Background: an optimization exercise with open tools, aiming at small area and a short achievable clock period. Do not read the settings as production practice. The RTL was checked by simulation tests, not by an equivalence proof against the original design. Not every run is shown, and edits may drop behaviour that the tests do not exercise.

**Run 1: routed metal, one colour a layer**

Only two layers are drawn.
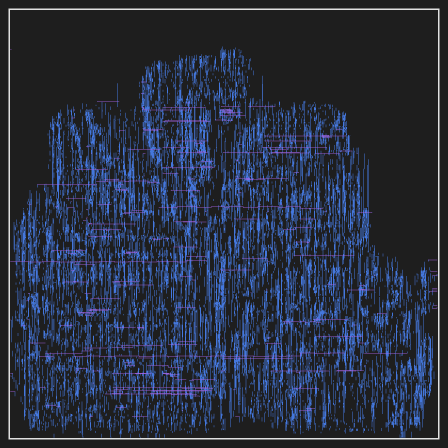
**Run 1: layout detail**

Bar = 10 um. Window x 188 to 218, y 269 to 299 um. Cells in grey, sequential cells in the stronger grey; small squares are vias.
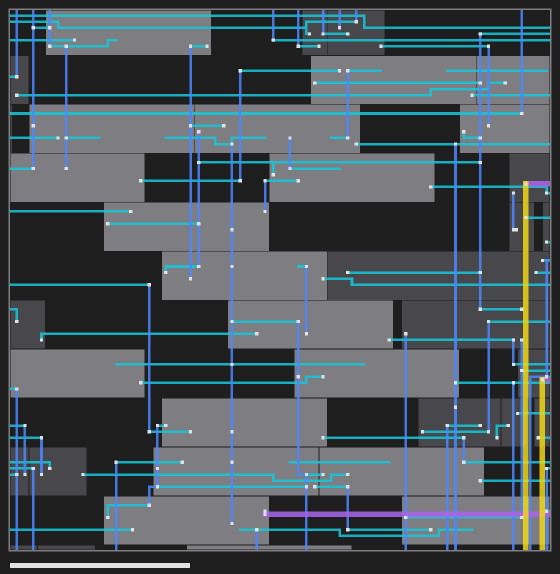
**Run 1: congestion heat map**

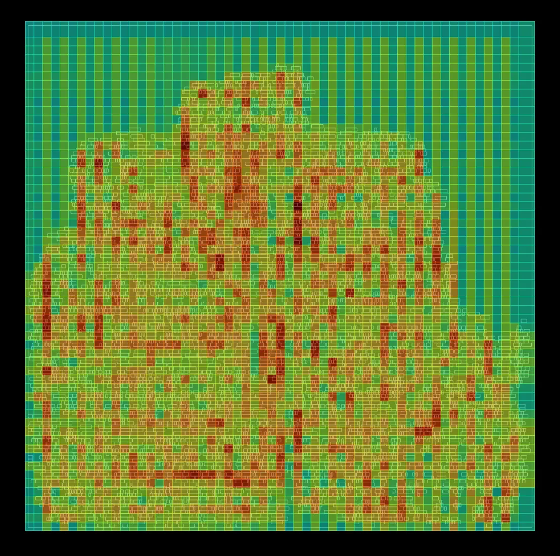
<file path="config.mk">
export PLATFORM = sky130hd
export DESIGN_NAME = fir_pipe_1
export DESIGN_NICKNAME = fir_pipe_1
export VERILOG_FILES = /design/flow/design.v
export SDC_FILE = /design/flow/constraint.sdc
export NUM_CORES = 4
export LEC_CHECK = 0
export CAP_MARGIN = 20
export CORE_MARGIN = 2
export CORE_UTILIZATION = 40
export SLEW_MARGIN = 20
</file>
<file path="constraint.sdc">
create_clock -name core_clock -period 10.0 [get_ports {clk}]
set_input_delay 2.0000 -clock core_clock [delete_from_list [all_inputs] [get_ports {clk}]]
set_output_delay 2.0000 -clock core_clock [all_outputs]
set_load 0.01 [all_outputs]
</file>
<file path="design.v">
`timescale 1ns / 1ps
module fir_pipe_1(
    input clk,
    input reset_p,
    input [15:0]x,
    output [15:0]y
    );
    wire [15:0]w_x[0:9];
    wire [31:0]w_acc[0:9];
    wire [31:0]tmp_y;
    FIR_stage state_0_inst( .clk( clk), .reset_p( reset_p), .x_in( x), .acc_in( 32'b0), 
        .coef( 16'b1111111101111000), .x_out( w_x[0]), .acc_out( w_acc[0]));
    FIR_stage state_1_inst( .clk( clk), .reset_p( reset_p), .x_in( w_x[0]), .acc_in( w_acc[0]), 
        .coef( 16'b1111111001110011), .x_out( w_x[1]), .acc_out( w_acc[1]));
    FIR_stage state_2_inst( .clk( clk), .reset_p( reset_p), .x_in( w_x[1]), .acc_in( w_acc[1]), 
        .coef( 16'b1111111110101001), .x_out( w_x[2]), .acc_out( w_acc[2]));
    FIR_stage state_3_inst( .clk( clk), .reset_p( reset_p), .x_in( w_x[2]), .acc_in( w_acc[2]), 
        .coef( 16'b0000101110111100), .x_out( w_x[3]), .acc_out( w_acc[3]));
    FIR_stage state_4_inst( .clk( clk), .reset_p( reset_p), .x_in( w_x[3]), .acc_in( w_acc[3]), 
        .coef( 16'b0010000010010010), .x_out( w_x[4]), .acc_out( w_acc[4]));
    FIR_stage state_5_inst( .clk( clk), .reset_p( reset_p), .x_in( w_x[4]), .acc_in( w_acc[4]), 
        .coef( 16'b0010101110000110), .x_out( w_x[5]), .acc_out( w_acc[5]));
    FIR_stage state_6_inst( .clk( clk), .reset_p( reset_p), .x_in( w_x[5]), .acc_in( w_acc[5]), 
        .coef( 16'b0010000010010010), .x_out( w_x[6]), .acc_out( w_acc[6]));
    FIR_stage state_7_inst( .clk( clk), .reset_p( reset_p), .x_in( w_x[6]), .acc_in( w_acc[6]), 
        .coef( 16'b0000101110111100), .x_out( w_x[7]), .acc_out( w_acc[7]));
    FIR_stage state_8_inst( .clk( clk), .reset_p( reset_p), .x_in( w_x[7]), .acc_in( w_acc[7]), 
        .coef( 16'b1111111110101001), .x_out( w_x[8]), .acc_out( w_acc[8]));
    FIR_stage state_9_inst( .clk( clk), .reset_p( reset_p), .x_in( w_x[8]), .acc_in( w_acc[8]), 
        .coef( 16'b1111111001110011), .x_out( w_x[9]), .acc_out( w_acc[9]));
    FIR_stage state_10_inst( .clk( clk), .reset_p( reset_p), .x_in( w_x[9]), .acc_in( w_acc[9]), 
        .coef( 16'b1111111101111000), .x_out( ), .acc_out( tmp_y));
    assign y = tmp_y[31:16];
endmodule
module FIR_stage(
    input clk,
    input reset_p,
    input [15:0]x_in,
    input [31:0]acc_in,
    input [15:0]coef,
    output [15:0]x_out,
    output [31:0]acc_out
);
    reg [15:0]shift_reg;
    reg [15:0]pipe_reg_in;
    reg [31:0]pipe_reg_acc;
    always@( posedge clk or posedge reset_p)begin
        if( reset_p == 1'b1)begin
            shift_reg <= 16'b0;
            pipe_reg_in <= 16'b0;
            pipe_reg_acc <= 16'b0;
        end else begin
            pipe_reg_in <= x_in;
            shift_reg <= pipe_reg_in;
            pipe_reg_acc <= acc_in;
        end
    end
    assign x_out = shift_reg;
    assign acc_out = $signed(pipe_reg_acc) + ($signed(coef) * $signed(shift_reg));
endmodule
</file>
<file path="run.sh">
#!/bin/bash
# synth_recipe.tcl (not shown) runs the flow's synth.tcl, then flattens the netlist and writes it again
# the make line also repeats each setting of config.mk as NAME=value (left out here)
make -C /OpenROAD-flow-scripts/flow DESIGN_CONFIG=/design/flow/config.mk WORK_HOME=/design/flow/orfs CLKGATE_MAP_FILE= SYNTH_SCRIPT=/design/flow/synth_recipe.tcl finish
</file>
==> out/metrics.cfg, run 1 <==
[timing]
layout_worst_path_cycle_share_pct=95.5
setup_viol=0
relSlewSlack_pct=35.9

[synthesis]
synth_edf_count=0
syn_area_per_cell_sq_um=10.2
ys_ff_latch=657

[run_status]
outcome=complete, no violations

[floorplan]
core_area_sq_mm=0.161
dieArea_sq_mm=0.165
initial_core_util_pct=40.3

[detailed_routing]
viasPerCell=4.92
drtAntennaViolNets=0

[worst_setup_path]
crit_path_end=y[12]

[finish]
antennaDiodeCount=0
seqCellArea_sq_mm=0.0164
syn2layout_area_growth_pct=9.00
layout.nets=8196

[cts]
cts_buffer_depth=3
htreeDepth=3

[worst_hold_path]
whs_path_depth=0

[global_route]
grt_max_degree=148
grt_pass1_wl_um=226000
grt_pass1_vias=43800

Notes on 'routed metal, one colour a layer' above:
| colour | layer | wire length |
|---|---|---|
| purple | met3 | 4180 um |
| blue | met2 | 62.4 mm |
via count: 42700
All-Layer GR Usage: 17.0%
final wirelength: 134000 um
DR WL/cell: 15.4 um

Notes on 'layout detail' above:
| colour | layer |
|---|---|
| yellow | met4 |
| cyan | met1 |
| blue | met2 |
| purple | met3 |
netlist names of flops here include: `state_6_inst.pipe_reg_in` (6), `state_6_inst.shift_reg` (6), `state_6_inst.pipe_reg_acc` (5)
most frequent: dfrtp_1 (17), inv_1 (4), xnor2_1 (2)
cells with their middle in the window: 27
sequential cells in the window: 17

Notes on 'congestion heat map' above:
met2 Use GR: 28.1%
met3 global-route usage: 2.10%

run 1: routing by layer:
layer | up-vias | wire length [um]
li1 | 21300 | -
met5 | - | 0
met2 | 492 | 62400
met3 | 155 | 4180
met1 | 20800 | 64000
met4 | 0 | 3120
run 1: critical path, delay by kind of cell (launching register included):
family / cells / cell delay [ns]
AOI/OAI and AO/OA: 11 / 1.92
xor gates and xnor gates: 2 / 0.29
adders and majority gates: 6 / 2.51
buffers and inverters: 5 / 0.79
DFF: 1 / 0.40
and+or+nand+nor: 6 / 0.96
run 1: synthesized netlist by cell type, types with 39 or more instances:
| library cell | number |
|---|---|
| o21a_1 | 81 |
| a21o_1 | 178 |
| nor3_1 | 89 |
| a211oi_1 | 45 |
| nor2_1 | 302 |
| nand2b_1 | 66 |
| o21bai_1 | 64 |
| dfrtp_1 | 657 |
| a21oi_1 | 347 |
| nand2_1 | 179 |
| fa_1 | 592 |
| ha_1 | 1126 |
| xor2_1 | 137 |
| inv_1 | 1252 |
| nand3_1 | 94 |
| nor2b_1 | 62 |
| and3_1 | 39 |
| o21ai_0 | 191 |
| xnor2_1 | 383 |
run 1: timing repair:
item                       CTS  global route
setup endpoints to repair    5             5
setup buffers                3             1
pin swaps                    3             1
hold buffers                 0             0
gates resized for setup      8            14
run 1: cells by family (layout without fill, tap and decap cells):
group	count (synthesis)	in the layout	synth area share, %
buffers and inverters	1272	1430	7.39
XOR/XNOR	523	523	7.15
AND/OR/NAND/NOR	994	994	7.53
adder cells (fa/ha/maj)	1718	1718	40.1
flip-flops	657	657	25.4
AO/OA/AOI/OAI	1176	1176	12.1
multiplexers	15	15	0.244
run 1: placed cells by master (no fill, tap or decap), types with 11 or more instances in the layout:
cell type	instances
fa_1	592
nand3_1	94
dfrtp_1	657
o211ai_1	26
a21boi_0	15
clkinv_2	11
o21bai_1	64
a31oi_1	34
clkdlybuf4s50_1	30
nand2b_1	66
and4_1	11
ha_1	1126
o21ai_0	187
nand2_1	178
nand4_1	27
inv_1	1251
o2111ai_1	12
xnor2_1	382
buf_4	13
a211oi_1	44
xor2_1	137
and2_1	25
nor3_1	88
o31a_1	12
nor2b_1	62
nand3b_1	11
and3_1	39
a21oi_1	347
clkbuf_16	74
o21a_1	81
a21o_1	178
nor2_1	302
or2_2	24
or3_1	37
a211o_1	19
bufinv_16	13
o31ai_1	15
a31o_2	11
run 1: worst min-delay path by stage:
stage,start,to,slack (ns)
after floorplan,state_0_inst.pipe_reg_in[0],state_0_inst.shift_reg[0],0.33
after global placement,state_7_inst.pipe_reg_in[11],state_7_inst.shift_reg[11],0.33
after detailed placement,state_0_inst.pipe_reg_in[12],state_0_inst.shift_reg[12],0.33
after CTS,state_7_inst.pipe_reg_in[2],state_7_inst.shift_reg[2],0.33
after global routing,state_7_inst.pipe_reg_in[2],state_7_inst.shift_reg[2],0.34
final,state_7_inst.pipe_reg_in[10],state_7_inst.shift_reg[10],0.33
run 1: stage by stage:
step / worst slack, ns / utilization (%) / setup TNS, ns / instance area (sq um)
after detailed placement: 0.393 / 42.2 / 0 / 67700
after global routing: 0.0347 / 43.9 / 0 / 70500
after floorplan: -0.981 / - / -644.20 / 64700
after CTS: 0.00318 / 43.9 / 0 / 70400
final: 0.447 / 43.9 / 0 / 70500
after global placement: 0.419 / 42.2 / 0 / 67700
run 1: area by class of cell:
cell class | count | share of cell area [%]
clock inverter | 40 | 0.877
clock buffer | 89 | 2.84
sequential | 657 | 23.3
timing repair buffer | 49 | 0.703
multi-input combinational | 4426 | 61.7
inverter | 1252 | 6.67
tap | 2160 | 3.83
==> run 2: a larger rewrite; changed files in full <==
==> design.v <==
`timescale 1ns / 1ps
module fir_pipe_1(
    input clk,
    input reset_p,
    input [15:0]x,
    output [15:0]y
    );
    reg [15:0] d [1:19];
    integer i;
    always @(posedge clk or posedge reset_p) begin
        if (reset_p) begin
            for (i = 1; i <= 19; i = i + 1) d[i] <= 16'd0;
        end else begin
            d[1] <= x;
            for (i = 2; i <= 19; i = i + 1) d[i] <= d[i-1];
        end
    end
    reg [16:0] p0;
    reg [16:0] p1;
    reg [16:0] p2;
    reg [16:0] p3;
    reg [16:0] p4;
    always @(posedge clk or posedge reset_p) begin
        if (reset_p) begin
            p0 <= 17'd0;
            p1 <= 17'd0;
            p2 <= 17'd0;
            p3 <= 17'd0;
            p4 <= 17'd0;
        end else begin
            p0 <= {d[9][15], d[9]} + {d[19][15], d[19]};
            p1 <= {d[10][15], d[10]} + {d[18][15], d[18]};
            p2 <= {d[11][15], d[11]} + {d[17][15], d[17]};
            p3 <= {d[12][15], d[12]} + {d[16][15], d[16]};
            p4 <= {d[13][15], d[13]} + {d[15][15], d[15]};
        end
    end
    wire fs1, fc2;
    assign {fc2, fs1} = {1'b0, ~p0[7]} + {1'b0, ~p0[3]} + {1'b0, ~p1[10]};
    wire fs3, fc4;
    assign {fc4, fs3} = {1'b0, ~p0[8]} + {1'b0, ~p0[4]} + {1'b0, ~p1[11]};
    wire fs5, fc6;
    assign {fc6, fs5} = {1'b0, p1[9]} + {1'b0, ~p1[7]};
    wire fs7, fc8;
    assign {fc8, fs7} = {1'b0, ~p0[9]} + {1'b0, ~p0[5]} + {1'b0, ~p1[12]};
    wire fs9, fc10;
    assign {fc10, fs9} = {1'b0, p1[10]} + {1'b0, ~p1[8]} + {1'b0, p1[5]};
    wire fs11, fc12;
    assign {fc12, fs11} = {1'b0, ~p1[3]} + {1'b0, p2[12]} + {1'b0, p2[9]};
    wire fs13, fc14;
    assign {fc14, fs13} = {1'b0, ~p0[10]} + {1'b0, ~p0[6]} + {1'b0, ~p1[13]};
    wire fs15, fc16;
    assign {fc16, fs15} = {1'b0, p1[11]} + {1'b0, ~p1[9]} + {1'b0, p1[6]};
    wire fs17, fc18;
    assign {fc18, fs17} = {1'b0, ~p1[4]} + {1'b0, p2[13]} + {1'b0, p2[10]};
    wire fs19, fc20;
    assign {fc20, fs19} = {1'b0, p2[8]} + {1'b0, ~p2[6]} + {1'b0, ~p3[11]};
    wire fs21, fc22;
    assign {fc22, fs21} = {1'b0, ~p0[11]} + {1'b0, ~p0[7]} + {1'b0, ~p1[14]};
    wire fs23, fc24;
    assign {fc24, fs23} = {1'b0, p1[12]} + {1'b0, ~p1[10]} + {1'b0, p1[7]};
    wire fs25, fc26;
    assign {fc26, fs25} = {1'b0, ~p1[5]} + {1'b0, p2[14]} + {1'b0, p2[11]};
    wire fs27, fc28;
    assign {fc28, fs27} = {1'b0, p2[9]} + {1'b0, ~p2[7]} + {1'b0, ~p3[12]};
    wire fs29, fc30;
    assign {fc30, fs29} = {1'b0, ~p3[8]} + {1'b0, ~p3[4]} + {1'b0, p3[2]};
    wire fs31, fc32;
    assign {fc32, fs31} = {1'b0, ~p0[12]} + {1'b0, ~p0[8]} + {1'b0, ~p1[15]};
    wire fs33, fc34;
    assign {fc34, fs33} = {1'b0, p1[13]} + {1'b0, ~p1[11]} + {1'b0, p1[8]};
    wire fs35, fc36;
    assign {fc36, fs35} = {1'b0, ~p1[6]} + {1'b0, p2[15]} + {1'b0, p2[12]};
    wire fs37, fc38;
    assign {fc38, fs37} = {1'b0, p2[10]} + {1'b0, ~p2[8]} + {1'b0, ~p3[13]};
    wire fs39, fc40;
    assign {fc40, fs39} = {1'b0, ~p3[9]} + {1'b0, ~p3[5]} + {1'b0, p3[3]};
    wire fs41, fc42;
    assign {fc42, fs41} = {1'b0, p4[14]} + {1'b0, p4[11]};
    wire fs43, fc44;
    assign {fc44, fs43} = {1'b0, ~p0[13]} + {1'b0, ~p0[9]} + {1'b0, p1[16]};
    wire fs45, fc46;
    assign {fc46, fs45} = {1'b0, p1[14]} + {1'b0, ~p1[12]} + {1'b0, p1[9]};
    wire fs47, fc48;
    assign {fc48, fs47} = {1'b0, ~p1[7]} + {1'b0, ~p2[16]} + {1'b0, p2[13]};
    wire fs49, fc50;
    assign {fc50, fs49} = {1'b0, p2[11]} + {1'b0, ~p2[9]} + {1'b0, ~p3[14]};
    wire fs51, fc52;
    assign {fc52, fs51} = {1'b0, ~p3[10]} + {1'b0, ~p3[6]} + {1'b0, p3[4]};
    wire fs53, fc54;
    assign {fc54, fs53} = {1'b0, p4[15]} + {1'b0, p4[12]} + {1'b0, p4[9]};
    wire fs55, fc56;
    assign {fc56, fs55} = {1'b0, ~p0[14]} + {1'b0, ~p0[10]} + {1'b0, p1[15]};
    wire fs57, fc58;
    assign {fc58, fs57} = {1'b0, ~p1[13]} + {1'b0, p1[10]} + {1'b0, ~p1[8]};
    wire fs59, fc60;
    assign {fc60, fs59} = {1'b0, p2[14]} + {1'b0, p2[12]} + {1'b0, ~p2[10]};
    wire fs61, fc62;
    assign {fc62, fs61} = {1'b0, ~p3[15]} + {1'b0, ~p3[11]} + {1'b0, ~p3[7]};
    wire fs63, fc64;
    assign {fc64, fs63} = {1'b0, p3[5]} + {1'b0, ~p4[16]};
    wire fs65, fc66;
    assign {fc66, fs65} = {1'b0, ~p0[15]} + {1'b0, ~p0[11]} + {1'b0, ~p1[16]};
    wire fs67, fc68;
    assign {fc68, fs67} = {1'b0, ~p1[14]} + {1'b0, p1[11]} + {1'b0, ~p1[9]};
    wire fs69, fc70;
    assign {fc70, fs69} = {1'b0, p2[15]} + {1'b0, p2[13]} + {1'b0, ~p2[11]};
    wire fs71, fc72;
    assign {fc72, fs71} = {1'b0, p3[16]} + {1'b0, ~p3[12]};
    wire fs73, fc74;
    assign {fc74, fs73} = {1'b0, p0[16]} + {1'b0, ~p0[12]} + {1'b0, ~p1[15]};
    wire fs75, fc76;
    assign {fc76, fs75} = {1'b0, p1[12]} + {1'b0, ~p1[10]};
    wire fs77, fc78;
    assign {fc78, fs77} = {1'b0, ~p0[4]} + {1'b0, ~p0[0]} + {1'b0, ~p1[7]};
    wire fs79, fc80;
    assign {fc80, fs79} = {1'b0, p1[5]} + {1'b0, ~p1[3]} + {1'b0, p1[0]};
    wire fs81, fc82;
    assign {fc82, fs81} = {1'b0, p2[7]} + {1'b0, p2[4]};
    wire fs83, fc84;
    assign {fc84, fs83} = {1'b0, ~p0[5]} + {1'b0, ~p0[1]} + {1'b0, ~p1[8]};
    wire fs85, fc86;
    assign {fc86, fs85} = {1'b0, p1[6]} + {1'b0, ~p1[4]} + {1'b0, p1[1]};
    wire fs87, fc88;
    assign {fc88, fs87} = {1'b0, p2[8]} + {1'b0, p2[5]} + {1'b0, p2[3]};
    wire fs89, fc90;
    assign {fc90, fs89} = {1'b0, ~p2[1]} + {1'b0, ~p3[6]} + {1'b0, ~p3[2]};
    wire fs91, fc92;
    assign {fc92, fs91} = {1'b0, ~p0[6]} + {1'b0, ~p0[2]} + {1'b0, ~p1[9]};
    wire fs93, fc94;
    assign {fc94, fs93} = {1'b0, p1[7]} + {1'b0, ~p1[5]} + {1'b0, p1[2]};
    wire fs95, fc96;
    assign {fc96, fs95} = {1'b0, ~p1[0]} + {1'b0, p2[9]} + {1'b0, p2[6]};
    wire fs97, fc98;
    assign {fc98, fs97} = {1'b0, p2[4]} + {1'b0, ~p2[2]} + {1'b0, ~p3[7]};
    wire fs99, fc100;
    assign {fc100, fs99} = {1'b0, ~p3[3]} + {1'b0, p4[8]} + {1'b0, p4[5]};
    wire fs101, fc102;
    assign {fc102, fs101} = {1'b0, p1[8]} + {1'b0, ~p1[6]} + {1'b0, p1[3]};
    wire fs103, fc104;
    assign {fc104, fs103} = {1'b0, ~p1[1]} + {1'b0, p2[10]} + {1'b0, p2[7]};
    wire fs105, fc106;
    assign {fc106, fs105} = {1'b0, p2[5]} + {1'b0, ~p2[3]} + {1'b0, ~p3[8]};
    wire fs107, fc108;
    assign {fc108, fs107} = {1'b0, ~p3[4]} + {1'b0, ~p3[0]} + {1'b0, p4[9]};
    wire fs109, fc110;
    assign {fc110, fs109} = {1'b0, p4[6]} + {1'b0, p4[3]} + {1'b0, ~d[15][9]};
    wire fs111, fc112;
    assign {fc112, fs111} = {1'b0, d[15][7]} + {1'b0, ~d[15][3]};
    wire fs113, fc114;
    assign {fc114, fs113} = {1'b0, p1[4]} + {1'b0, ~p1[2]} + {1'b0, p2[11]};
    wire fs115, fc116;
    assign {fc116, fs115} = {1'b0, p2[8]} + {1'b0, p2[6]} + {1'b0, ~p2[4]};
    wire fs117, fc118;
    assign {fc118, fs117} = {1'b0, ~p3[9]} + {1'b0, ~p3[5]} + {1'b0, ~p3[1]};
    wire fs119, fc120;
    assign {fc120, fs119} = {1'b0, p4[10]} + {1'b0, p4[7]} + {1'b0, p4[4]};
    wire fs121, fc122;
    assign {fc122, fs121} = {1'b0, ~d[15][10]} + {1'b0, d[15][8]} + {1'b0, ~d[15][4]};
    wire fs123, fc124;
    assign {fc124, fs123} = {1'b0, ~d[15][1]} + {1'b0, fs5} + {1'b0, fc2};
    wire fs125, fc126;
    assign {fc126, fs125} = {1'b0, p2[7]} + {1'b0, ~p2[5]} + {1'b0, ~p3[10]};
    wire fs127, fc128;
    assign {fc128, fs127} = {1'b0, ~p3[6]} + {1'b0, ~p3[2]} + {1'b0, p3[0]};
    wire fs129, fc130;
    assign {fc130, fs129} = {1'b0, p4[11]} + {1'b0, p4[8]} + {1'b0, p4[5]};
    wire fs131, fc132;
    assign {fc132, fs131} = {1'b0, ~d[15][11]} + {1'b0, d[15][9]} + {1'b0, ~d[15][5]};
    wire fs133, fc134;
    assign {fc134, fs133} = {1'b0, ~d[15][2]} + {1'b0, ~d[15][0]} + {1'b0, fc6};
    wire fs135, fc136;
    assign {fc136, fs135} = {1'b0, fc4} + {1'b0, fs7} + {1'b0, fs9};
    wire fs137, fc138;
    assign {fc138, fs137} = {1'b0, ~p3[7]} + {1'b0, ~p3[3]} + {1'b0, p3[1]};
    wire fs139, fc140;
    assign {fc140, fs139} = {1'b0, p4[12]} + {1'b0, p4[9]} + {1'b0, p4[6]};
    wire fs141, fc142;
    assign {fc142, fs141} = {1'b0, p4[0]} + {1'b0, ~d[15][12]} + {1'b0, d[15][10]};
    wire fs143, fc144;
    assign {fc144, fs143} = {1'b0, ~d[15][6]} + {1'b0, ~d[15][3]} + {1'b0, ~d[15][1]};
    wire fs145, fc146;
    assign {fc146, fs145} = {1'b0, fc8} + {1'b0, fc10} + {1'b0, fc12};
    wire fs147, fc148;
    assign {fc148, fs147} = {1'b0, fs13} + {1'b0, fs15} + {1'b0, fs17};
    wire fs149, fc150;
    assign {fc150, fs149} = {1'b0, p4[13]} + {1'b0, p4[10]} + {1'b0, p4[7]};
    wire fs151, fc152;
    assign {fc152, fs151} = {1'b0, p4[1]} + {1'b0, ~d[15][13]} + {1'b0, d[15][11]};
    wire fs153, fc154;
    assign {fc154, fs153} = {1'b0, ~d[15][7]} + {1'b0, ~d[15][4]} + {1'b0, ~d[15][2]};
    wire fs155, fc156;
    assign {fc156, fs155} = {1'b0, d[15][0]} + {1'b0, fc14} + {1'b0, fc16};
    wire fs157, fc158;
    assign {fc158, fs157} = {1'b0, fc18} + {1'b0, fc20} + {1'b0, fs21};
    wire fs159, fc160;
    assign {fc160, fs159} = {1'b0, fs23} + {1'b0, fs25} + {1'b0, fs27};
    wire fs161, fc162;
    assign {fc162, fs161} = {1'b0, p4[8]} + {1'b0, p4[2]} + {1'b0, ~d[15][14]};
    wire fs163, fc164;
    assign {fc164, fs163} = {1'b0, d[15][12]} + {1'b0, ~d[15][8]} + {1'b0, ~d[15][5]};
    wire fs165, fc166;
    assign {fc166, fs165} = {1'b0, ~d[15][3]} + {1'b0, d[15][1]} + {1'b0, fs41};
    wire fs167, fc168;
    assign {fc168, fs167} = {1'b0, fc22} + {1'b0, fc24} + {1'b0, fc26};
    wire fs169, fc170;
    assign {fc170, fs169} = {1'b0, fc28} + {1'b0, fc30} + {1'b0, fs31};
    wire fs171, fc172;
    assign {fc172, fs171} = {1'b0, fs33} + {1'b0, fs35} + {1'b0, fs37};
    wire fs173, fc174;
    assign {fc174, fs173} = {1'b0, p4[3]} + {1'b0, d[15][15]} + {1'b0, d[15][13]};
    wire fs175, fc176;
    assign {fc176, fs175} = {1'b0, ~d[15][9]} + {1'b0, ~d[15][6]} + {1'b0, ~d[15][4]};
    wire fs177, fc178;
    assign {fc178, fs177} = {1'b0, d[15][2]} + {1'b0, fc42} + {1'b0, fc32};
    wire fs179, fc180;
    assign {fc180, fs179} = {1'b0, fc34} + {1'b0, fc36} + {1'b0, fc38};
    wire fs181, fc182;
    assign {fc182, fs181} = {1'b0, fc40} + {1'b0, fs43} + {1'b0, fs45};
    wire fs183, fc184;
    assign {fc184, fs183} = {1'b0, fs47} + {1'b0, fs49} + {1'b0, fs51};
    wire fs185, fc186;
    assign {fc186, fs185} = {1'b0, p4[13]} + {1'b0, p4[10]} + {1'b0, p4[4]};
    wire fs187, fc188;
    assign {fc188, fs187} = {1'b0, d[15][14]} + {1'b0, ~d[15][10]} + {1'b0, ~d[15][7]};
    wire fs189, fc190;
    assign {fc190, fs189} = {1'b0, ~d[15][5]} + {1'b0, d[15][3]} + {1'b0, fs63};
    wire fs191, fc192;
    assign {fc192, fs191} = {1'b0, fc44} + {1'b0, fc46} + {1'b0, fc48};
    wire fs193, fc194;
    assign {fc194, fs193} = {1'b0, fc50} + {1'b0, fc52} + {1'b0, fc54};
    wire fs195, fc196;
    assign {fc196, fs195} = {1'b0, fs55} + {1'b0, fs57} + {1'b0, fs59};
    wire fs197, fc198;
    assign {fc198, fs197} = {1'b0, ~p3[8]} + {1'b0, p3[6]} + {1'b0, p4[14]};
    wire fs199, fc200;
    assign {fc200, fs199} = {1'b0, p4[11]} + {1'b0, p4[5]} + {1'b0, ~d[15][15]};
    wire fs201, fc202;
    assign {fc202, fs201} = {1'b0, ~d[15][11]} + {1'b0, ~d[15][8]} + {1'b0, ~d[15][6]};
    wire fs203, fc204;
    assign {fc204, fs203} = {1'b0, d[15][4]} + {1'b0, fc64} + {1'b0, fs71};
    wire fs205, fc206;
    assign {fc206, fs205} = {1'b0, fc56} + {1'b0, fc58} + {1'b0, fc60};
    wire fs207, fc208;
    assign {fc208, fs207} = {1'b0, fc62} + {1'b0, fs65} + {1'b0, fs67};
    wire fs209, fc210;
    assign {fc210, fs209} = {1'b0, ~p2[16]} + {1'b0, p2[14]} + {1'b0, ~p2[12]};
    wire fs211, fc212;
    assign {fc212, fs211} = {1'b0, ~p3[13]} + {1'b0, ~p3[9]} + {1'b0, p3[7]};
    wire fs213, fc214;
    assign {fc214, fs213} = {1'b0, p4[15]} + {1'b0, p4[12]} + {1'b0, p4[6]};
    wire fs215, fc216;
    assign {fc216, fs215} = {1'b0, ~d[15][12]} + {1'b0, ~d[15][9]} + {1'b0, ~d[15][7]};
    wire fs217, fc218;
    assign {fc218, fs217} = {1'b0, d[15][5]} + {1'b0, fc72} + {1'b0, fs75};
    wire fs219, fc220;
    assign {fc220, fs219} = {1'b0, fc66} + {1'b0, fc68} + {1'b0, fc70};
    wire fs221, fc222;
    assign {fc222, fs221} = {1'b0, ~p0[13]} + {1'b0, p1[16]} + {1'b0, p1[13]};
    wire fs223, fc224;
    assign {fc224, fs223} = {1'b0, ~p1[11]} + {1'b0, p2[15]} + {1'b0, ~p2[13]};
    wire fs225, fc226;
    assign {fc226, fs225} = {1'b0, ~p3[14]} + {1'b0, ~p3[10]} + {1'b0, p3[8]};
    wire fs227, fc228;
    assign {fc228, fs227} = {1'b0, ~p4[16]} + {1'b0, p4[13]} + {1'b0, p4[7]};
    wire fs229, fc230;
    assign {fc230, fs229} = {1'b0, ~d[15][13]} + {1'b0, ~d[15][10]} + {1'b0, ~d[15][8]};
    wire fs231, fc232;
    assign {fc232, fs231} = {1'b0, d[15][6]} + {1'b0, fc76};
    wire fs233, fc234;
    assign {fc234, fs233} = {1'b0, ~p0[14]} + {1'b0, p1[14]} + {1'b0, ~p1[12]};
    wire fs235, fc236;
    assign {fc236, fs235} = {1'b0, ~p2[16]} + {1'b0, ~p2[14]} + {1'b0, ~p3[15]};
    wire fs237, fc238;
    assign {fc238, fs237} = {1'b0, ~p3[11]} + {1'b0, p3[9]} + {1'b0, p4[14]};
    wire fs239, fc240;
    assign {fc240, fs239} = {1'b0, p4[8]} + {1'b0, ~d[15][14]};
    wire fs241, fc242;
    assign {fc242, fs241} = {1'b0, ~p0[15]} + {1'b0, p1[15]} + {1'b0, ~p1[13]};
    wire fs243, fc244;
    assign {fc244, fs243} = {1'b0, ~p2[15]} + {1'b0, p3[16]} + {1'b0, ~p3[12]};
    wire fs245, fc246;
    assign {fc246, fs245} = {1'b0, ~p0[1]} + {1'b0, ~p1[4]} + {1'b0, p1[2]};
    wire fs247, fc248;
    assign {fc248, fs247} = {1'b0, ~p0[2]} + {1'b0, ~p1[5]} + {1'b0, p1[3]};
    wire fs249, fc250;
    assign {fc250, fs249} = {1'b0, ~p1[1]} + {1'b0, p2[5]} + {1'b0, p2[2]};
    wire fs251, fc252;
    assign {fc252, fs251} = {1'b0, ~p0[3]} + {1'b0, ~p1[6]} + {1'b0, p1[4]};
    wire fs253, fc254;
    assign {fc254, fs253} = {1'b0, ~p1[2]} + {1'b0, p2[6]} + {1'b0, p2[3]};
    wire fs255, fc256;
    assign {fc256, fs255} = {1'b0, p2[1]} + {1'b0, ~p3[4]} + {1'b0, ~p3[0]};
    wire fs257, fc258;
    assign {fc258, fs257} = {1'b0, p2[2]} + {1'b0, ~p2[0]} + {1'b0, ~p3[5]};
    wire fs259, fc260;
    assign {fc260, fs259} = {1'b0, ~p3[1]} + {1'b0, p4[6]} + {1'b0, p4[3]};
    wire fs261, fc262;
    assign {fc262, fs261} = {1'b0, p4[0]} + {1'b0, ~d[15][6]} + {1'b0, d[15][4]};
    wire fs263, fc264;
    assign {fc264, fs263} = {1'b0, ~d[15][0]} + {1'b0, fs81};
    wire fs265, fc266;
    assign {fc266, fs265} = {1'b0, p4[7]} + {1'b0, p4[4]} + {1'b0, p4[1]};
    wire fs267, fc268;
    assign {fc268, fs267} = {1'b0, ~d[15][7]} + {1'b0, d[15][5]} + {1'b0, ~d[15][1]};
    wire fs269, fc270;
    assign {fc270, fs269} = {1'b0, fc82} + {1'b0, fc78} + {1'b0, fc80};
    wire fs271, fc272;
    assign {fc272, fs271} = {1'b0, fs83} + {1'b0, fs85} + {1'b0, fs87};
    wire fs273, fc274;
    assign {fc274, fs273} = {1'b0, p4[2]} + {1'b0, ~d[15][8]} + {1'b0, d[15][6]};
    wire fs275, fc276;
    assign {fc276, fs275} = {1'b0, ~d[15][2]} + {1'b0, fc84} + {1'b0, fc86};
    wire fs277, fc278;
    assign {fc278, fs277} = {1'b0, fc88} + {1'b0, fc90} + {1'b0, fs91};
    wire fs279, fc280;
    assign {fc280, fs279} = {1'b0, fs93} + {1'b0, fs95} + {1'b0, fs97};
    wire fs281, fc282;
    assign {fc282, fs281} = {1'b0, ~d[15][0]} + {1'b0, fs111} + {1'b0, fc92};
    wire fs283, fc284;
    assign {fc284, fs283} = {1'b0, fc94} + {1'b0, fc96} + {1'b0, fc98};
    wire fs285, fc286;
    assign {fc286, fs285} = {1'b0, fc100} + {1'b0, fs101} + {1'b0, fs103};
    wire fs287, fc288;
    assign {fc288, fs287} = {1'b0, fs105} + {1'b0, fs107} + {1'b0, fs109};
    wire fs289, fc290;
    assign {fc290, fs289} = {1'b0, fc112} + {1'b0, fc102} + {1'b0, fc104};
    wire fs291, fc292;
    assign {fc292, fs291} = {1'b0, fc106} + {1'b0, fc108} + {1'b0, fc110};
    wire fs293, fc294;
    assign {fc294, fs293} = {1'b0, fs113} + {1'b0, fs115} + {1'b0, fs117};
    wire fs295, fc296;
    assign {fc296, fs295} = {1'b0, fs119} + {1'b0, fs121} + {1'b0, fs3};
    wire fs297, fc298;
    assign {fc298, fs297} = {1'b0, fc114} + {1'b0, fc116} + {1'b0, fc118};
    wire fs299, fc300;
    assign {fc300, fs299} = {1'b0, fc120} + {1'b0, fc122} + {1'b0, fs125};
    wire fs301, fc302;
    assign {fc302, fs301} = {1'b0, fs127} + {1'b0, fs129} + {1'b0, fs131};
    wire fs303, fc304;
    assign {fc304, fs303} = {1'b0, fs11} + {1'b0, fs133} + {1'b0, fc124};
    wire fs305, fc306;
    assign {fc306, fs305} = {1'b0, fc126} + {1'b0, fc128} + {1'b0, fc130};
    wire fs307, fc308;
    assign {fc308, fs307} = {1'b0, fc132} + {1'b0, fs137} + {1'b0, fs139};
    wire fs309, fc310;
    assign {fc310, fs309} = {1'b0, fs141} + {1'b0, fs143} + {1'b0, fs19};
    wire fs311, fc312;
    assign {fc312, fs311} = {1'b0, fc134} + {1'b0, fc136} + {1'b0, fs145};
    wire fs313, fc314;
    assign {fc314, fs313} = {1'b0, fc138} + {1'b0, fc140} + {1'b0, fc142};
    wire fs315, fc316;
    assign {fc316, fs315} = {1'b0, fc144} + {1'b0, fs149} + {1'b0, fs151};
    wire fs317, fc318;
    assign {fc318, fs317} = {1'b0, fs153} + {1'b0, fs29} + {1'b0, fc146};
    wire fs319, fc320;
    assign {fc320, fs319} = {1'b0, fc148} + {1'b0, fs155} + {1'b0, fs157};
    wire fs321, fc322;
    assign {fc322, fs321} = {1'b0, fc150} + {1'b0, fc152} + {1'b0, fc154};
    wire fs323, fc324;
    assign {fc324, fs323} = {1'b0, fs161} + {1'b0, fs163} + {1'b0, fs39};
    wire fs325, fc326;
    assign {fc326, fs325} = {1'b0, fs165} + {1'b0, fc156} + {1'b0, fc158};
    wire fs327, fc328;
    assign {fc328, fs327} = {1'b0, fc160} + {1'b0, fs167} + {1'b0, fs169};
    wire fs329, fc330;
    assign {fc330, fs329} = {1'b0, fc162} + {1'b0, fc164} + {1'b0, fs173};
    wire fs331, fc332;
    assign {fc332, fs331} = {1'b0, fs175} + {1'b0, fs53} + {1'b0, fc166};
    wire fs333, fc334;
    assign {fc334, fs333} = {1'b0, fc168} + {1'b0, fc170} + {1'b0, fc172};
    wire fs335, fc336;
    assign {fc336, fs335} = {1'b0, fs177} + {1'b0, fs179} + {1'b0, fs181};
    wire fs337, fc338;
    assign {fc338, fs337} = {1'b0, fc174} + {1'b0, fc176} + {1'b0, fs185};
    wire fs339, fc340;
    assign {fc340, fs339} = {1'b0, fs187} + {1'b0, fs61} + {1'b0, fs189};
    wire fs341, fc342;
    assign {fc342, fs341} = {1'b0, fc178} + {1'b0, fc180} + {1'b0, fc182};
    wire fs343, fc344;
    assign {fc344, fs343} = {1'b0, fc184} + {1'b0, fs191} + {1'b0, fs193};
    wire fs345, fc346;
    assign {fc346, fs345} = {1'b0, fc186} + {1'b0, fc188} + {1'b0, fs197};
    wire fs347, fc348;
    assign {fc348, fs347} = {1'b0, fs199} + {1'b0, fs201} + {1'b0, fs69};
    wire fs349, fc350;
    assign {fc350, fs349} = {1'b0, fc190} + {1'b0, fs203} + {1'b0, fc192};
    wire fs351, fc352;
    assign {fc352, fs351} = {1'b0, fc194} + {1'b0, fc196} + {1'b0, fs205};
    wire fs353, fc354;
    assign {fc354, fs353} = {1'b0, fc198} + {1'b0, fc200} + {1'b0, fc202};
    wire fs355, fc356;
    assign {fc356, fs355} = {1'b0, fs209} + {1'b0, fs211} + {1'b0, fs213};
    wire fs357, fc358;
    assign {fc358, fs357} = {1'b0, fs215} + {1'b0, fs73} + {1'b0, fc204};
    wire fs359, fc360;
    assign {fc360, fs359} = {1'b0, fs217} + {1'b0, fc206} + {1'b0, fc208};
    wire fs361, fc362;
    assign {fc362, fs361} = {1'b0, fc210} + {1'b0, fc212} + {1'b0, fc214};
    wire fs363, fc364;
    assign {fc364, fs363} = {1'b0, fc216} + {1'b0, fc74} + {1'b0, fs221};
    wire fs365, fc366;
    assign {fc366, fs365} = {1'b0, fs223} + {1'b0, fs225} + {1'b0, fs227};
    wire fs367, fc368;
    assign {fc368, fs367} = {1'b0, fs229} + {1'b0, fs231} + {1'b0, fc218};
    wire fs369, fc370;
    assign {fc370, fs369} = {1'b0, ~d[15][11]} + {1'b0, ~d[15][9]} + {1'b0, d[15][7]};
    wire fs371, fc372;
    assign {fc372, fs371} = {1'b0, fs239} + {1'b0, fc222} + {1'b0, fc224};
    wire fs373, fc374;
    assign {fc374, fs373} = {1'b0, fc226} + {1'b0, fc228} + {1'b0, fc230};
    wire fs375, fc376;
    assign {fc376, fs375} = {1'b0, fs233} + {1'b0, fs235} + {1'b0, fs237};
    wire fs377, fc378;
    assign {fc378, fs377} = {1'b0, p3[10]} + {1'b0, p4[15]} + {1'b0, p4[9]};
    wire fs379, fc380;
    assign {fc380, fs379} = {1'b0, d[15][15]} + {1'b0, ~d[15][12]} + {1'b0, ~d[15][10]};
    wire fs381, fc382;
    assign {fc382, fs381} = {1'b0, d[15][8]} + {1'b0, fc240} + {1'b0, fc234};
    wire fs383, fc384;
    assign {fc384, fs383} = {1'b0, fc236} + {1'b0, fc238} + {1'b0, fs241};
    wire fs385, fc386;
    assign {fc386, fs385} = {1'b0, p0[16]} + {1'b0, ~p1[16]} + {1'b0, ~p1[14]};
    wire fs387, fc388;
    assign {fc388, fs387} = {1'b0, p2[16]} + {1'b0, ~p3[13]} + {1'b0, p3[11]};
    wire fs389, fc390;
    assign {fc390, fs389} = {1'b0, ~p4[16]} + {1'b0, p4[10]} + {1'b0, ~d[15][13]};
    wire fs391, fc392;
    assign {fc392, fs391} = {1'b0, ~d[15][11]} + {1'b0, d[15][9]} + {1'b0, fc242};
    wire fs393, fc394;
    assign {fc394, fs393} = {1'b0, ~p1[15]} + {1'b0, ~p3[14]} + {1'b0, p3[12]};
    wire fs395, fc396;
    assign {fc396, fs395} = {1'b0, ~p0[0]} + {1'b0, ~p1[3]} + {1'b0, p1[1]};
    wire fs397, fc398;
    assign {fc398, fs397} = {1'b0, p2[3]} + {1'b0, p2[0]};
    wire fs399, fc400;
    assign {fc400, fs399} = {1'b0, ~p1[0]} + {1'b0, p2[4]} + {1'b0, p2[1]};
    wire fs401, fc402;
    assign {fc402, fs401} = {1'b0, ~p3[2]} + {1'b0, p4[3]} + {1'b0, p4[0]};
    wire fs403, fc404;
    assign {fc404, fs403} = {1'b0, ~d[15][3]} + {1'b0, d[15][1]};
    wire fs405, fc406;
    assign {fc406, fs405} = {1'b0, p2[0]} + {1'b0, ~p3[3]} + {1'b0, p4[4]};
    wire fs407, fc408;
    assign {fc408, fs407} = {1'b0, p4[1]} + {1'b0, ~d[15][4]} + {1'b0, d[15][2]};
    wire fs409, fc410;
    assign {fc410, fs409} = {1'b0, fc246} + {1'b0, fs247} + {1'b0, fs249};
    wire fs411, fc412;
    assign {fc412, fs411} = {1'b0, p4[5]} + {1'b0, p4[2]} + {1'b0, ~d[15][5]};
    wire fs413, fc414;
    assign {fc414, fs413} = {1'b0, d[15][3]} + {1'b0, fc248} + {1'b0, fc250};
    wire fs415, fc416;
    assign {fc416, fs415} = {1'b0, fs251} + {1'b0, fs253} + {1'b0, fs255};
    wire fs417, fc418;
    assign {fc418, fs417} = {1'b0, fc252} + {1'b0, fc254} + {1'b0, fc256};
    wire fs419, fc420;
    assign {fc420, fs419} = {1'b0, fs257} + {1'b0, fs259} + {1'b0, fs261};
    wire fs421, fc422;
    assign {fc422, fs421} = {1'b0, fs77} + {1'b0, fs79} + {1'b0, fs263};
    wire fs423, fc424;
    assign {fc424, fs423} = {1'b0, fc258} + {1'b0, fc260} + {1'b0, fc262};
    wire fs425, fc426;
    assign {fc426, fs425} = {1'b0, fs265} + {1'b0, fs267} + {1'b0, fs89};
    wire fs427, fc428;
    assign {fc428, fs427} = {1'b0, fc264} + {1'b0, fs269} + {1'b0, fs271};
    wire fs429, fc430;
    assign {fc430, fs429} = {1'b0, fc266} + {1'b0, fc268} + {1'b0, fs273};
    wire fs431, fc432;
    assign {fc432, fs431} = {1'b0, fs99} + {1'b0, fc270} + {1'b0, fc272};
    wire fs433, fc434;
    assign {fc434, fs433} = {1'b0, fs275} + {1'b0, fs277} + {1'b0, fs279};
    wire fs435, fc436;
    assign {fc436, fs435} = {1'b0, fc274} + {1'b0, fs1} + {1'b0, fc276};
    wire fs437, fc438;
    assign {fc438, fs437} = {1'b0, fc278} + {1'b0, fc280} + {1'b0, fs281};
    wire fs439, fc440;
    assign {fc440, fs439} = {1'b0, fs283} + {1'b0, fs285} + {1'b0, fs287};
    wire fs441, fc442;
    assign {fc442, fs441} = {1'b0, fc282} + {1'b0, fc284} + {1'b0, fc286};
    wire fs443, fc444;
    assign {fc444, fs443} = {1'b0, fc288} + {1'b0, fs289} + {1'b0, fs291};
    wire fs445, fc446;
    assign {fc446, fs445} = {1'b0, fs123} + {1'b0, fs293} + {1'b0, fs295};
    wire fs447, fc448;
    assign {fc448, fs447} = {1'b0, fc290} + {1'b0, fc292} + {1'b0, fc294};
    wire fs449, fc450;
    assign {fc450, fs449} = {1'b0, fc296} + {1'b0, fs297} + {1'b0, fs299};
    wire fs451, fc452;
    assign {fc452, fs451} = {1'b0, fs301} + {1'b0, fs135} + {1'b0, fs303};
    wire fs453, fc454;
    assign {fc454, fs453} = {1'b0, fc298} + {1'b0, fc300} + {1'b0, fc302};
    wire fs455, fc456;
    assign {fc456, fs455} = {1'b0, fs305} + {1'b0, fs307} + {1'b0, fs309};
    wire fs457, fc458;
    assign {fc458, fs457} = {1'b0, fs147} + {1'b0, fc304} + {1'b0, fs311};
    wire fs459, fc460;
    assign {fc460, fs459} = {1'b0, fc306} + {1'b0, fc308} + {1'b0, fc310};
    wire fs461, fc462;
    assign {fc462, fs461} = {1'b0, fs313} + {1'b0, fs315} + {1'b0, fs159};
    wire fs463, fc464;
    assign {fc464, fs463} = {1'b0, fc312} + {1'b0, fs317} + {1'b0, fs319};
    wire fs465, fc466;
    assign {fc466, fs465} = {1'b0, fc314} + {1'b0, fc316} + {1'b0, fs321};
    wire fs467, fc468;
    assign {fc468, fs467} = {1'b0, fs323} + {1'b0, fs171} + {1'b0, fc318};
    wire fs469, fc470;
    assign {fc470, fs469} = {1'b0, fc320} + {1'b0, fs325} + {1'b0, fs327};
    wire fs471, fc472;
    assign {fc472, fs471} = {1'b0, fc322} + {1'b0, fc324} + {1'b0, fs329};
    wire fs473, fc474;
    assign {fc474, fs473} = {1'b0, fs183} + {1'b0, fs331} + {1'b0, fc326};
    wire fs475, fc476;
    assign {fc476, fs475} = {1'b0, fc328} + {1'b0, fs333} + {1'b0, fs335};
    wire fs477, fc478;
    assign {fc478, fs477} = {1'b0, fc330} + {1'b0, fs337} + {1'b0, fs195};
    wire fs479, fc480;
    assign {fc480, fs479} = {1'b0, fc332} + {1'b0, fs339} + {1'b0, fc334};
    wire fs481, fc482;
    assign {fc482, fs481} = {1'b0, fc336} + {1'b0, fs341} + {1'b0, fs343};
    wire fs483, fc484;
    assign {fc484, fs483} = {1'b0, fc338} + {1'b0, fs345} + {1'b0, fs347};
    wire fs485, fc486;
    assign {fc486, fs485} = {1'b0, fs207} + {1'b0, fc340} + {1'b0, fc342};
    wire fs487, fc488;
    assign {fc488, fs487} = {1'b0, fc344} + {1'b0, fs349} + {1'b0, fs351};
    wire fs489, fc490;
    assign {fc490, fs489} = {1'b0, fc346} + {1'b0, fc348} + {1'b0, fs353};
    wire fs491, fc492;
    assign {fc492, fs491} = {1'b0, fs219} + {1'b0, fs355} + {1'b0, fs357};
    wire fs493, fc494;
    assign {fc494, fs493} = {1'b0, fc350} + {1'b0, fc352} + {1'b0, fs359};
    wire fs495, fc496;
    assign {fc496, fs495} = {1'b0, fc354} + {1'b0, fc220} + {1'b0, fc356};
    wire fs497, fc498;
    assign {fc498, fs497} = {1'b0, fs361} + {1'b0, fs363} + {1'b0, fs365};
    wire fs499, fc500;
    assign {fc500, fs499} = {1'b0, fc358} + {1'b0, fs367} + {1'b0, fc360};
    wire fs501, fc502;
    assign {fc502, fs501} = {1'b0, fs369} + {1'b0, fc232} + {1'b0, fc362};
    wire fs503, fc504;
    assign {fc504, fs503} = {1'b0, fc364} + {1'b0, fc366} + {1'b0, fs371};
    wire fs505, fc506;
    assign {fc506, fs505} = {1'b0, fs373} + {1'b0, fs375} + {1'b0, fc368};
    wire fs507, fc508;
    assign {fc508, fs507} = {1'b0, fc370} + {1'b0, fs377} + {1'b0, fs379};
    wire fs509, fc510;
    assign {fc510, fs509} = {1'b0, fs243} + {1'b0, fc372} + {1'b0, fc374};
    wire fs511, fc512;
    assign {fc512, fs511} = {1'b0, fc376} + {1'b0, fs381} + {1'b0, fs383};
    wire fs513, fc514;
    assign {fc514, fs513} = {1'b0, fc378} + {1'b0, fc380} + {1'b0, fc244};
    wire fs515, fc516;
    assign {fc516, fs515} = {1'b0, fs385} + {1'b0, fs387} + {1'b0, fs389};
    wire fs517, fc518;
    assign {fc518, fs517} = {1'b0, fc382} + {1'b0, fc384} + {1'b0, fs391};
    wire fs519, fc520;
    assign {fc520, fs519} = {1'b0, p4[11]} + {1'b0, ~d[15][14]} + {1'b0, ~d[15][12]};
    wire fs521, fc522;
    assign {fc522, fs521} = {1'b0, d[15][10]} + {1'b0, fc386} + {1'b0, fc388};
    wire fs523, fc524;
    assign {fc524, fs523} = {1'b0, fc390} + {1'b0, fs393} + {1'b0, fc392};
    wire fs525, fc526;
    assign {fc526, fs525} = {1'b0, p1[16]} + {1'b0, ~p3[15]} + {1'b0, p3[13]};
    wire fs527, fc528;
    assign {fc528, fs527} = {1'b0, p4[12]} + {1'b0, d[15][15]} + {1'b0, ~d[15][13]};
    wire fs529, fc530;
    assign {fc530, fs529} = {1'b0, d[15][11]} + {1'b0, fc394};
    wire fs531, fc532;
    assign {fc532, fs531} = {1'b0, p3[16]} + {1'b0, p3[14]} + {1'b0, p4[13]};
    wire fs533, fc534;
    assign {fc534, fs533} = {1'b0, ~p1[2]} + {1'b0, p1[0]} + {1'b0, p2[2]};
    wire fs535, fc536;
    assign {fc536, fs535} = {1'b0, ~p3[1]} + {1'b0, p4[2]} + {1'b0, ~d[15][2]};
    wire fs537, fc538;
    assign {fc538, fs537} = {1'b0, d[15][0]} + {1'b0, fs397};
    wire fs539, fc540;
    assign {fc540, fs539} = {1'b0, fc398} + {1'b0, fs403} + {1'b0, fc396};
    wire fs541, fc542;
    assign {fc542, fs541} = {1'b0, fs399} + {1'b0, fs401} + {1'b0, fs245};
    wire fs543, fc544;
    assign {fc544, fs543} = {1'b0, fc404} + {1'b0, fc400} + {1'b0, fc402};
    wire fs545, fc546;
    assign {fc546, fs545} = {1'b0, fs405} + {1'b0, fs407} + {1'b0, fs409};
    wire fs547, fc548;
    assign {fc548, fs547} = {1'b0, fc406} + {1'b0, fc408} + {1'b0, fs411};
    wire fs549, fc550;
    assign {fc550, fs549} = {1'b0, fc410} + {1'b0, fs413} + {1'b0, fs415};
    wire fs551, fc552;
    assign {fc552, fs551} = {1'b0, fc412} + {1'b0, fc414} + {1'b0, fc416};
    wire fs553, fc554;
    assign {fc554, fs553} = {1'b0, fs417} + {1'b0, fs419} + {1'b0, fs421};
    wire fs555, fc556;
    assign {fc556, fs555} = {1'b0, fc418} + {1'b0, fc420} + {1'b0, fs423};
    wire fs557, fc558;
    assign {fc558, fs557} = {1'b0, fs425} + {1'b0, fc422} + {1'b0, fs427};
    wire fs559, fc560;
    assign {fc560, fs559} = {1'b0, fc424} + {1'b0, fc426} + {1'b0, fs429};
    wire fs561, fc562;
    assign {fc562, fs561} = {1'b0, fc428} + {1'b0, fs431} + {1'b0, fs433};
    wire fs563, fc564;
    assign {fc564, fs563} = {1'b0, fc430} + {1'b0, fc432} + {1'b0, fs435};
    wire fs565, fc566;
    assign {fc566, fs565} = {1'b0, fc434} + {1'b0, fs437} + {1'b0, fs439};
    wire fs567, fc568;
    assign {fc568, fs567} = {1'b0, fc436} + {1'b0, fc438} + {1'b0, fc440};
    wire fs569, fc570;
    assign {fc570, fs569} = {1'b0, fs441} + {1'b0, fs443} + {1'b0, fs445};
    wire fs571, fc572;
    assign {fc572, fs571} = {1'b0, fc442} + {1'b0, fc444} + {1'b0, fc446};
    wire fs573, fc574;
    assign {fc574, fs573} = {1'b0, fs447} + {1'b0, fs449} + {1'b0, fs451};
    wire fs575, fc576;
    assign {fc576, fs575} = {1'b0, fc448} + {1'b0, fc450} + {1'b0, fs453};
    wire fs577, fc578;
    assign {fc578, fs577} = {1'b0, fs455} + {1'b0, fc452} + {1'b0, fs457};
    wire fs579, fc580;
    assign {fc580, fs579} = {1'b0, fc454} + {1'b0, fc456} + {1'b0, fs459};
    wire fs581, fc582;
    assign {fc582, fs581} = {1'b0, fs461} + {1'b0, fc458} + {1'b0, fs463};
    wire fs583, fc584;
    assign {fc584, fs583} = {1'b0, fc460} + {1'b0, fc462} + {1'b0, fs465};
    wire fs585, fc586;
    assign {fc586, fs585} = {1'b0, fs467} + {1'b0, fc464} + {1'b0, fs469};
    wire fs587, fc588;
    assign {fc588, fs587} = {1'b0, fc466} + {1'b0, fs471} + {1'b0, fc468};
    wire fs589, fc590;
    assign {fc590, fs589} = {1'b0, fs473} + {1'b0, fc470} + {1'b0, fs475};
    wire fs591, fc592;
    assign {fc592, fs591} = {1'b0, fc472} + {1'b0, fs477} + {1'b0, fc474};
    wire fs593, fc594;
    assign {fc594, fs593} = {1'b0, fs479} + {1'b0, fc476} + {1'b0, fs481};
    wire fs595, fc596;
    assign {fc596, fs595} = {1'b0, fc478} + {1'b0, fs483} + {1'b0, fc480};
    wire fs597, fc598;
    assign {fc598, fs597} = {1'b0, fc482} + {1'b0, fs485} + {1'b0, fs487};
    wire fs599, fc600;
    assign {fc600, fs599} = {1'b0, fc484} + {1'b0, fs489} + {1'b0, fs491};
    wire fs601, fc602;
    assign {fc602, fs601} = {1'b0, fc486} + {1'b0, fc488} + {1'b0, fs493};
    wire fs603, fc604;
    assign {fc604, fs603} = {1'b0, fc490} + {1'b0, fs495} + {1'b0, fs497};
    wire fs605, fc606;
    assign {fc606, fs605} = {1'b0, fc492} + {1'b0, fc494} + {1'b0, fs499};
    wire fs607, fc608;
    assign {fc608, fs607} = {1'b0, fc496} + {1'b0, fs501} + {1'b0, fc498};
    wire fs609, fc610;
    assign {fc610, fs609} = {1'b0, fs503} + {1'b0, fs505} + {1'b0, fc500};
    wire fs611, fc612;
    assign {fc612, fs611} = {1'b0, fs507} + {1'b0, fc502} + {1'b0, fc504};
    wire fs613, fc614;
    assign {fc614, fs613} = {1'b0, fs509} + {1'b0, fs511} + {1'b0, fc506};
    wire fs615, fc616;
    assign {fc616, fs615} = {1'b0, fc508} + {1'b0, fs513} + {1'b0, fs515};
    wire fs617, fc618;
    assign {fc618, fs617} = {1'b0, fc510} + {1'b0, fc512} + {1'b0, fs517};
    wire fs619, fc620;
    assign {fc620, fs619} = {1'b0, fs519} + {1'b0, fc514} + {1'b0, fc516};
    wire fs621, fc622;
    assign {fc622, fs621} = {1'b0, fs521} + {1'b0, fc518} + {1'b0, fs523};
    wire fs623, fc624;
    assign {fc624, fs623} = {1'b0, fc520} + {1'b0, fs525} + {1'b0, fs527};
    wire fs625, fc626;
    assign {fc626, fs625} = {1'b0, fs529} + {1'b0, fc522} + {1'b0, fc524};
    wire fs627, fc628;
    assign {fc628, fs627} = {1'b0, ~d[15][14]} + {1'b0, d[15][12]} + {1'b0, fc526};
    wire fs629, fc630;
    assign {fc630, fs629} = {1'b0, fc528} + {1'b0, fs531} + {1'b0, fc530};
    wire fs631, fc632;
    assign {fc632, fs631} = {1'b0, p3[15]} + {1'b0, p4[14]} + {1'b0, d[15][15]};
    wire fs633, fc634;
    assign {fc634, fs633} = {1'b0, d[15][13]} + {1'b0, fc532};
    wire fs635, fc636;
    assign {fc636, fs635} = {1'b0, ~p3[16]} + {1'b0, p4[15]};
    wire fs637, fc638;
    assign {fc638, fs637} = {1'b0, ~p1[1]} + {1'b0, p2[1]};
    wire fs639, fc640;
    assign {fc640, fs639} = {1'b0, ~p3[0]} + {1'b0, p4[1]} + {1'b0, ~d[15][1]};
    wire fs641, fc642;
    assign {fc642, fs641} = {1'b0, fc534} + {1'b0, fs535} + {1'b0, fs395};
    wire fs643, fc644;
    assign {fc644, fs643} = {1'b0, fc536} + {1'b0, fc538} + {1'b0, fs539};
    wire fs645, fc646;
    assign {fc646, fs645} = {1'b0, fc540} + {1'b0, fc542} + {1'b0, fs543};
    wire fs647, fc648;
    assign {fc648, fs647} = {1'b0, fc544} + {1'b0, fs547} + {1'b0, fc546};
    wire fs649, fc650;
    assign {fc650, fs649} = {1'b0, fc548} + {1'b0, fc550} + {1'b0, fs551};
    wire fs651, fc652;
    assign {fc652, fs651} = {1'b0, fc552} + {1'b0, fs555} + {1'b0, fc554};
    wire fs653, fc654;
    assign {fc654, fs653} = {1'b0, fc556} + {1'b0, fs559} + {1'b0, fc558};
    wire fs655, fc656;
    assign {fc656, fs655} = {1'b0, fc560} + {1'b0, fs563} + {1'b0, fc562};
    wire fs657, fc658;
    assign {fc658, fs657} = {1'b0, fc564} + {1'b0, fc566} + {1'b0, fs567};
    wire fs659, fc660;
    assign {fc660, fs659} = {1'b0, fc568} + {1'b0, fc570} + {1'b0, fs571};
    wire fs661, fc662;
    assign {fc662, fs661} = {1'b0, fc572} + {1'b0, fs575} + {1'b0, fc574};
    wire fs663, fc664;
    assign {fc664, fs663} = {1'b0, fc576} + {1'b0, fs579} + {1'b0, fc578};
    wire fs665, fc666;
    assign {fc666, fs665} = {1'b0, fc580} + {1'b0, fs583} + {1'b0, fc582};
    wire fs667, fc668;
    assign {fc668, fs667} = {1'b0, fc584} + {1'b0, fs587} + {1'b0, fc586};
    wire fs669, fc670;
    assign {fc670, fs669} = {1'b0, fc588} + {1'b0, fs591} + {1'b0, fs593};
    wire fs671, fc672;
    assign {fc672, fs671} = {1'b0, fc592} + {1'b0, fs595} + {1'b0, fc594};
    wire fs673, fc674;
    assign {fc674, fs673} = {1'b0, fs599} + {1'b0, fc596} + {1'b0, fc598};
    wire fs675, fc676;
    assign {fc676, fs675} = {1'b0, fs603} + {1'b0, fc600} + {1'b0, fc602};
    wire fs677, fc678;
    assign {fc678, fs677} = {1'b0, fc604} + {1'b0, fs607} + {1'b0, fc606};
    wire fs679, fc680;
    assign {fc680, fs679} = {1'b0, fc608} + {1'b0, fs611} + {1'b0, fs613};
    wire fs681, fc682;
    assign {fc682, fs681} = {1'b0, fs615} + {1'b0, fc612} + {1'b0, fs617};
    wire fs683, fc684;
    assign {fc684, fs683} = {1'b0, fc616} + {1'b0, fs619} + {1'b0, fc618};
    wire fs685, fc686;
    assign {fc686, fs685} = {1'b0, fs623} + {1'b0, fc620} + {1'b0, fc622};
    wire fs687, fc688;
    assign {fc688, fs687} = {1'b0, fc624} + {1'b0, fs627} + {1'b0, fs629};
    wire fs689, fc690;
    assign {fc690, fs689} = {1'b0, fs631} + {1'b0, fs633} + {1'b0, fc628};
    wire fs691, fc692;
    assign {fc692, fs691} = {1'b0, d[15][14]} + {1'b0, fs635} + {1'b0, fc632};
    wire fs693, fc694;
    assign {fc694, fs693} = {1'b0, ~p4[16]} + {1'b0, ~d[15][15]};
    reg [89:0] rr;
    wire [89:0] rr_d = {fc694, fc636, fs693, fc692, fc634, fs691, fc690, fc630, fs689, fc688, fc626, fs687, fc686, fs625, fs685, fc684, fs621, fs683, fc682, fc614, fs681, fc680, fc610, fs679, fc678, fs609, fs677, fc676, fs605, fs675, fc674, fs601, fs673, fc672, fs597, fs671, fc670, fc590, fs669, fc668, fs589, fs667, fc666, fs585, fs665, fc664, fs581, fs663, fc662, fs577, fs661, fc660, fs573, fs659, fc658, fs569, fs657, fc656, fs565, fs655, fc654, fs561, fs653, fc652, fs557, fs651, fc650, fs553, fs649, fc648, fs549, fs647, fc646, fs545, fs645, fc644, fs541, fs643, fc642, fs537, fs641, fc640, fs533, fs639, fc638, ~d[15][0], p4[0], fs637, p2[0], ~p1[0]};
    always @(posedge clk or posedge reset_p)
        if (reset_p) rr <= 90'h2118e3cb6f190bca37a1195;
        else rr <= rr_d;
    wire fs695, fc696;
    assign {fc696, fs695} = {1'b0, 1'b1} + {1'b0, rr[2]};
    wire fs697, fc698;
    assign {fc698, fs697} = {1'b0, 1'b1} + {1'b0, rr[5]} + {1'b0, rr[6]};
    wire fs699, fc700;
    assign {fc700, fs699} = {1'b0, 1'b1} + {1'b0, rr[8]} + {1'b0, rr[9]};
    wire fs701, fc702;
    assign {fc702, fs701} = {1'b0, 1'b1} + {1'b0, rr[11]} + {1'b0, rr[12]};
    wire fs703, fc704;
    assign {fc704, fs703} = {1'b0, rr[14]} + {1'b0, rr[15]};
    wire fs705, fc706;
    assign {fc706, fs705} = {1'b0, 1'b1} + {1'b0, rr[17]} + {1'b0, rr[18]};
    wire fs707, fc708;
    assign {fc708, fs707} = {1'b0, 1'b1} + {1'b0, rr[20]} + {1'b0, rr[21]};
    wire fs709, fc710;
    assign {fc710, fs709} = {1'b0, 1'b1} + {1'b0, rr[23]} + {1'b0, rr[24]};
    wire fs711, fc712;
    assign {fc712, fs711} = {1'b0, 1'b1} + {1'b0, rr[26]} + {1'b0, rr[27]};
    wire fs713, fc714;
    assign {fc714, fs713} = {1'b0, rr[29]} + {1'b0, rr[30]};
    wire fs715, fc716;
    assign {fc716, fs715} = {1'b0, 1'b1} + {1'b0, rr[32]} + {1'b0, rr[33]};
    wire fs717, fc718;
    assign {fc718, fs717} = {1'b0, 1'b1} + {1'b0, rr[35]} + {1'b0, rr[36]};
    wire fs719, fc720;
    assign {fc720, fs719} = {1'b0, rr[38]} + {1'b0, rr[39]};
    wire fs721, fc722;
    assign {fc722, fs721} = {1'b0, rr[41]} + {1'b0, rr[42]};
    wire fs723, fc724;
    assign {fc724, fs723} = {1'b0, rr[44]} + {1'b0, rr[45]};
    wire fs725, fc726;
    assign {fc726, fs725} = {1'b0, 1'b1} + {1'b0, rr[47]} + {1'b0, rr[48]};
    wire fs727, fc728;
    assign {fc728, fs727} = {1'b0, 1'b1} + {1'b0, rr[50]} + {1'b0, rr[51]};
    wire fs729, fc730;
    assign {fc730, fs729} = {1'b0, 1'b1} + {1'b0, rr[53]} + {1'b0, rr[54]};
    wire fs731, fc732;
    assign {fc732, fs731} = {1'b0, 1'b1} + {1'b0, rr[56]} + {1'b0, rr[57]};
    wire fs733, fc734;
    assign {fc734, fs733} = {1'b0, 1'b1} + {1'b0, rr[59]} + {1'b0, rr[60]};
    wire fs735, fc736;
    assign {fc736, fs735} = {1'b0, rr[62]} + {1'b0, rr[63]};
    wire fs737, fc738;
    assign {fc738, fs737} = {1'b0, rr[65]} + {1'b0, rr[66]};
    wire fs739, fc740;
    assign {fc740, fs739} = {1'b0, rr[68]} + {1'b0, rr[69]};
    wire fs741, fc742;
    assign {fc742, fs741} = {1'b0, 1'b1} + {1'b0, rr[71]} + {1'b0, rr[72]};
    wire fs743, fc744;
    assign {fc744, fs743} = {1'b0, rr[74]} + {1'b0, rr[75]};
    wire fs745, fc746;
    assign {fc746, fs745} = {1'b0, 1'b1} + {1'b0, rr[77]} + {1'b0, rr[78]};
    wire fs747, fc748;
    assign {fc748, fs747} = {1'b0, 1'b1} + {1'b0, rr[80]} + {1'b0, rr[81]};
    wire fs749, fc750;
    assign {fc750, fs749} = {1'b0, 1'b1} + {1'b0, rr[83]} + {1'b0, rr[84]};
    wire fs751, fc752;
    assign {fc752, fs751} = {1'b0, rr[86]} + {1'b0, rr[87]};
    wire fs753, fc754;
    assign {fc754, fs753} = {1'b0, 1'b1} + {1'b0, rr[0]};
    wire fs755, fc756;
    assign {fc756, fs755} = {1'b0, rr[3]} + {1'b0, rr[4]} + {1'b0, fs695};
    wire fs757, fc758;
    assign {fc758, fs757} = {1'b0, rr[7]} + {1'b0, fc696} + {1'b0, fs697};
    wire fs759, fc760;
    assign {fc760, fs759} = {1'b0, rr[10]} + {1'b0, fc698} + {1'b0, fs699};
    wire fs761, fc762;
    assign {fc762, fs761} = {1'b0, rr[13]} + {1'b0, fc700} + {1'b0, fs701};
    wire fs763, fc764;
    assign {fc764, fs763} = {1'b0, rr[16]} + {1'b0, fs703} + {1'b0, fc702};
    wire fs765, fc766;
    assign {fc766, fs765} = {1'b0, rr[19]} + {1'b0, fc704} + {1'b0, fs705};
    wire fs767, fc768;
    assign {fc768, fs767} = {1'b0, rr[22]} + {1'b0, fc706} + {1'b0, fs707};
    wire fs769, fc770;
    assign {fc770, fs769} = {1'b0, rr[25]} + {1'b0, fc708} + {1'b0, fs709};
    wire fs771, fc772;
    assign {fc772, fs771} = {1'b0, rr[28]} + {1'b0, fc710} + {1'b0, fs711};
    wire fs773, fc774;
    assign {fc774, fs773} = {1'b0, rr[31]} + {1'b0, fs713} + {1'b0, fc712};
    wire fs775, fc776;
    assign {fc776, fs775} = {1'b0, rr[34]} + {1'b0, fc714} + {1'b0, fs715};
    wire fs777, fc778;
    assign {fc778, fs777} = {1'b0, rr[37]} + {1'b0, fc716} + {1'b0, fs717};
    wire fs779, fc780;
    assign {fc780, fs779} = {1'b0, rr[40]} + {1'b0, fs719} + {1'b0, fc718};
    wire fs781, fc782;
    assign {fc782, fs781} = {1'b0, rr[43]} + {1'b0, fc720} + {1'b0, fs721};
    wire fs783, fc784;
    assign {fc784, fs783} = {1'b0, rr[46]} + {1'b0, fc722} + {1'b0, fs723};
    wire fs785, fc786;
    assign {fc786, fs785} = {1'b0, rr[49]} + {1'b0, fc724} + {1'b0, fs725};
    wire fs787, fc788;
    assign {fc788, fs787} = {1'b0, rr[52]} + {1'b0, fc726} + {1'b0, fs727};
    wire fs789, fc790;
    assign {fc790, fs789} = {1'b0, rr[55]} + {1'b0, fc728} + {1'b0, fs729};
    wire fs791, fc792;
    assign {fc792, fs791} = {1'b0, rr[58]} + {1'b0, fc730} + {1'b0, fs731};
    wire fs793, fc794;
    assign {fc794, fs793} = {1'b0, rr[61]} + {1'b0, fc732} + {1'b0, fs733};
    wire fs795, fc796;
    assign {fc796, fs795} = {1'b0, rr[64]} + {1'b0, fs735} + {1'b0, fc734};
    wire fs797, fc798;
    assign {fc798, fs797} = {1'b0, rr[67]} + {1'b0, fc736} + {1'b0, fs737};
    wire fs799, fc800;
    assign {fc800, fs799} = {1'b0, rr[70]} + {1'b0, fc738} + {1'b0, fs739};
    wire fs801, fc802;
    assign {fc802, fs801} = {1'b0, rr[73]} + {1'b0, fc740} + {1'b0, fs741};
    wire fs803, fc804;
    assign {fc804, fs803} = {1'b0, rr[76]} + {1'b0, fs743} + {1'b0, fc742};
    wire fs805, fc806;
    assign {fc806, fs805} = {1'b0, rr[79]} + {1'b0, fc744} + {1'b0, fs745};
    wire fs807, fc808;
    assign {fc808, fs807} = {1'b0, rr[82]} + {1'b0, fc746} + {1'b0, fs747};
    wire fs809, fc810;
    assign {fc810, fs809} = {1'b0, rr[85]} + {1'b0, fc748} + {1'b0, fs749};
    wire fs811, fc812;
    assign {fc812, fs811} = {1'b0, rr[88]} + {1'b0, fs751} + {1'b0, fc750};
    wire fs813, fc814;
    assign {fc814, fs813} = {1'b0, rr[89]} + {1'b0, fc752};
    wire [31:0] fa_ = {fc814, fc812, fc810, fc808, fc806, fc804, fc802, fc800, fc798, fc796, fc794, fc792, fc790, fc788, fc786, fc784, fc782, fc780, fc778, fc776, fc774, fc772, fc770, fc768, fc766, fc764, fc762, fc760, fc758, fc756, fc754, fs753};
    wire [31:0] fb_ = {1'b1, fs813, fs811, fs809, fs807, fs805, fs803, fs801, fs799, fs797, fs795, fs793, fs791, fs789, fs787, fs785, fs783, fs781, fs779, fs777, fs775, fs773, fs771, fs769, fs767, fs765, fs763, fs761, fs759, fs757, fs755, rr[1]};
    wire [31:0] acc = fa_ + fb_;
    reg [15:0] y_r;
    always @(posedge clk) y_r <= acc[31:16];
    assign y = y_r;
endmodule
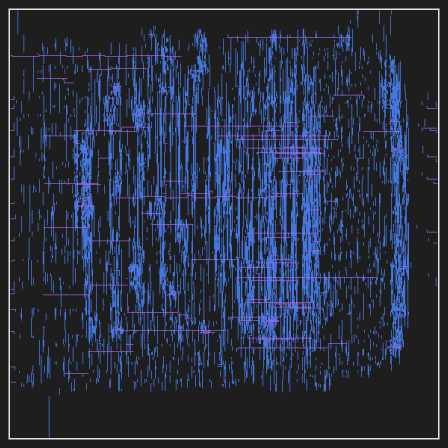
**Above:** run 2 (routed metal, one colour a layer).
Only two layers are drawn.
| colour | layer | wire length |
|---|---|---|
| purple | met3 | 2250 um |
| blue | met2 | 28.5 mm |
DR WL/cell: 19.6 um
All-Layer GR Usage: 18.1%
via count: 14700

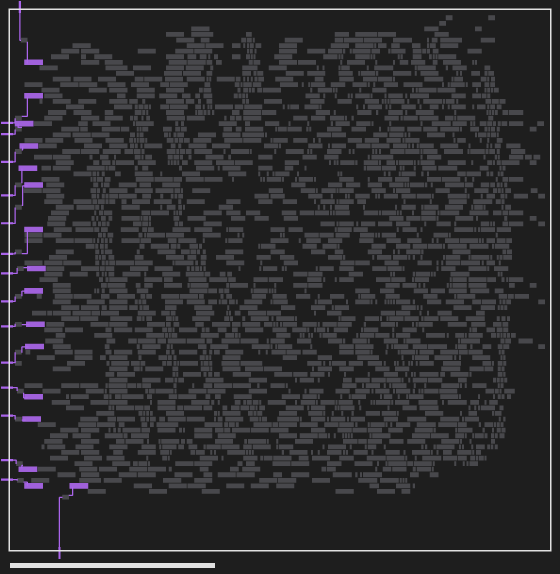
**Above:** run 2 (nets reached from selected ports).
Bar = 100 um.
| colour | port | bits | direction | edge | end cells | buffers | wire |
|---|---|---|---|---|---|---|---|
| purple | `x` | 16 | input | 14 left, 1 bottom, 1 top | 16 | 16 | 210 um |
Ports: 34
IO Port Bufs: 33

==> out/metrics.cfg, run 2 <==
[finish]
syn2layout_area_growth_pct=12.5  ; was 9.00%
layout_common_cells=inv_1, dfrtp_1, fa_1  ; was inv_1, ha_1, dfrtp_1
antennaDiodeCount=0  ; unchanged
largest_reg_flops=304
seqCellArea_sq_mm=0.0124  ; was 0.0164 sq mm
layout.nets=2698  ; was 8196
final_common_cell=inv_1  ; unchanged
multi_input_area_sq_mm=0.0126  ; was 0.0435 sq mm

[global_route]
grt_pass1_wl_um=94900  ; was 226000 um
grt_pass1_vias=16300  ; was 43800
grt_max_degree=171  ; was 148

[timing]
layout_worst_path_cycle_share_pct=40.1  ; was 95.5%
setup_viol=0  ; unchanged
relSlewSlack_pct=40.5  ; was 35.9%

[detailed_routing]
drtAntennaViolNets=0  ; unchanged
viasPerCell=4.78  ; was 4.92

[synthesis]
post-synth-top-count-cell=inv_1  ; unchanged
syn_area_per_cell_sq_um=13.0  ; was 10.2 sq um
synthTopCellsByCount=inv_1, dfrtp_1, fa_1  ; was inv_1, ha_1, dfrtp_1
synth_edf_count=0  ; unchanged
ys_ff_latch=495  ; was 657

[cts]
post-cts-setup-buffer-count=0  ; was 3
htreeDepth=2  ; was 3
ctsHoldBuffers=0  ; unchanged
cts-resized-gates=0  ; was 8
cts_buffer_depth=3  ; unchanged

[floorplan]
initial_core_util_pct=40.3  ; about the same
dieArea_sq_mm=0.0695  ; was 0.165 sq mm
core_area_sq_mm=0.0669  ; was 0.161 sq mm

[run_status]
outcome=complete, no violations  ; unchanged

[worst_hold_path]
whs_path_depth=0  ; unchanged

[worst_setup_path]
crit_path_end=rr[51]  ; was y[12]

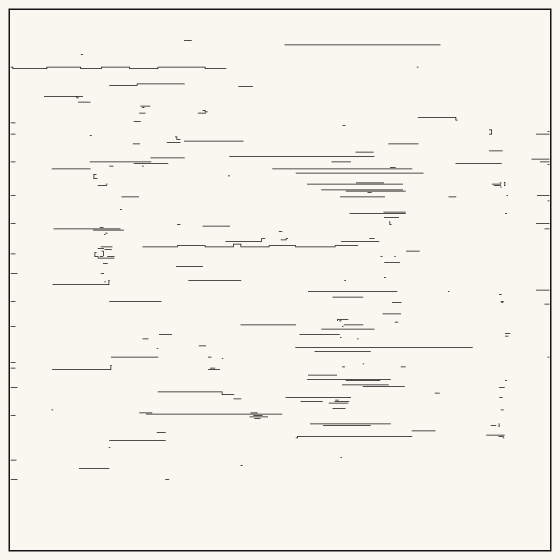
**Above:** run 2 (signal wires on met3).
nets with wire on the layer: 132
wire length on this layer: 2250 um
longest straight run: 86.3 um
main direction: horizontal
share of all routed wire: 3.7%
final wirelength: 60200 um
met3 global-route usage: 2.39%

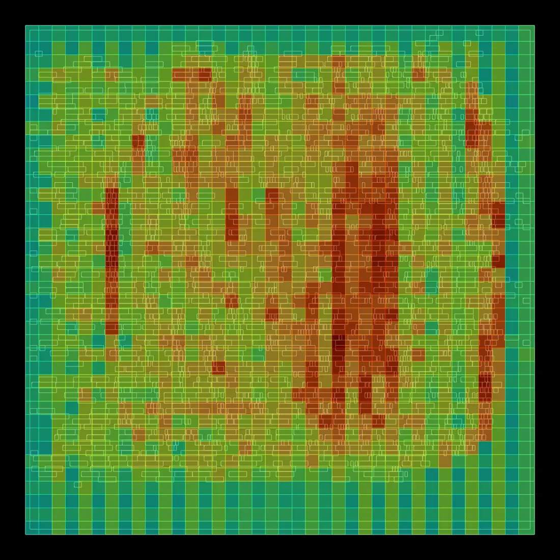
**Above:** run 2 (congestion heat map).
final core occ: 45.3%
grt peak-use layer: met2
met2 Use GR: 29.6%

## run 2: worst min-delay path by stage
| stage | from | end | slack (ns) |
|---|---|---|---|
| after global placement | d[3][0] | d[4][0] | 0.33 |
| after global routing | d[14][9] | d[15][9] | 0.33 |
| after CTS | d[6][8] | d[7][8] | 0.33 |
| after floorplan | d[14][0] | d[15][0] | 0.33 |
| final | d[14][9] | d[15][9] | 0.33 |
| after detailed placement | d[14][6] | d[15][6] | 0.33 |
## run 2: cells by family after synthesis
family	synth area share, %
flip-flops	45.9
buffers and inverters	7.35
adder cells (fa/ha/maj)	34.3
AND/OR/NAND/NOR	3.96
AO/OA/AOI/OAI	6.20
XOR/XNOR	2.18
multiplexers	0.186
## run 2: cell type report
type | instances | area share, %
clock buffers | 66 | 4.66
multi-input cells | 1052 | 41.6
flip-flops and latches | 495 | 40.8
inverters | 520 | 6.45
clock inverters | 31 | 1.67
repair buffers | 39 | 1.29
well taps | 873 | 3.60
## run 2: per-stage QoR
stage	hold slack [ns]	instances	setup WS [ns]	utilization (%)	area, sq um
floorplan	0.331	2074	1.54	-	26900
global placement	0.331	2979	5.68	42.4	28400
detailed placement	0.335	2979	5.60	42.4	28400
CTS	0.334	3076	6.00	45.3	30300
global route	0.331	3076	5.83	45.3	30300
finish	0.329	3076	5.99	45.3	30300
## run 2: critical path, delay by kind of cell, from the launching register on
kind / cells / cell delay, ns
adders and majority gates: 6 / 3.00
DFF: 1 / 0.56
buffers and inverters: 4 / 0.31
## run 2: metal layers
metal / vias to the layer above / global-route usage [%] / routed length (um) / part of all wire, %
li1: 6586 / - / - / -
met1: 7711 / 25.5 / 28000 / 46
met2: 308 / 29.6 / 28500 / 47
met3: 86 / 2.39 / 2250 / 3.7
met4: 0 / 4.90 / 1420 / 2.4
met5: - / 0 / 0 / 0
==> run 3, diff against run 2 <==
--- a/design.v
+++ b/design.v
@@ -729,131 +729,131 @@
     assign {fc692, fs691} = {1'b0, d[15][14]} + {1'b0, fs635} + {1'b0, fc632};
     wire fs693, fc694;
     assign {fc694, fs693} = {1'b0, ~p4[16]} + {1'b0, ~d[15][15]};
-    reg [89:0] rr;
-    wire [89:0] rr_d = {fc694, fc636, fs693, fc692, fc634, fs691, fc690, fc630, fs689, fc688, fc626, fs687, fc686, fs625, fs685, fc684, fs621, fs683, fc682, fc614, fs681, fc680, fc610, fs679, fc678, fs609, fs677, fc676, fs605, fs675, fc674, fs601, fs673, fc672, fs597, fs671, fc670, fc590, fs669, fc668, fs589, fs667, fc666, fs585, fs665, fc664, fs581, fs663, fc662, fs577, fs661, fc660, fs573, fs659, fc658, fs569, fs657, fc656, fs565, fs655, fc654, fs561, fs653, fc652, fs557, fs651, fc650, fs553, fs649, fc648, fs549, fs647, fc646, fs545, fs645, fc644, fs541, fs643, fc642, fs537, fs641, fc640, fs533, fs639, fc638, ~d[15][0], p4[0], fs637, p2[0], ~p1[0]};
-    always @(posedge clk or posedge reset_p)
-        if (reset_p) rr <= 90'h2118e3cb6f190bca37a1195;
-        else rr <= rr_d;
     wire fs695, fc696;
-    assign {fc696, fs695} = {1'b0, 1'b1} + {1'b0, rr[2]};
+    assign {fc696, fs695} = {1'b0, p4[0]} + {1'b0, ~d[15][0]};
     wire fs697, fc698;
-    assign {fc698, fs697} = {1'b0, 1'b1} + {1'b0, rr[5]} + {1'b0, rr[6]};
+    assign {fc698, fs697} = {1'b0, fc638} + {1'b0, fs639} + {1'b0, fs533};
     wire fs699, fc700;
-    assign {fc700, fs699} = {1'b0, 1'b1} + {1'b0, rr[8]} + {1'b0, rr[9]};
+    assign {fc700, fs699} = {1'b0, fc640} + {1'b0, fs537} + {1'b0, fs641};
     wire fs701, fc702;
-    assign {fc702, fs701} = {1'b0, 1'b1} + {1'b0, rr[11]} + {1'b0, rr[12]};
+    assign {fc702, fs701} = {1'b0, fc642} + {1'b0, fs541} + {1'b0, fs643};
     wire fs703, fc704;
-    assign {fc704, fs703} = {1'b0, rr[14]} + {1'b0, rr[15]};
+    assign {fc704, fs703} = {1'b0, fc644} + {1'b0, fs645} + {1'b0, fs545};
     wire fs705, fc706;
-    assign {fc706, fs705} = {1'b0, 1'b1} + {1'b0, rr[17]} + {1'b0, rr[18]};
+    assign {fc706, fs705} = {1'b0, fc646} + {1'b0, fs549} + {1'b0, fs647};
     wire fs707, fc708;
-    assign {fc708, fs707} = {1'b0, 1'b1} + {1'b0, rr[20]} + {1'b0, rr[21]};
+    assign {fc708, fs707} = {1'b0, fs553} + {1'b0, fc648} + {1'b0, fs649};
     wire fs709, fc710;
-    assign {fc710, fs709} = {1'b0, 1'b1} + {1'b0, rr[23]} + {1'b0, rr[24]};
+    assign {fc710, fs709} = {1'b0, fc650} + {1'b0, fs557} + {1'b0, fs651};
     wire fs711, fc712;
-    assign {fc712, fs711} = {1'b0, 1'b1} + {1'b0, rr[26]} + {1'b0, rr[27]};
+    assign {fc712, fs711} = {1'b0, fs561} + {1'b0, fc652} + {1'b0, fs653};
     wire fs713, fc714;
-    assign {fc714, fs713} = {1'b0, rr[29]} + {1'b0, rr[30]};
+    assign {fc714, fs713} = {1'b0, fs565} + {1'b0, fc654} + {1'b0, fs655};
     wire fs715, fc716;
-    assign {fc716, fs715} = {1'b0, 1'b1} + {1'b0, rr[32]} + {1'b0, rr[33]};
+    assign {fc716, fs715} = {1'b0, fs569} + {1'b0, fc656} + {1'b0, fs657};
     wire fs717, fc718;
-    assign {fc718, fs717} = {1'b0, 1'b1} + {1'b0, rr[35]} + {1'b0, rr[36]};
+    assign {fc718, fs717} = {1'b0, fc658} + {1'b0, fs573} + {1'b0, fs659};
     wire fs719, fc720;
-    assign {fc720, fs719} = {1'b0, rr[38]} + {1'b0, rr[39]};
+    assign {fc720, fs719} = {1'b0, fc660} + {1'b0, fs577} + {1'b0, fs661};
     wire fs721, fc722;
-    assign {fc722, fs721} = {1'b0, rr[41]} + {1'b0, rr[42]};
+    assign {fc722, fs721} = {1'b0, fs581} + {1'b0, fc662} + {1'b0, fs663};
     wire fs723, fc724;
-    assign {fc724, fs723} = {1'b0, rr[44]} + {1'b0, rr[45]};
+    assign {fc724, fs723} = {1'b0, fs585} + {1'b0, fc664} + {1'b0, fs665};
     wire fs725, fc726;
-    assign {fc726, fs725} = {1'b0, 1'b1} + {1'b0, rr[47]} + {1'b0, rr[48]};
+    assign {fc726, fs725} = {1'b0, fs589} + {1'b0, fc666} + {1'b0, fs667};
     wire fs727, fc728;
-    assign {fc728, fs727} = {1'b0, 1'b1} + {1'b0, rr[50]} + {1'b0, rr[51]};
+    assign {fc728, fs727} = {1'b0, fc590} + {1'b0, fc668} + {1'b0, fs669};
     wire fs729, fc730;
-    assign {fc730, fs729} = {1'b0, 1'b1} + {1'b0, rr[53]} + {1'b0, rr[54]};
+    assign {fc730, fs729} = {1'b0, fs597} + {1'b0, fc670} + {1'b0, fs671};
     wire fs731, fc732;
-    assign {fc732, fs731} = {1'b0, 1'b1} + {1'b0, rr[56]} + {1'b0, rr[57]};
+    assign {fc732, fs731} = {1'b0, fs601} + {1'b0, fc672} + {1'b0, fs673};
     wire fs733, fc734;
-    assign {fc734, fs733} = {1'b0, 1'b1} + {1'b0, rr[59]} + {1'b0, rr[60]};
+    assign {fc734, fs733} = {1'b0, fs605} + {1'b0, fc674} + {1'b0, fs675};
     wire fs735, fc736;
-    assign {fc736, fs735} = {1'b0, rr[62]} + {1'b0, rr[63]};
+    assign {fc736, fs735} = {1'b0, fs609} + {1'b0, fc676} + {1'b0, fs677};
     wire fs737, fc738;
-    assign {fc738, fs737} = {1'b0, rr[65]} + {1'b0, rr[66]};
+    assign {fc738, fs737} = {1'b0, fc610} + {1'b0, fs679} + {1'b0, fc678};
     wire fs739, fc740;
-    assign {fc740, fs739} = {1'b0, rr[68]} + {1'b0, rr[69]};
+    assign {fc740, fs739} = {1'b0, fc614} + {1'b0, fs681} + {1'b0, fc680};
     wire fs741, fc742;
-    assign {fc742, fs741} = {1'b0, 1'b1} + {1'b0, rr[71]} + {1'b0, rr[72]};
+    assign {fc742, fs741} = {1'b0, fs621} + {1'b0, fc682} + {1'b0, fs683};
     wire fs743, fc744;
-    assign {fc744, fs743} = {1'b0, rr[74]} + {1'b0, rr[75]};
+    assign {fc744, fs743} = {1'b0, fs625} + {1'b0, fc684} + {1'b0, fs685};
     wire fs745, fc746;
-    assign {fc746, fs745} = {1'b0, 1'b1} + {1'b0, rr[77]} + {1'b0, rr[78]};
+    assign {fc746, fs745} = {1'b0, fs687} + {1'b0, fc626} + {1'b0, fc686};
     wire fs747, fc748;
-    assign {fc748, fs747} = {1'b0, 1'b1} + {1'b0, rr[80]} + {1'b0, rr[81]};
+    assign {fc748, fs747} = {1'b0, fc630} + {1'b0, fs689} + {1'b0, fc688};
     wire fs749, fc750;
-    assign {fc750, fs749} = {1'b0, 1'b1} + {1'b0, rr[83]} + {1'b0, rr[84]};
+    assign {fc750, fs749} = {1'b0, fc634} + {1'b0, fs691} + {1'b0, fc690};
     wire fs751, fc752;
-    assign {fc752, fs751} = {1'b0, rr[86]} + {1'b0, rr[87]};
+    assign {fc752, fs751} = {1'b0, fs693} + {1'b0, fc636} + {1'b0, fc692};
+    reg [61:0] rr;
+    wire [61:0] rr_d = {fc694, fc752, fs751, fc750, fs749, fc748, fs747, fc746, fs745, fc744, fs743, fc742, fs741, fc740, fs739, fc738, fs737, fc736, fs735, fc734, fs733, fc732, fs731, fc730, fs729, fc728, fs727, fc726, fs725, fc724, fs723, fc722, fs721, fc720, fs719, fc718, fs717, fc716, fs715, fc714, fs713, fc712, fs711, fc710, fs709, fc708, fs707, fc706, fs705, fc704, fs703, fc702, fs701, fc700, fs699, fc698, fs697, fc696, fs637, fs695, p2[0], ~p1[0]};
+    always @(posedge clk or posedge reset_p)
+        if (reset_p) rr <= 62'h22b34d6c8ec5c2ad;
+        else rr <= rr_d;
     wire fs753, fc754;
     assign {fc754, fs753} = {1'b0, 1'b1} + {1'b0, rr[0]};
     wire fs755, fc756;
-    assign {fc756, fs755} = {1'b0, rr[3]} + {1'b0, rr[4]} + {1'b0, fs695};
+    assign {fc756, fs755} = {1'b0, 1'b1} + {1'b0, rr[2]} + {1'b0, rr[3]};
     wire fs757, fc758;
-    assign {fc758, fs757} = {1'b0, rr[7]} + {1'b0, fc696} + {1'b0, fs697};
+    assign {fc758, fs757} = {1'b0, 1'b1} + {1'b0, rr[4]} + {1'b0, rr[5]};
     wire fs759, fc760;
-    assign {fc760, fs759} = {1'b0, rr[10]} + {1'b0, fc698} + {1'b0, fs699};
+    assign {fc760, fs759} = {1'b0, 1'b1} + {1'b0, rr[6]} + {1'b0, rr[7]};
     wire fs761, fc762;
-    assign {fc762, fs761} = {1'b0, rr[13]} + {1'b0, fc700} + {1'b0, fs701};
+    assign {fc762, fs761} = {1'b0, 1'b1} + {1'b0, rr[8]} + {1'b0, rr[9]};
     wire fs763, fc764;
-    assign {fc764, fs763} = {1'b0, rr[16]} + {1'b0, fs703} + {1'b0, fc702};
+    assign {fc764, fs763} = {1'b0, rr[10]} + {1'b0, rr[11]};
     wire fs765, fc766;
-    assign {fc766, fs765} = {1'b0, rr[19]} + {1'b0, fc704} + {1'b0, fs705};
+    assign {fc766, fs765} = {1'b0, 1'b1} + {1'b0, rr[12]} + {1'b0, rr[13]};
     wire fs767, fc768;
-    assign {fc768, fs767} = {1'b0, rr[22]} + {1'b0, fc706} + {1'b0, fs707};
+    assign {fc768, fs767} = {1'b0, 1'b1} + {1'b0, rr[14]} + {1'b0, rr[15]};
     wire fs769, fc770;
-    assign {fc770, fs769} = {1'b0, rr[25]} + {1'b0, fc708} + {1'b0, fs709};
+    assign {fc770, fs769} = {1'b0, 1'b1} + {1'b0, rr[16]} + {1'b0, rr[17]};
     wire fs771, fc772;
-    assign {fc772, fs771} = {1'b0, rr[28]} + {1'b0, fc710} + {1'b0, fs711};
+    assign {fc772, fs771} = {1'b0, 1'b1} + {1'b0, rr[18]} + {1'b0, rr[19]};
     wire fs773, fc774;
-    assign {fc774, fs773} = {1'b0, rr[31]} + {1'b0, fs713} + {1'b0, fc712};
+    assign {fc774, fs773} = {1'b0, rr[20]} + {1'b0, rr[21]};
     wire fs775, fc776;
-    assign {fc776, fs775} = {1'b0, rr[34]} + {1'b0, fc714} + {1'b0, fs715};
+    assign {fc776, fs775} = {1'b0, 1'b1} + {1'b0, rr[22]} + {1'b0, rr[23]};
     wire fs777, fc778;
-    assign {fc778, fs777} = {1'b0, rr[37]} + {1'b0, fc716} + {1'b0, fs717};
+    assign {fc778, fs777} = {1'b0, 1'b1} + {1'b0, rr[24]} + {1'b0, rr[25]};
     wire fs779, fc780;
-    assign {fc780, fs779} = {1'b0, rr[40]} + {1'b0, fs719} + {1'b0, fc718};
+    assign {fc780, fs779} = {1'b0, rr[26]} + {1'b0, rr[27]};
     wire fs781, fc782;
-    assign {fc782, fs781} = {1'b0, rr[43]} + {1'b0, fc720} + {1'b0, fs721};
+    assign {fc782, fs781} = {1'b0, rr[28]} + {1'b0, rr[29]};
     wire fs783, fc784;
-    assign {fc784, fs783} = {1'b0, rr[46]} + {1'b0, fc722} + {1'b0, fs723};
+    assign {fc784, fs783} = {1'b0, rr[30]} + {1'b0, rr[31]};
     wire fs785, fc786;
-    assign {fc786, fs785} = {1'b0, rr[49]} + {1'b0, fc724} + {1'b0, fs725};
+    assign {fc786, fs785} = {1'b0, 1'b1} + {1'b0, rr[32]} + {1'b0, rr[33]};
     wire fs787, fc788;
-    assign {fc788, fs787} = {1'b0, rr[52]} + {1'b0, fc726} + {1'b0, fs727};
+    assign {fc788, fs787} = {1'b0, 1'b1} + {1'b0, rr[34]} + {1'b0, rr[35]};
     wire fs789, fc790;
-    assign {fc790, fs789} = {1'b0, rr[55]} + {1'b0, fc728} + {1'b0, fs729};
+    assign {fc790, fs789} = {1'b0, 1'b1} + {1'b0, rr[36]} + {1'b0, rr[37]};
     wire fs791, fc792;
-    assign {fc792, fs791} = {1'b0, rr[58]} + {1'b0, fc730} + {1'b0, fs731};
+    assign {fc792, fs791} = {1'b0, 1'b1} + {1'b0, rr[38]} + {1'b0, rr[39]};
     wire fs793, fc794;
-    assign {fc794, fs793} = {1'b0, rr[61]} + {1'b0, fc732} + {1'b0, fs733};
+    assign {fc794, fs793} = {1'b0, 1'b1} + {1'b0, rr[40]} + {1'b0, rr[41]};
     wire fs795, fc796;
-    assign {fc796, fs795} = {1'b0, rr[64]} + {1'b0, fs735} + {1'b0, fc734};
+    assign {fc796, fs795} = {1'b0, rr[42]} + {1'b0, rr[43]};
     wire fs797, fc798;
-    assign {fc798, fs797} = {1'b0, rr[67]} + {1'b0, fc736} + {1'b0, fs737};
+    assign {fc798, fs797} = {1'b0, rr[44]} + {1'b0, rr[45]};
     wire fs799, fc800;
-    assign {fc800, fs799} = {1'b0, rr[70]} + {1'b0, fc738} + {1'b0, fs739};
+    assign {fc800, fs799} = {1'b0, rr[46]} + {1'b0, rr[47]};
     wire fs801, fc802;
-    assign {fc802, fs801} = {1'b0, rr[73]} + {1'b0, fc740} + {1'b0, fs741};
+    assign {fc802, fs801} = {1'b0, 1'b1} + {1'b0, rr[48]} + {1'b0, rr[49]};
     wire fs803, fc804;
-    assign {fc804, fs803} = {1'b0, rr[76]} + {1'b0, fs743} + {1'b0, fc742};
+    assign {fc804, fs803} = {1'b0, rr[50]} + {1'b0, rr[51]};
     wire fs805, fc806;
-    assign {fc806, fs805} = {1'b0, rr[79]} + {1'b0, fc744} + {1'b0, fs745};
+    assign {fc806, fs805} = {1'b0, 1'b1} + {1'b0, rr[52]} + {1'b0, rr[53]};
     wire fs807, fc808;
-    assign {fc808, fs807} = {1'b0, rr[82]} + {1'b0, fc746} + {1'b0, fs747};
+    assign {fc808, fs807} = {1'b0, 1'b1} + {1'b0, rr[54]} + {1'b0, rr[55]};
     wire fs809, fc810;
-    assign {fc810, fs809} = {1'b0, rr[85]} + {1'b0, fc748} + {1'b0, fs749};
+    assign {fc810, fs809} = {1'b0, 1'b1} + {1'b0, rr[56]} + {1'b0, rr[57]};
     wire fs811, fc812;
-    assign {fc812, fs811} = {1'b0, rr[88]} + {1'b0, fs751} + {1'b0, fc750};
+    assign {fc812, fs811} = {1'b0, rr[58]} + {1'b0, rr[59]};
     wire fs813, fc814;
-    assign {fc814, fs813} = {1'b0, rr[89]} + {1'b0, fc752};
+    assign {fc814, fs813} = {1'b0, rr[60]} + {1'b0, rr[61]};
     wire [31:0] fa_ = {fc814, fc812, fc810, fc808, fc806, fc804, fc802, fc800, fc798, fc796, fc794, fc792, fc790, fc788, fc786, fc784, fc782, fc780, fc778, fc776, fc774, fc772, fc770, fc768, fc766, fc764, fc762, fc760, fc758, fc756, fc754, fs753};
     wire [31:0] fb_ = {1'b1, fs813, fs811, fs809, fs807, fs805, fs803, fs801, fs799, fs797, fs795, fs793, fs791, fs789, fs787, fs785, fs783, fs781, fs779, fs777, fs775, fs773, fs771, fs769, fs767, fs765, fs763, fs761, fs759, fs757, fs755, rr[1]};
     wire [31:0] acc = fa_ + fb_;
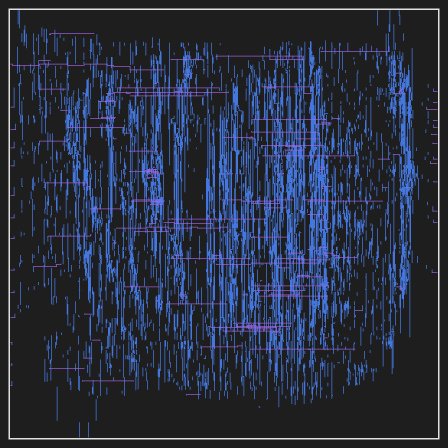
**Above:** run 3 (routed metal, one colour a layer).
Only two layers are drawn.
| colour | layer | wire length |
|---|---|---|
| purple | met3 | 2300 um |
| blue | met2 | 26.7 mm |
DR WL/cell: 19.6 um
All-Layer GR Usage: 18.1%
via count: 13600
final wirelength: 56800 um

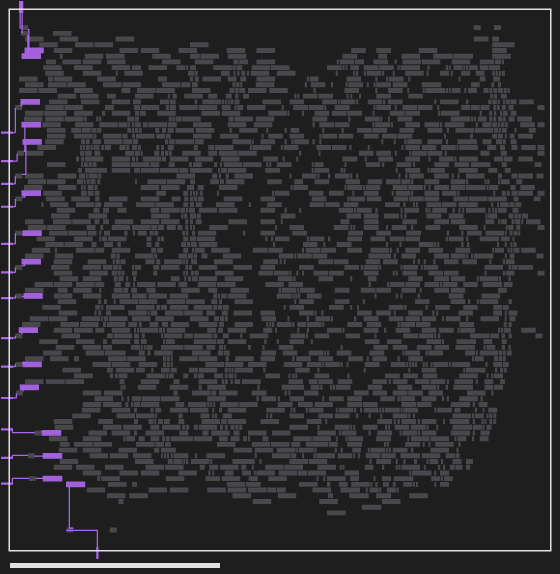
**Above:** run 3 (nets reached from selected ports).
Bar = 100 um.
| colour | port | bits | direction | edge | end cells | buffers | wire |
|---|---|---|---|---|---|---|---|
| purple | `x` | 16 | input | 13 left, 2 top, 1 bottom | 16 | 16 | 240 um |

==> out/metrics.cfg, run 3 <==
[finish]
antennaDiodeCount=0  ; unchanged
layout_common_cells=inv_1, dfrtp_1, fa_1  ; unchanged
utilization_pct=45.7  ; was 45.3%
largest_reg_flops=304  ; unchanged
layout.nets=2557  ; was 2698

[run_status]
outcome=complete, no violations  ; unchanged

[detailed_routing]
drtAntennaViolNets=0  ; unchanged
viasPerCell=4.69  ; was 4.78

[timing]
setup_viol=0  ; unchanged
layout_setup_ws_ns=5.67  ; was 5.99 ns
setup_tns_ns=0  ; unchanged
relSlewSlack_pct=42.9  ; was 40.5%
layout_worst_path_cycle_share_pct=43.3  ; was 40.1%

[floorplan]
io_pins=34  ; unchanged
dieArea_sq_mm=0.0662  ; was 0.0695 sq mm
initial_core_util_pct=40.6  ; was 40.3%
core_area_sq_mm=0.0632  ; was 0.0669 sq mm

[synthesis]
synthTopCellsByCount=inv_1, dfrtp_1, fa_1  ; unchanged
synth_edf_count=0  ; unchanged
post-synth-top-count-cell=inv_1  ; unchanged
syn_area_per_cell_sq_um=13.3  ; was 13.0 sq um
ys_ff_latch=467  ; was 495

[placement]
placed_cells=2812  ; was 2979
io_buffers=33  ; unchanged

[cts]
cts-resized-gates=0  ; unchanged

[global_route]
grt_pass1_vias=15200  ; was 16300

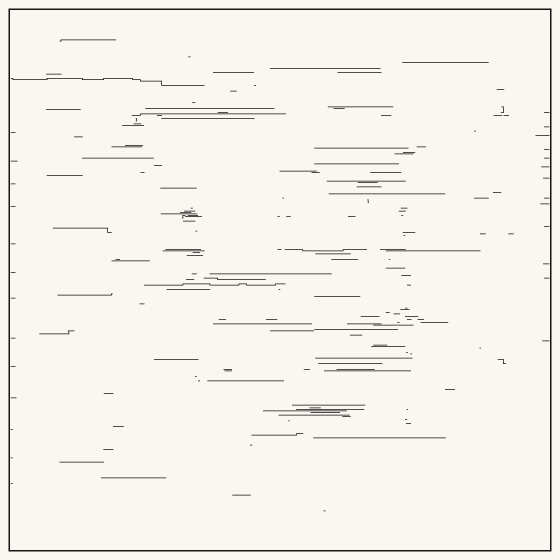
**Above:** run 3 (signal wires on met3).
wire length on this layer: 2300 um
longest straight run: 69.2 um
main direction: horizontal
share of all routed wire: 4.1%
met3 global-route usage: 2.64%

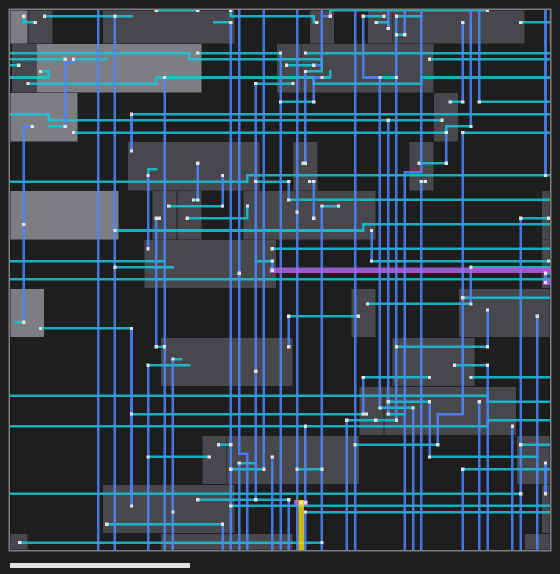
**Above:** run 3 (layout detail).
Bar = 10 um. Window x 114 to 144, y 165 to 195 um. Cells in grey, sequential cells in the stronger grey; small squares are vias.
| colour | layer |
|---|---|
| blue | met2 |
| purple | met3 |
| yellow | met4 |
| cyan | met1 |
most frequent: inv_1 (13), fa_1 (11), dfrtp_1 (2)
sequential cells in the window: 2
cells with their middle in the window: 27
netlist names of flops here include: `p1` (1), `p4` (1)

==> run 3: cell count changes after synthesis, moves of 5 or more <==
cell,change
inv_1,-61
a21o_1,+18
dfrtp_1,-16
nor3_1,-16
dfstp_2,-12
nand2_1,-12
nand4_1,-9
nor2_1,-7
nor2b_1,+7
xnor2_1,+7
o21bai_1,-6
a211oi_1,-5
==> run 3: critical path, cell delays in order, from the launching register on <==
cell,delay [ns]
dfrtp_1,0.49
inv_1,0.19
fa_1,0.53
fa_1,0.46
fa_1,0.58
fa_1,0.48
fa_1,0.44
fa_1,0.49
fa_1,0.51
inv_1,0.04
==> run 3: through the flow <==
stage	instance area, sq um	hold WS, ns
after floorplan	25700	0.331
after global placement	27100	0.332
after detailed placement	27100	0.335
after CTS	28900	0.345
after global routing	28900	0.350
final	28900	0.340
==> run 3: kinds of logic (layout without fill, tap and decap cells) <==
| logic type | Yosys count | after routing | synth area share, % |
|---|---|---|---|
| compound gates | 232 | 232 | 5.85 |
| flops | 467 | 467 | 45.4 |
| fa+ha+maj | 521 | 521 | 36.0 |
| simple gates | 173 | 173 | 3.38 |
| mux | 3 | 3 | 0.122 |
| xor+xnor | 74 | 74 | 2.53 |
| buf+inv | 461 | 586 | 6.74 |
==> run 3: path summary, 6_finish.rpt <==
| path | depth (start not counted) | to | start | slack (ns) |
|---|---|---|---|---|
| worst max-delay path | 9 | rr[33] | p1[7] | 5.67 |
| worst min-delay path | 0 | d[5][9] | d[4][9] | 0.34 |
| worst max register to register | 9 | rr[33] | p1[7] | 5.67 |
| worst min register to register | 0 | d[5][9] | d[4][9] | 0.34 |
| max in group asynchronous | 5 | d[2][11] | reset_p | 6.10 |
| min in group asynchronous | 2 | d[18][2] | reset_p | 1.82 |
==> run 3: cell type report <==
type	count	area, sq um
Fill cell	5627	34300
Multi-Input combinational cell	1003	12300
Sequential cell	467	11600
Inverter	458	1720
Clock buffer	67	1370
Tap cell	846	1060
Timing Repair Buffer	39	408
Clock inverter	22	405
==> run 3: layer usage <==
metal  track usage (%)  wire (um)
met5                 0          0
met4              4.38       1230
met3              2.64       2300
met2              29.1      26700
met1              25.9      26500
## Run 4: large edit since run 3, in outline
design.v: 863 -> 846 lines; modules unchanged: 0
  fir_pipe_1: edited, 862 -> 841 lines
  fa3: new, 4 lines
==> module fa3 as of run 4 <==
module fa3(input a, input b, input c, output s, output co);
    assign s = a ^ b ^ c;
    assign co = (a & b) | (a & c) | (b & c);
endmodule
==> flow/run.sh (new file) <==
#!/bin/bash
# Standard layout flow, with the timing repair steps asked to leave a setup
# margin below the clock period (the constraints themselves are unchanged).
set -euo pipefail
bash standard.sh SETUP_SLACK_MARGIN=${FLOW_MARGIN:-6.9} finish > standard.log 2>&1
==> standard.sh (new file) <==
#!/bin/bash
# synth_recipe.tcl (not shown) runs the flow's synth.tcl, then flattens the netlist and writes it again
# the make line also repeats each setting of config.mk as NAME=value (left out here)
make -C /OpenROAD-flow-scripts/flow DESIGN_CONFIG=/design/flow/config.mk WORK_HOME=/design/flow/orfs CLKGATE_MAP_FILE= SYNTH_SCRIPT=/design/flow/synth_recipe.tcl "${@:-finish}"
--- a/config.mk
+++ b/config.mk
@@ -10,2 +10,3 @@
 export CORE_UTILIZATION = 40
 export SLEW_MARGIN = 20
+export SYNTH_HIERARCHICAL = 1
removed: run.sh
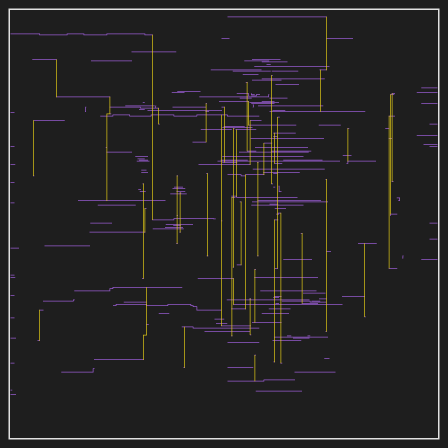
**Above:** run 4 (routed metal, one colour a layer).
Only two layers are drawn.
| colour | layer | wire length |
|---|---|---|
| yellow | met4 | 2090 um |
| purple | met3 | 3180 um |
via count: 13600
final wirelength: 59700 um
All-Layer GR Usage: 18.6%
DR WL/cell: 22.0 um

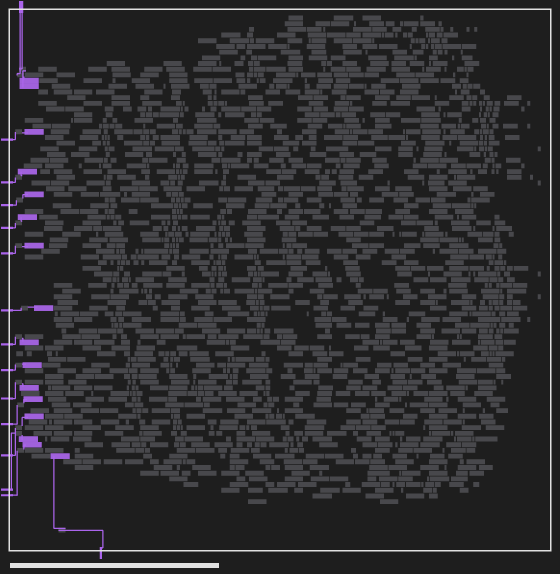
**Above:** run 4 (nets reached from selected ports).
Bar = 100 um.
| colour | port | bits | direction | edge | end cells | buffers | wire |
|---|---|---|---|---|---|---|---|
| purple | `x` | 16 | input | 13 left, 2 top, 1 bottom | 16 | 16 | 315 um |

==> out/metrics.cfg, run 4 <==
[finish]
final_common_cell=dfrtp_1  ; was inv_1
design_area_sq_mm=0.0304  ; was 0.0289 sq mm
utilization_pct=47.4  ; was 45.7%
layout.nets=2333  ; was 2557
fin_cells=2710  ; was 2902
fillerInstances=5469  ; was 5627

[synthesis]
post-synth-top-count-cell=dfrtp_1  ; was inv_1
synth_edf_count=0  ; unchanged
ys_ff_latch=520  ; was 467

[floorplan]
dieArea_sq_mm=0.0666  ; was 0.0662 sq mm
initial_core_util_pct=40.3  ; was 40.6%

[timing]
fin_hold_ws_ns=0.343  ; was 0.340 ns
relSlewSlack_pct=42.3  ; was 42.9%
setup_viol=0  ; unchanged
setup_tns_ns=0  ; unchanged

[worst_setup_path]
r2r_slack_ns=6.67  ; was 5.67 ns

[cts]
htreeDepth=2  ; unchanged
cts_buffer_depth=3  ; unchanged

[detailed_routing]
viasPerCell=5.00  ; was 4.69

[placement]
placed_cells=2529  ; was 2812

[run_status]
outcome=complete, no violations  ; unchanged

[global_route]
grt_max_degree=176  ; was 195

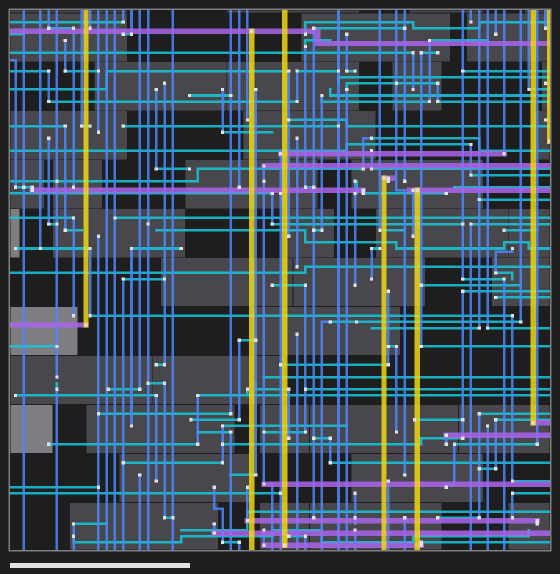
**Above:** run 4 (layout detail).
Bar = 10 um. Window x 114 to 144, y 166 to 196 um. Cells in grey, sequential cells in the stronger grey; small squares are vias.
| colour | layer |
|---|---|
| blue | met2 |
| cyan | met1 |
| yellow | met4 |
| purple | met3 |
sequential cells in the window: 0
most frequent: fa_1 (16), fa_2 (6), buf_4 (6)
cells with their middle in the window: 29

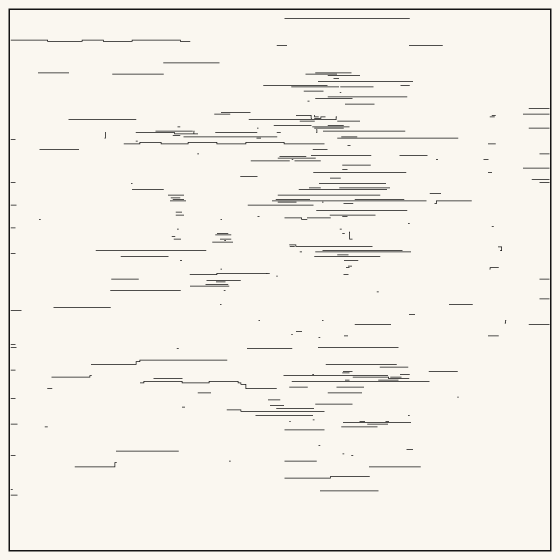
**Above:** run 4 (signal wires on met3).
share of all routed wire: 5.3%
longest straight run: 73.6 um
main direction: horizontal
wire length on this layer: 3180 um
nets with wire on the layer: 142
met3 global-route usage: 3.37%

run 4: final cells by class:
class                   instances  share of cell area, %
flip-flops and latches        520                   42.9
multi-input cells             990                   42.5
clock buffers                  71                   4.88
repair buffers                117                   3.62
well taps                     855                   3.52
inverters                     125                   1.55
clock inverters                30                   1.04
repair inverters                2                 0.0329
run 4: path summary, 6_finish.rpt:
kind,depth (start not counted),startpoint,endpoint
worst max-delay path,10,rr[40],y_r[14]
worst min-delay path,0,d[4][15],d[5][15]
worst max register to register,10,rr[40],y_r[14]
worst min register to register,0,d[4][15],d[5][15]
max in group asynchronous,4,reset_p,rr[109]
min in group asynchronous,2,reset_p,d[2][3]
run 4: critical path, stage by stage (launching register included):
cell	delay (ns)
dfstp_2	0.53
fa_1	0.42
fa_1	0.49
ha_4	0.33
nand2_4	0.08
o21ai_2	0.17
a21oi_4	0.08
o31a_1	0.34
a311o_1	0.43
a211o_1	0.28
o2111ai_2	0.07
run 4: cell families after synthesis:
kind of cell | synth area share, %
compound gates | 6.39
xor+xnor | 2.41
flops | 50.1
buf+inv | 1.87
mux | 0.155
simple gates | 3.47
fa+ha+maj | 35.6
run 4: repair_timing:
item | 4_1_cts | 5_1_grt
pin swaps | 44 | 46
setup endpoints to repair | 418 | 352
hold buffers | 0 | 0
hold endpoints to repair | 0 | 0
gates resized for setup | 212 | 65
setup buffers | 53 | 23
gates cloned | 3 | 1
run 4: layer usage:
layer | share of wire [%] | vias up | track usage (%) | wire length [um]
met1 | 44 | 7285 | 25.9 | 26500
met5 | 0.022 | - | 0 | 13
met2 | 47 | 372 | 29.7 | 27900
met3 | 5.3 | 106 | 3.37 | 3180
met4 | 3.5 | 2 | 6.20 | 2090
li1 | - | 5785 | - | -
run 4: Yosys stat by module (local to each module, per instance):
module	times used	flip-flops and latches
fa3	377	0
fir_pipe_1	1	520
==> run 5, diff against run 4 <==
--- a/config.mk
+++ b/config.mk
@@ -7,6 +7,6 @@
 export LEC_CHECK = 0
 export CAP_MARGIN = 20
 export CORE_MARGIN = 2
-export CORE_UTILIZATION = 40
+export CORE_UTILIZATION = 60
 export SLEW_MARGIN = 20
 export SYNTH_HIERARCHICAL = 1
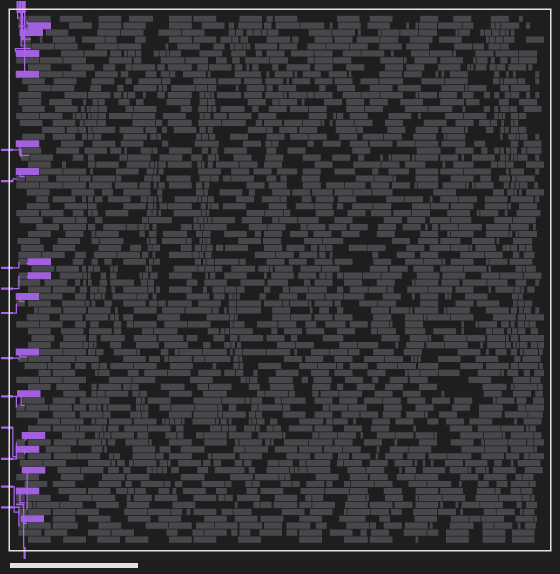
**Above:** run 5 (nets reached from selected ports).
Bar = 50 um.
| colour | port | bits | direction | edge | end cells | buffers | wire |
|---|---|---|---|---|---|---|---|
| purple | `x` | 16 | input | 11 left, 4 top, 1 bottom | 16 | 16 | 239 um |

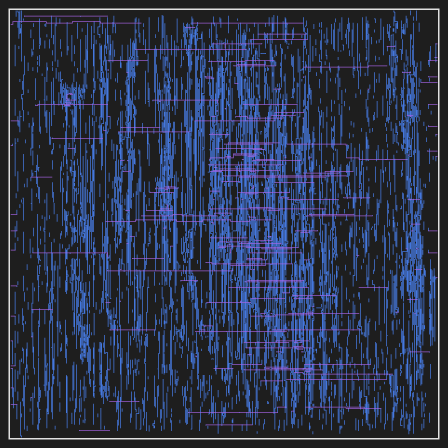
**Above:** run 5 (routed metal, one colour a layer).
Only two layers are drawn.
| colour | layer | wire length |
|---|---|---|
| purple | met3 | 2990 um |
| blue | met2 | 27.3 mm |
final wirelength: 58200 um
via count: 13700

==> out/metrics.cfg, run 5 <==
[placement]
dp_slack_ns=5.68  ; was 5.12 ns

[synthesis]
ys_ff_latch=520  ; unchanged
synthTopCellsByCount=dfrtp_1, fa_1, inv_1  ; unchanged
syn_area_per_cell_sq_um=15.8  ; unchanged

[global_route]
grt_pass1_wl_um=90700  ; was 91700 um
grt_pass1_vias=15400  ; was 15300
grtUsageTotal_pct=28.1  ; was 18.6%

[timing]
fin_hold_ws_ns=0.343  ; about the same
setup_tns_ns=0  ; unchanged
layout_worst_path_cycle_share_pct=33.4  ; was 33.3%
setup_viol=0  ; unchanged

[worst_setup_path]
cp_cell_sequence=fa_1 -> fa_2 -> ha_1 -> a21oi_2 -> o21ai_1 -> nor2_1 -> o21ba_2 -> a311o_1 -> a211o_1 -> o2111ai_1  ; was fa_1 -> fa_1 -> ha_4 -> nand2_4 -> o21ai_2 -> a21oi_4 -> o31a_1 -> a311o_1 -> a211o_1 -> o2111ai_2
slowest_delay_ns=0.53  ; about the same
crit_family=compound AO/OA/AOI/OAI gates  ; unchanged
startpoint=rr[81]  ; was rr[40]
cp_slowest_cell=dfstp_2  ; unchanged

[floorplan]
dieArea_sq_mm=0.0447  ; was 0.0666 sq mm
io_pins=34  ; unchanged
initial_core_util_pct=60.4  ; was 40.3%
core_area_sq_mm=0.0428  ; was 0.0641 sq mm

[finish]
layout.nets=2343  ; was 2333
final_common_cell=dfrtp_1  ; unchanged
fin_cells=2407  ; was 2710
seqCellArea_sq_mm=0.0130  ; about the same
layout_common_cells=dfrtp_1, fa_1, inv_1  ; unchanged
largest_reg_flops=303  ; unchanged
fillerInstances=2876  ; was 5469
utilization_pct=70.2  ; was 47.4%
multi_input_area_sq_mm=0.0129  ; about the same

[detailed_routing]
viasPerCell=5.68  ; was 5.00
drtAntennaViolNets=0  ; unchanged
wl_per_cell_um=24.2  ; was 22.0 um

[cts]
htreeDepth=2  ; unchanged

[run_status]
outcome=complete, no violations  ; unchanged

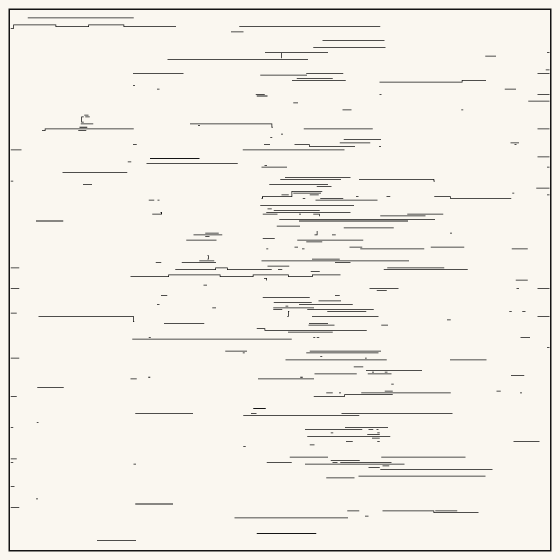
**Above:** run 5 (signal wires on met3).
longest straight run: 62.1 um
wire length on this layer: 2990 um
main direction: horizontal
share of all routed wire: 5.1%
met3 global-route usage: 4.64%

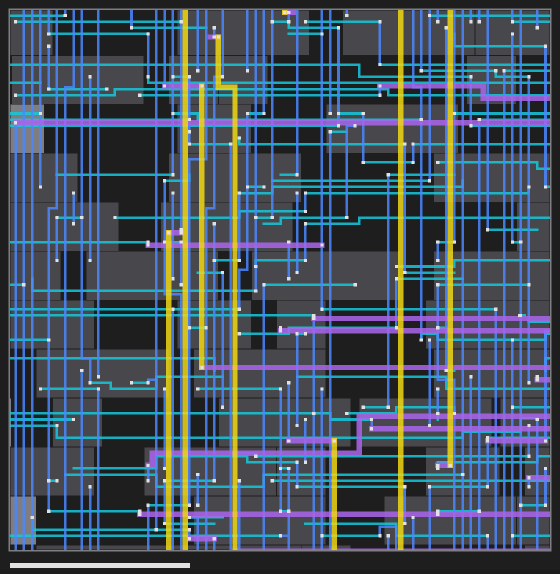
**Above:** run 5 (layout detail).
Bar = 10 um. Window x 91 to 121, y 133 to 163 um. Cells in grey, sequential cells in the stronger grey; small squares are vias.
| colour | layer |
|---|---|
| blue | met2 |
| yellow | met4 |
| cyan | met1 |
| purple | met3 |
most frequent: fa_1 (22), buf_4 (6), buf_6 (3)
sequential cells in the window: 0
cells with their middle in the window: 33

run 5: cell counts after synthesis:
Identical to the previous run, type by type.
run 5: worst paths after layout:
kind / depth (start not counted) / slack [ns] / end
max in group asynchronous: 4 / 7.03 / rr[65]
worst max-delay path: 10 / 6.66 / y_r[14]
worst max register to register: 10 / 6.66 / y_r[14]
min in group asynchronous: 3 / 1.94 / d[9][7]
worst min-delay path: 0 / 0.34 / d[15][9]
worst min register to register: 0 / 0.34 / d[15][9]
run 5: worst reg2reg max path, cell delays in order (launching register included):
cell and delay, ns:
dfstp_2 0.53, fa_1 0.43, fa_2 0.42, ha_1 0.43, a21oi_2 0.11, o21ai_1 0.27
nor2_1 0.10, o21ba_2 0.23, a311o_1 0.36, a211o_1 0.30, o2111ai_1 0.08
run 5: final cells by class:
| cell class | count | area share [%] |
|---|---|---|
| repair buffers | 131 | 3.84 |
| multi-input cells | 990 | 43.0 |
| well taps | 546 | 2.27 |
| clock inverters | 19 | 0.904 |
| inverters | 125 | 1.57 |
| flip-flops and latches | 520 | 43.4 |
| clock buffers | 76 | 5.00 |
run 5: logic make-up (layout without fill, tap and decap cells):
group           after synthesis  after routing  synth area share [%]
flops                       520            520                  50.1
fa+ha+maj                   505            505                  35.6
compound gates              239            239                  6.39
simple gates                171            171                  3.47
buf+inv                     127            351                  1.87
xor+xnor                     71             71                  2.41
mux                           4              4                 0.155
run 5: timing repair:
item,in CTS,in global routing
cloned,2,0
resized for setup,198,71
pin swaps,45,53
buffers inserted,55,37
setup endpoints to repair,408,121
run 5: metal layers:
| layer | vias to the layer above | part of all wire [%] | global-route usage, % | wire length (um) |
|---|---|---|---|---|
| met3 | 126 | 5.1 | 4.64 | 2990 |
| li1 | 5810 | - | - | - |
| met5 | - | 0 | 0 | 0 |
| met2 | 379 | 47 | 44.5 | 27300 |
| met1 | 7363 | 44 | 40.1 | 25800 |
| met4 | 0 | 3.8 | 10.5 | 2190 |
run 5: modules after synthesis (local to each module, per instance):
module,area [sq um],times used,cells inside,flops+latches
fa3,20.0,377,1,0
fir_pipe_1,18300,1,1260,520
==> run 6, diff against run 5 <==
--- a/config.mk
+++ b/config.mk
@@ -7,6 +7,7 @@
 export LEC_CHECK = 0
 export CAP_MARGIN = 20
 export CORE_MARGIN = 2
-export CORE_UTILIZATION = 60
+export CORE_UTILIZATION = 40
+export CTS_BUF_LIST = sky130_fd_sc_hd__clkbuf_8
 export SLEW_MARGIN = 20
 export SYNTH_HIERARCHICAL = 1
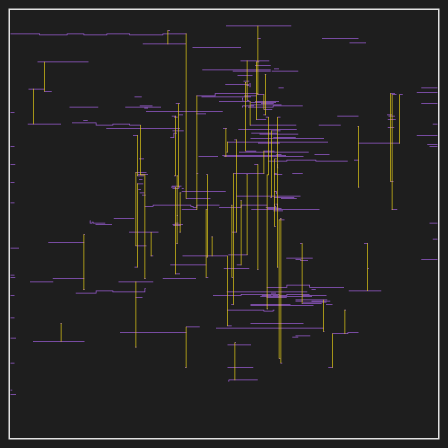
**Above:** run 6 (routed metal, one colour a layer).
Only two layers are drawn.
| colour | layer | wire length |
|---|---|---|
| yellow | met4 | 2240 um |
| purple | met3 | 2850 um |
final wirelength: 59800 um
DR WL/cell: 21.6 um

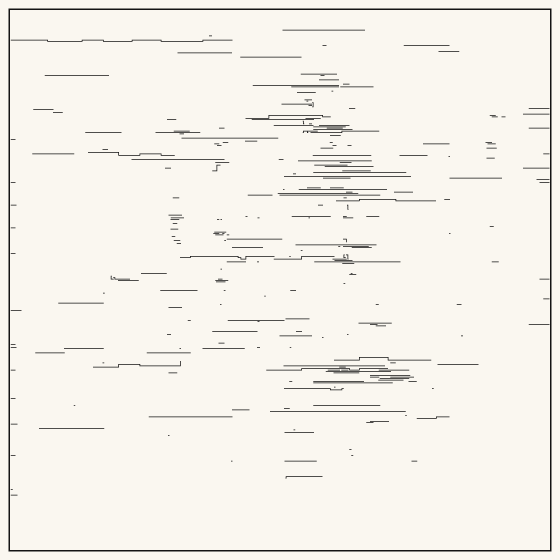
**Above:** run 6 (signal wires on met3).
longest straight run: 64.6 um
main direction: horizontal
nets with wire on the layer: 149
met3 global-route usage: 3.86%
via count: 13700

==> out/metrics.cfg, run 6 <==
[placement]
place_area_sq_mm=0.0273  ; was 0.0269 sq mm
dp_slack_ns=5.12  ; was 5.68 ns
io_buffers=33  ; unchanged
placed_cells=2529  ; was 2218

[finish]
fin_cells=2768  ; was 2407
utilization_pct=47.5  ; was 70.2%
layout.nets=2370  ; was 2343
syn2layout_area_growth_pct=17.8  ; was 16.3%
design_area_sq_mm=0.0304  ; was 0.0301 sq mm
layout_common_cells=dfrtp_1, fa_1, inv_1  ; unchanged

[worst_setup_path]
crit_path_end=y_r[14]  ; unchanged
r2r_slack_ns=6.69  ; was 6.66 ns
cp_cell_sequence=fa_1 -> fa_1 -> ha_4 -> nand2_4 -> o21ai_4 -> a21oi_2 -> o31a_1 -> a311o_1 -> a211o_1 -> o2111ai_2  ; was fa_1 -> fa_2 -> ha_1 -> a21oi_2 -> o21ai_1 -> nor2_1 -> o21ba_2 -> a311o_1 -> a211o_1 -> o2111ai_1
r2r_start=rr[57]  ; was rr[81]
path_common_cell=fa_1
ff2ff_path_depth=10  ; unchanged
cp_slowest_cell=fa_1  ; was dfstp_2
startpoint=rr[57]  ; was rr[81]
r2r_end=y_r[14]  ; unchanged
crit_family=compound AO/OA/AOI/OAI gates  ; unchanged
path_buf_inv=0  ; unchanged
slowest_delay_ns=0.53  ; about the same

[synthesis]
synth_edf_count=0  ; unchanged
ys_ff_latch=520  ; unchanged
post-synth-top-count-cell=dfrtp_1  ; unchanged

[cts]
ctsHoldBuffers=0  ; unchanged
cts_buffer_depth=3  ; unchanged
htreeDepth=3  ; was 2

[global_route]
grt_pass1_wl_um=91900  ; was 90700 um
grt_pass1_vias=15600  ; was 15400

[floorplan]
io_pins=34  ; unchanged
core_area_sq_mm=0.0641  ; was 0.0428 sq mm

[timing]
relSlewSlack_pct=43.3  ; was 45.4%
setup_tns_ns=0  ; unchanged
layout_setup_ws_ns=6.69  ; was 6.66 ns
fin_hold_ws_ns=0.338  ; was 0.343 ns
layout_worst_path_cycle_share_pct=33.1  ; was 33.4%

[worst_hold_path]
min_from=d[14][10]  ; was d[14][9]

[run_status]
outcome=complete, no violations  ; unchanged

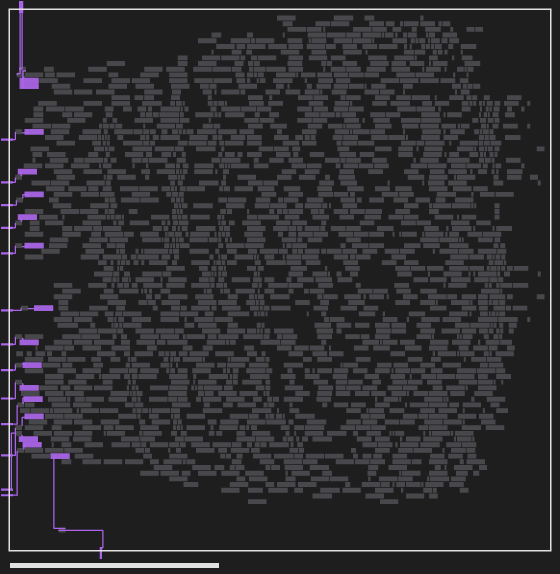
**Above:** run 6 (nets reached from selected ports).
Bar = 100 um.
| colour | port | bits | direction | edge | end cells | buffers | wire |
|---|---|---|---|---|---|---|---|
| purple | `x` | 16 | input | 13 left, 2 top, 1 bottom | 16 | 16 | 316 um |

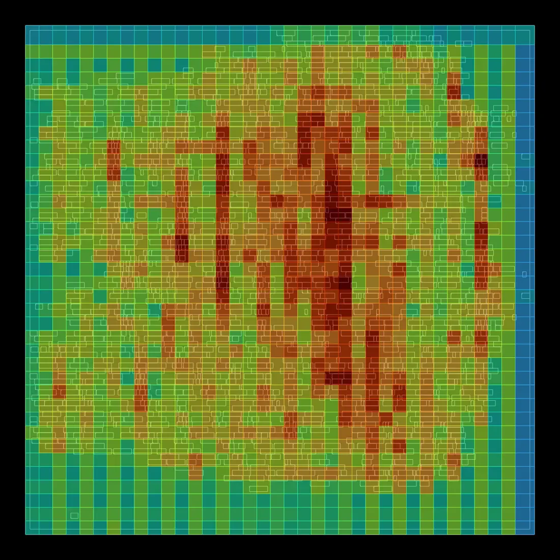
**Above:** run 6 (congestion heat map).
met2 Use GR: 29.6%
All-Layer GR Usage: 18.7%

==> run 6: kinds of logic after synthesis <==
logic type,after synthesis,synth area share [%]
AND/OR/NAND/NOR,171,3.47
adder cells (fa/ha/maj),505,35.6
buffers and inverters,127,1.87
XOR/XNOR,71,2.41
flip-flops,520,50.1
AO/OA/AOI/OAI,239,6.39
multiplexers,4,0.155
==> run 6: how the worst min path moves through the flow <==
stage                      endpoint  cells after the start
after global placement    d[15][10]                      0
after global routing      d[15][10]                      0
after floorplan            d[15][0]                      0
after detailed placement  d[15][14]                      0
final                     d[15][10]                      0
after CTS                 d[15][10]                      0
==> run 6: per-module statistics from Yosys, one instance, submodules excluded <==
module / copies in the design / cells inside / flip-flops and latches / area (sq um)
fa3: 377 / 1 / 0 / 20.0
fir_pipe_1: 1 / 1260 / 520 / 18300
==> run 6: area by class of cell <==
cell class	count	area, sq um	area share, %
clock buffers	109	1500	4.93
repair buffers	122	1120	3.69
inverters	125	473	1.55
flip-flops and latches	520	13100	42.9
well taps	855	1070	3.52
repair inverters	2	10.0	0.0329
clock inverters	45	267	0.876
multi-input cells	990	12900	42.5
==> run 6: worst reg2reg max path: stages, from the launching register on <==
cell and delay, ns:
dfstp_2 0.52, fa_1 0.43, fa_1 0.53, ha_4 0.33, nand2_4 0.06, o21ai_4 0.18, a21oi_2 0.07, o31a_1 0.33
a311o_1 0.44, a211o_1 0.29, o2111ai_2 0.06
==> run 6: timing repair <==
action                     CTS  global route
resized for setup          199            90
setup endpoints to repair  419           287
buffers inserted            52            29
cloned                       3             1
pin swaps                   36            50
==> run 6: routing by layer <==
metal | vias up | routed length [um] | global-route usage [%] | part of all wire (%)
li1 | 5874 | - | - | -
met5 | - | 13 | 0 | 0.022
met4 | 2 | 2240 | 7.53 | 3.7
met3 | 132 | 2850 | 3.86 | 4.8
met1 | 7284 | 26700 | 25.4 | 45
met2 | 392 | 28000 | 29.6 | 47

==> notes/layouts.md <==
Pictures saved along the way, in no particular order.

Congestion heat map.
Plate I
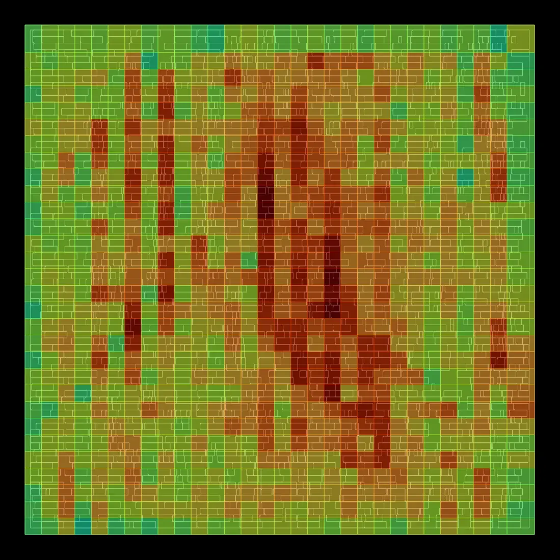
Plate II
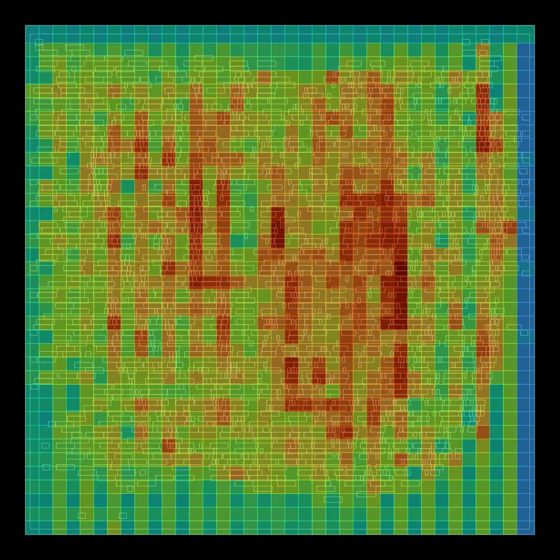
- highest utilization: Plate I
- highest track usage: Plate I
For run 3, see Plate II.
For run 5, see Plate I.

what the ideal ports hide:
The flow's constraints put no driver on any port. The routed layouts listed below were extracted and timed again, unchanged, in two steps.
Step 1 sets driving cells, clkbuf_16 on the clock port and buf_2 on the other inputs (assumed; they add their load-dependent delay and slew).
Step 2 times the ports against the registers' clock, not the clock port: input delays grow and output delays shrink by t, the midpoint of the rising clock arrivals with the driver on.
Three values: no drivers, after step 1, after step 2; two values: the first two.
run | t (ns) | setup slack, ns | hold WS [ns] | pins driven straight from the clock port
run 1 | 0.724 | 0.447 / 0.373 / 1.097 | 0.333 / 0.333 / 0.333 | 1
run 2 | 0.667 | 5.992 / 5.992 / 5.910 | 0.329 / 0.329 / 0.329 | 1
run 3 | 0.653 | 5.666 / 5.666 / 5.476 | 0.340 / 0.340 / 0.340 | 1
run 4 | 0.661 | 6.674 / 6.674 / 6.595 | 0.343 / 0.343 / 0.343 | 1
run 5 | 0.647 | 6.664 / 6.664 / 6.411 | 0.343 / 0.343 / 0.343 | 1
run 6 | 0.725 | 6.688 / 6.688 / 6.533 | 0.338 / 0.338 / 0.338 | 1
After both steps setup and hold are still met in every run listed. The setup slack of run 5, which loses most, moves by 0.000 ns with the drivers and by -0.253 ns with both steps. The worst setup slack also covers recovery checks on asynchronous resets.
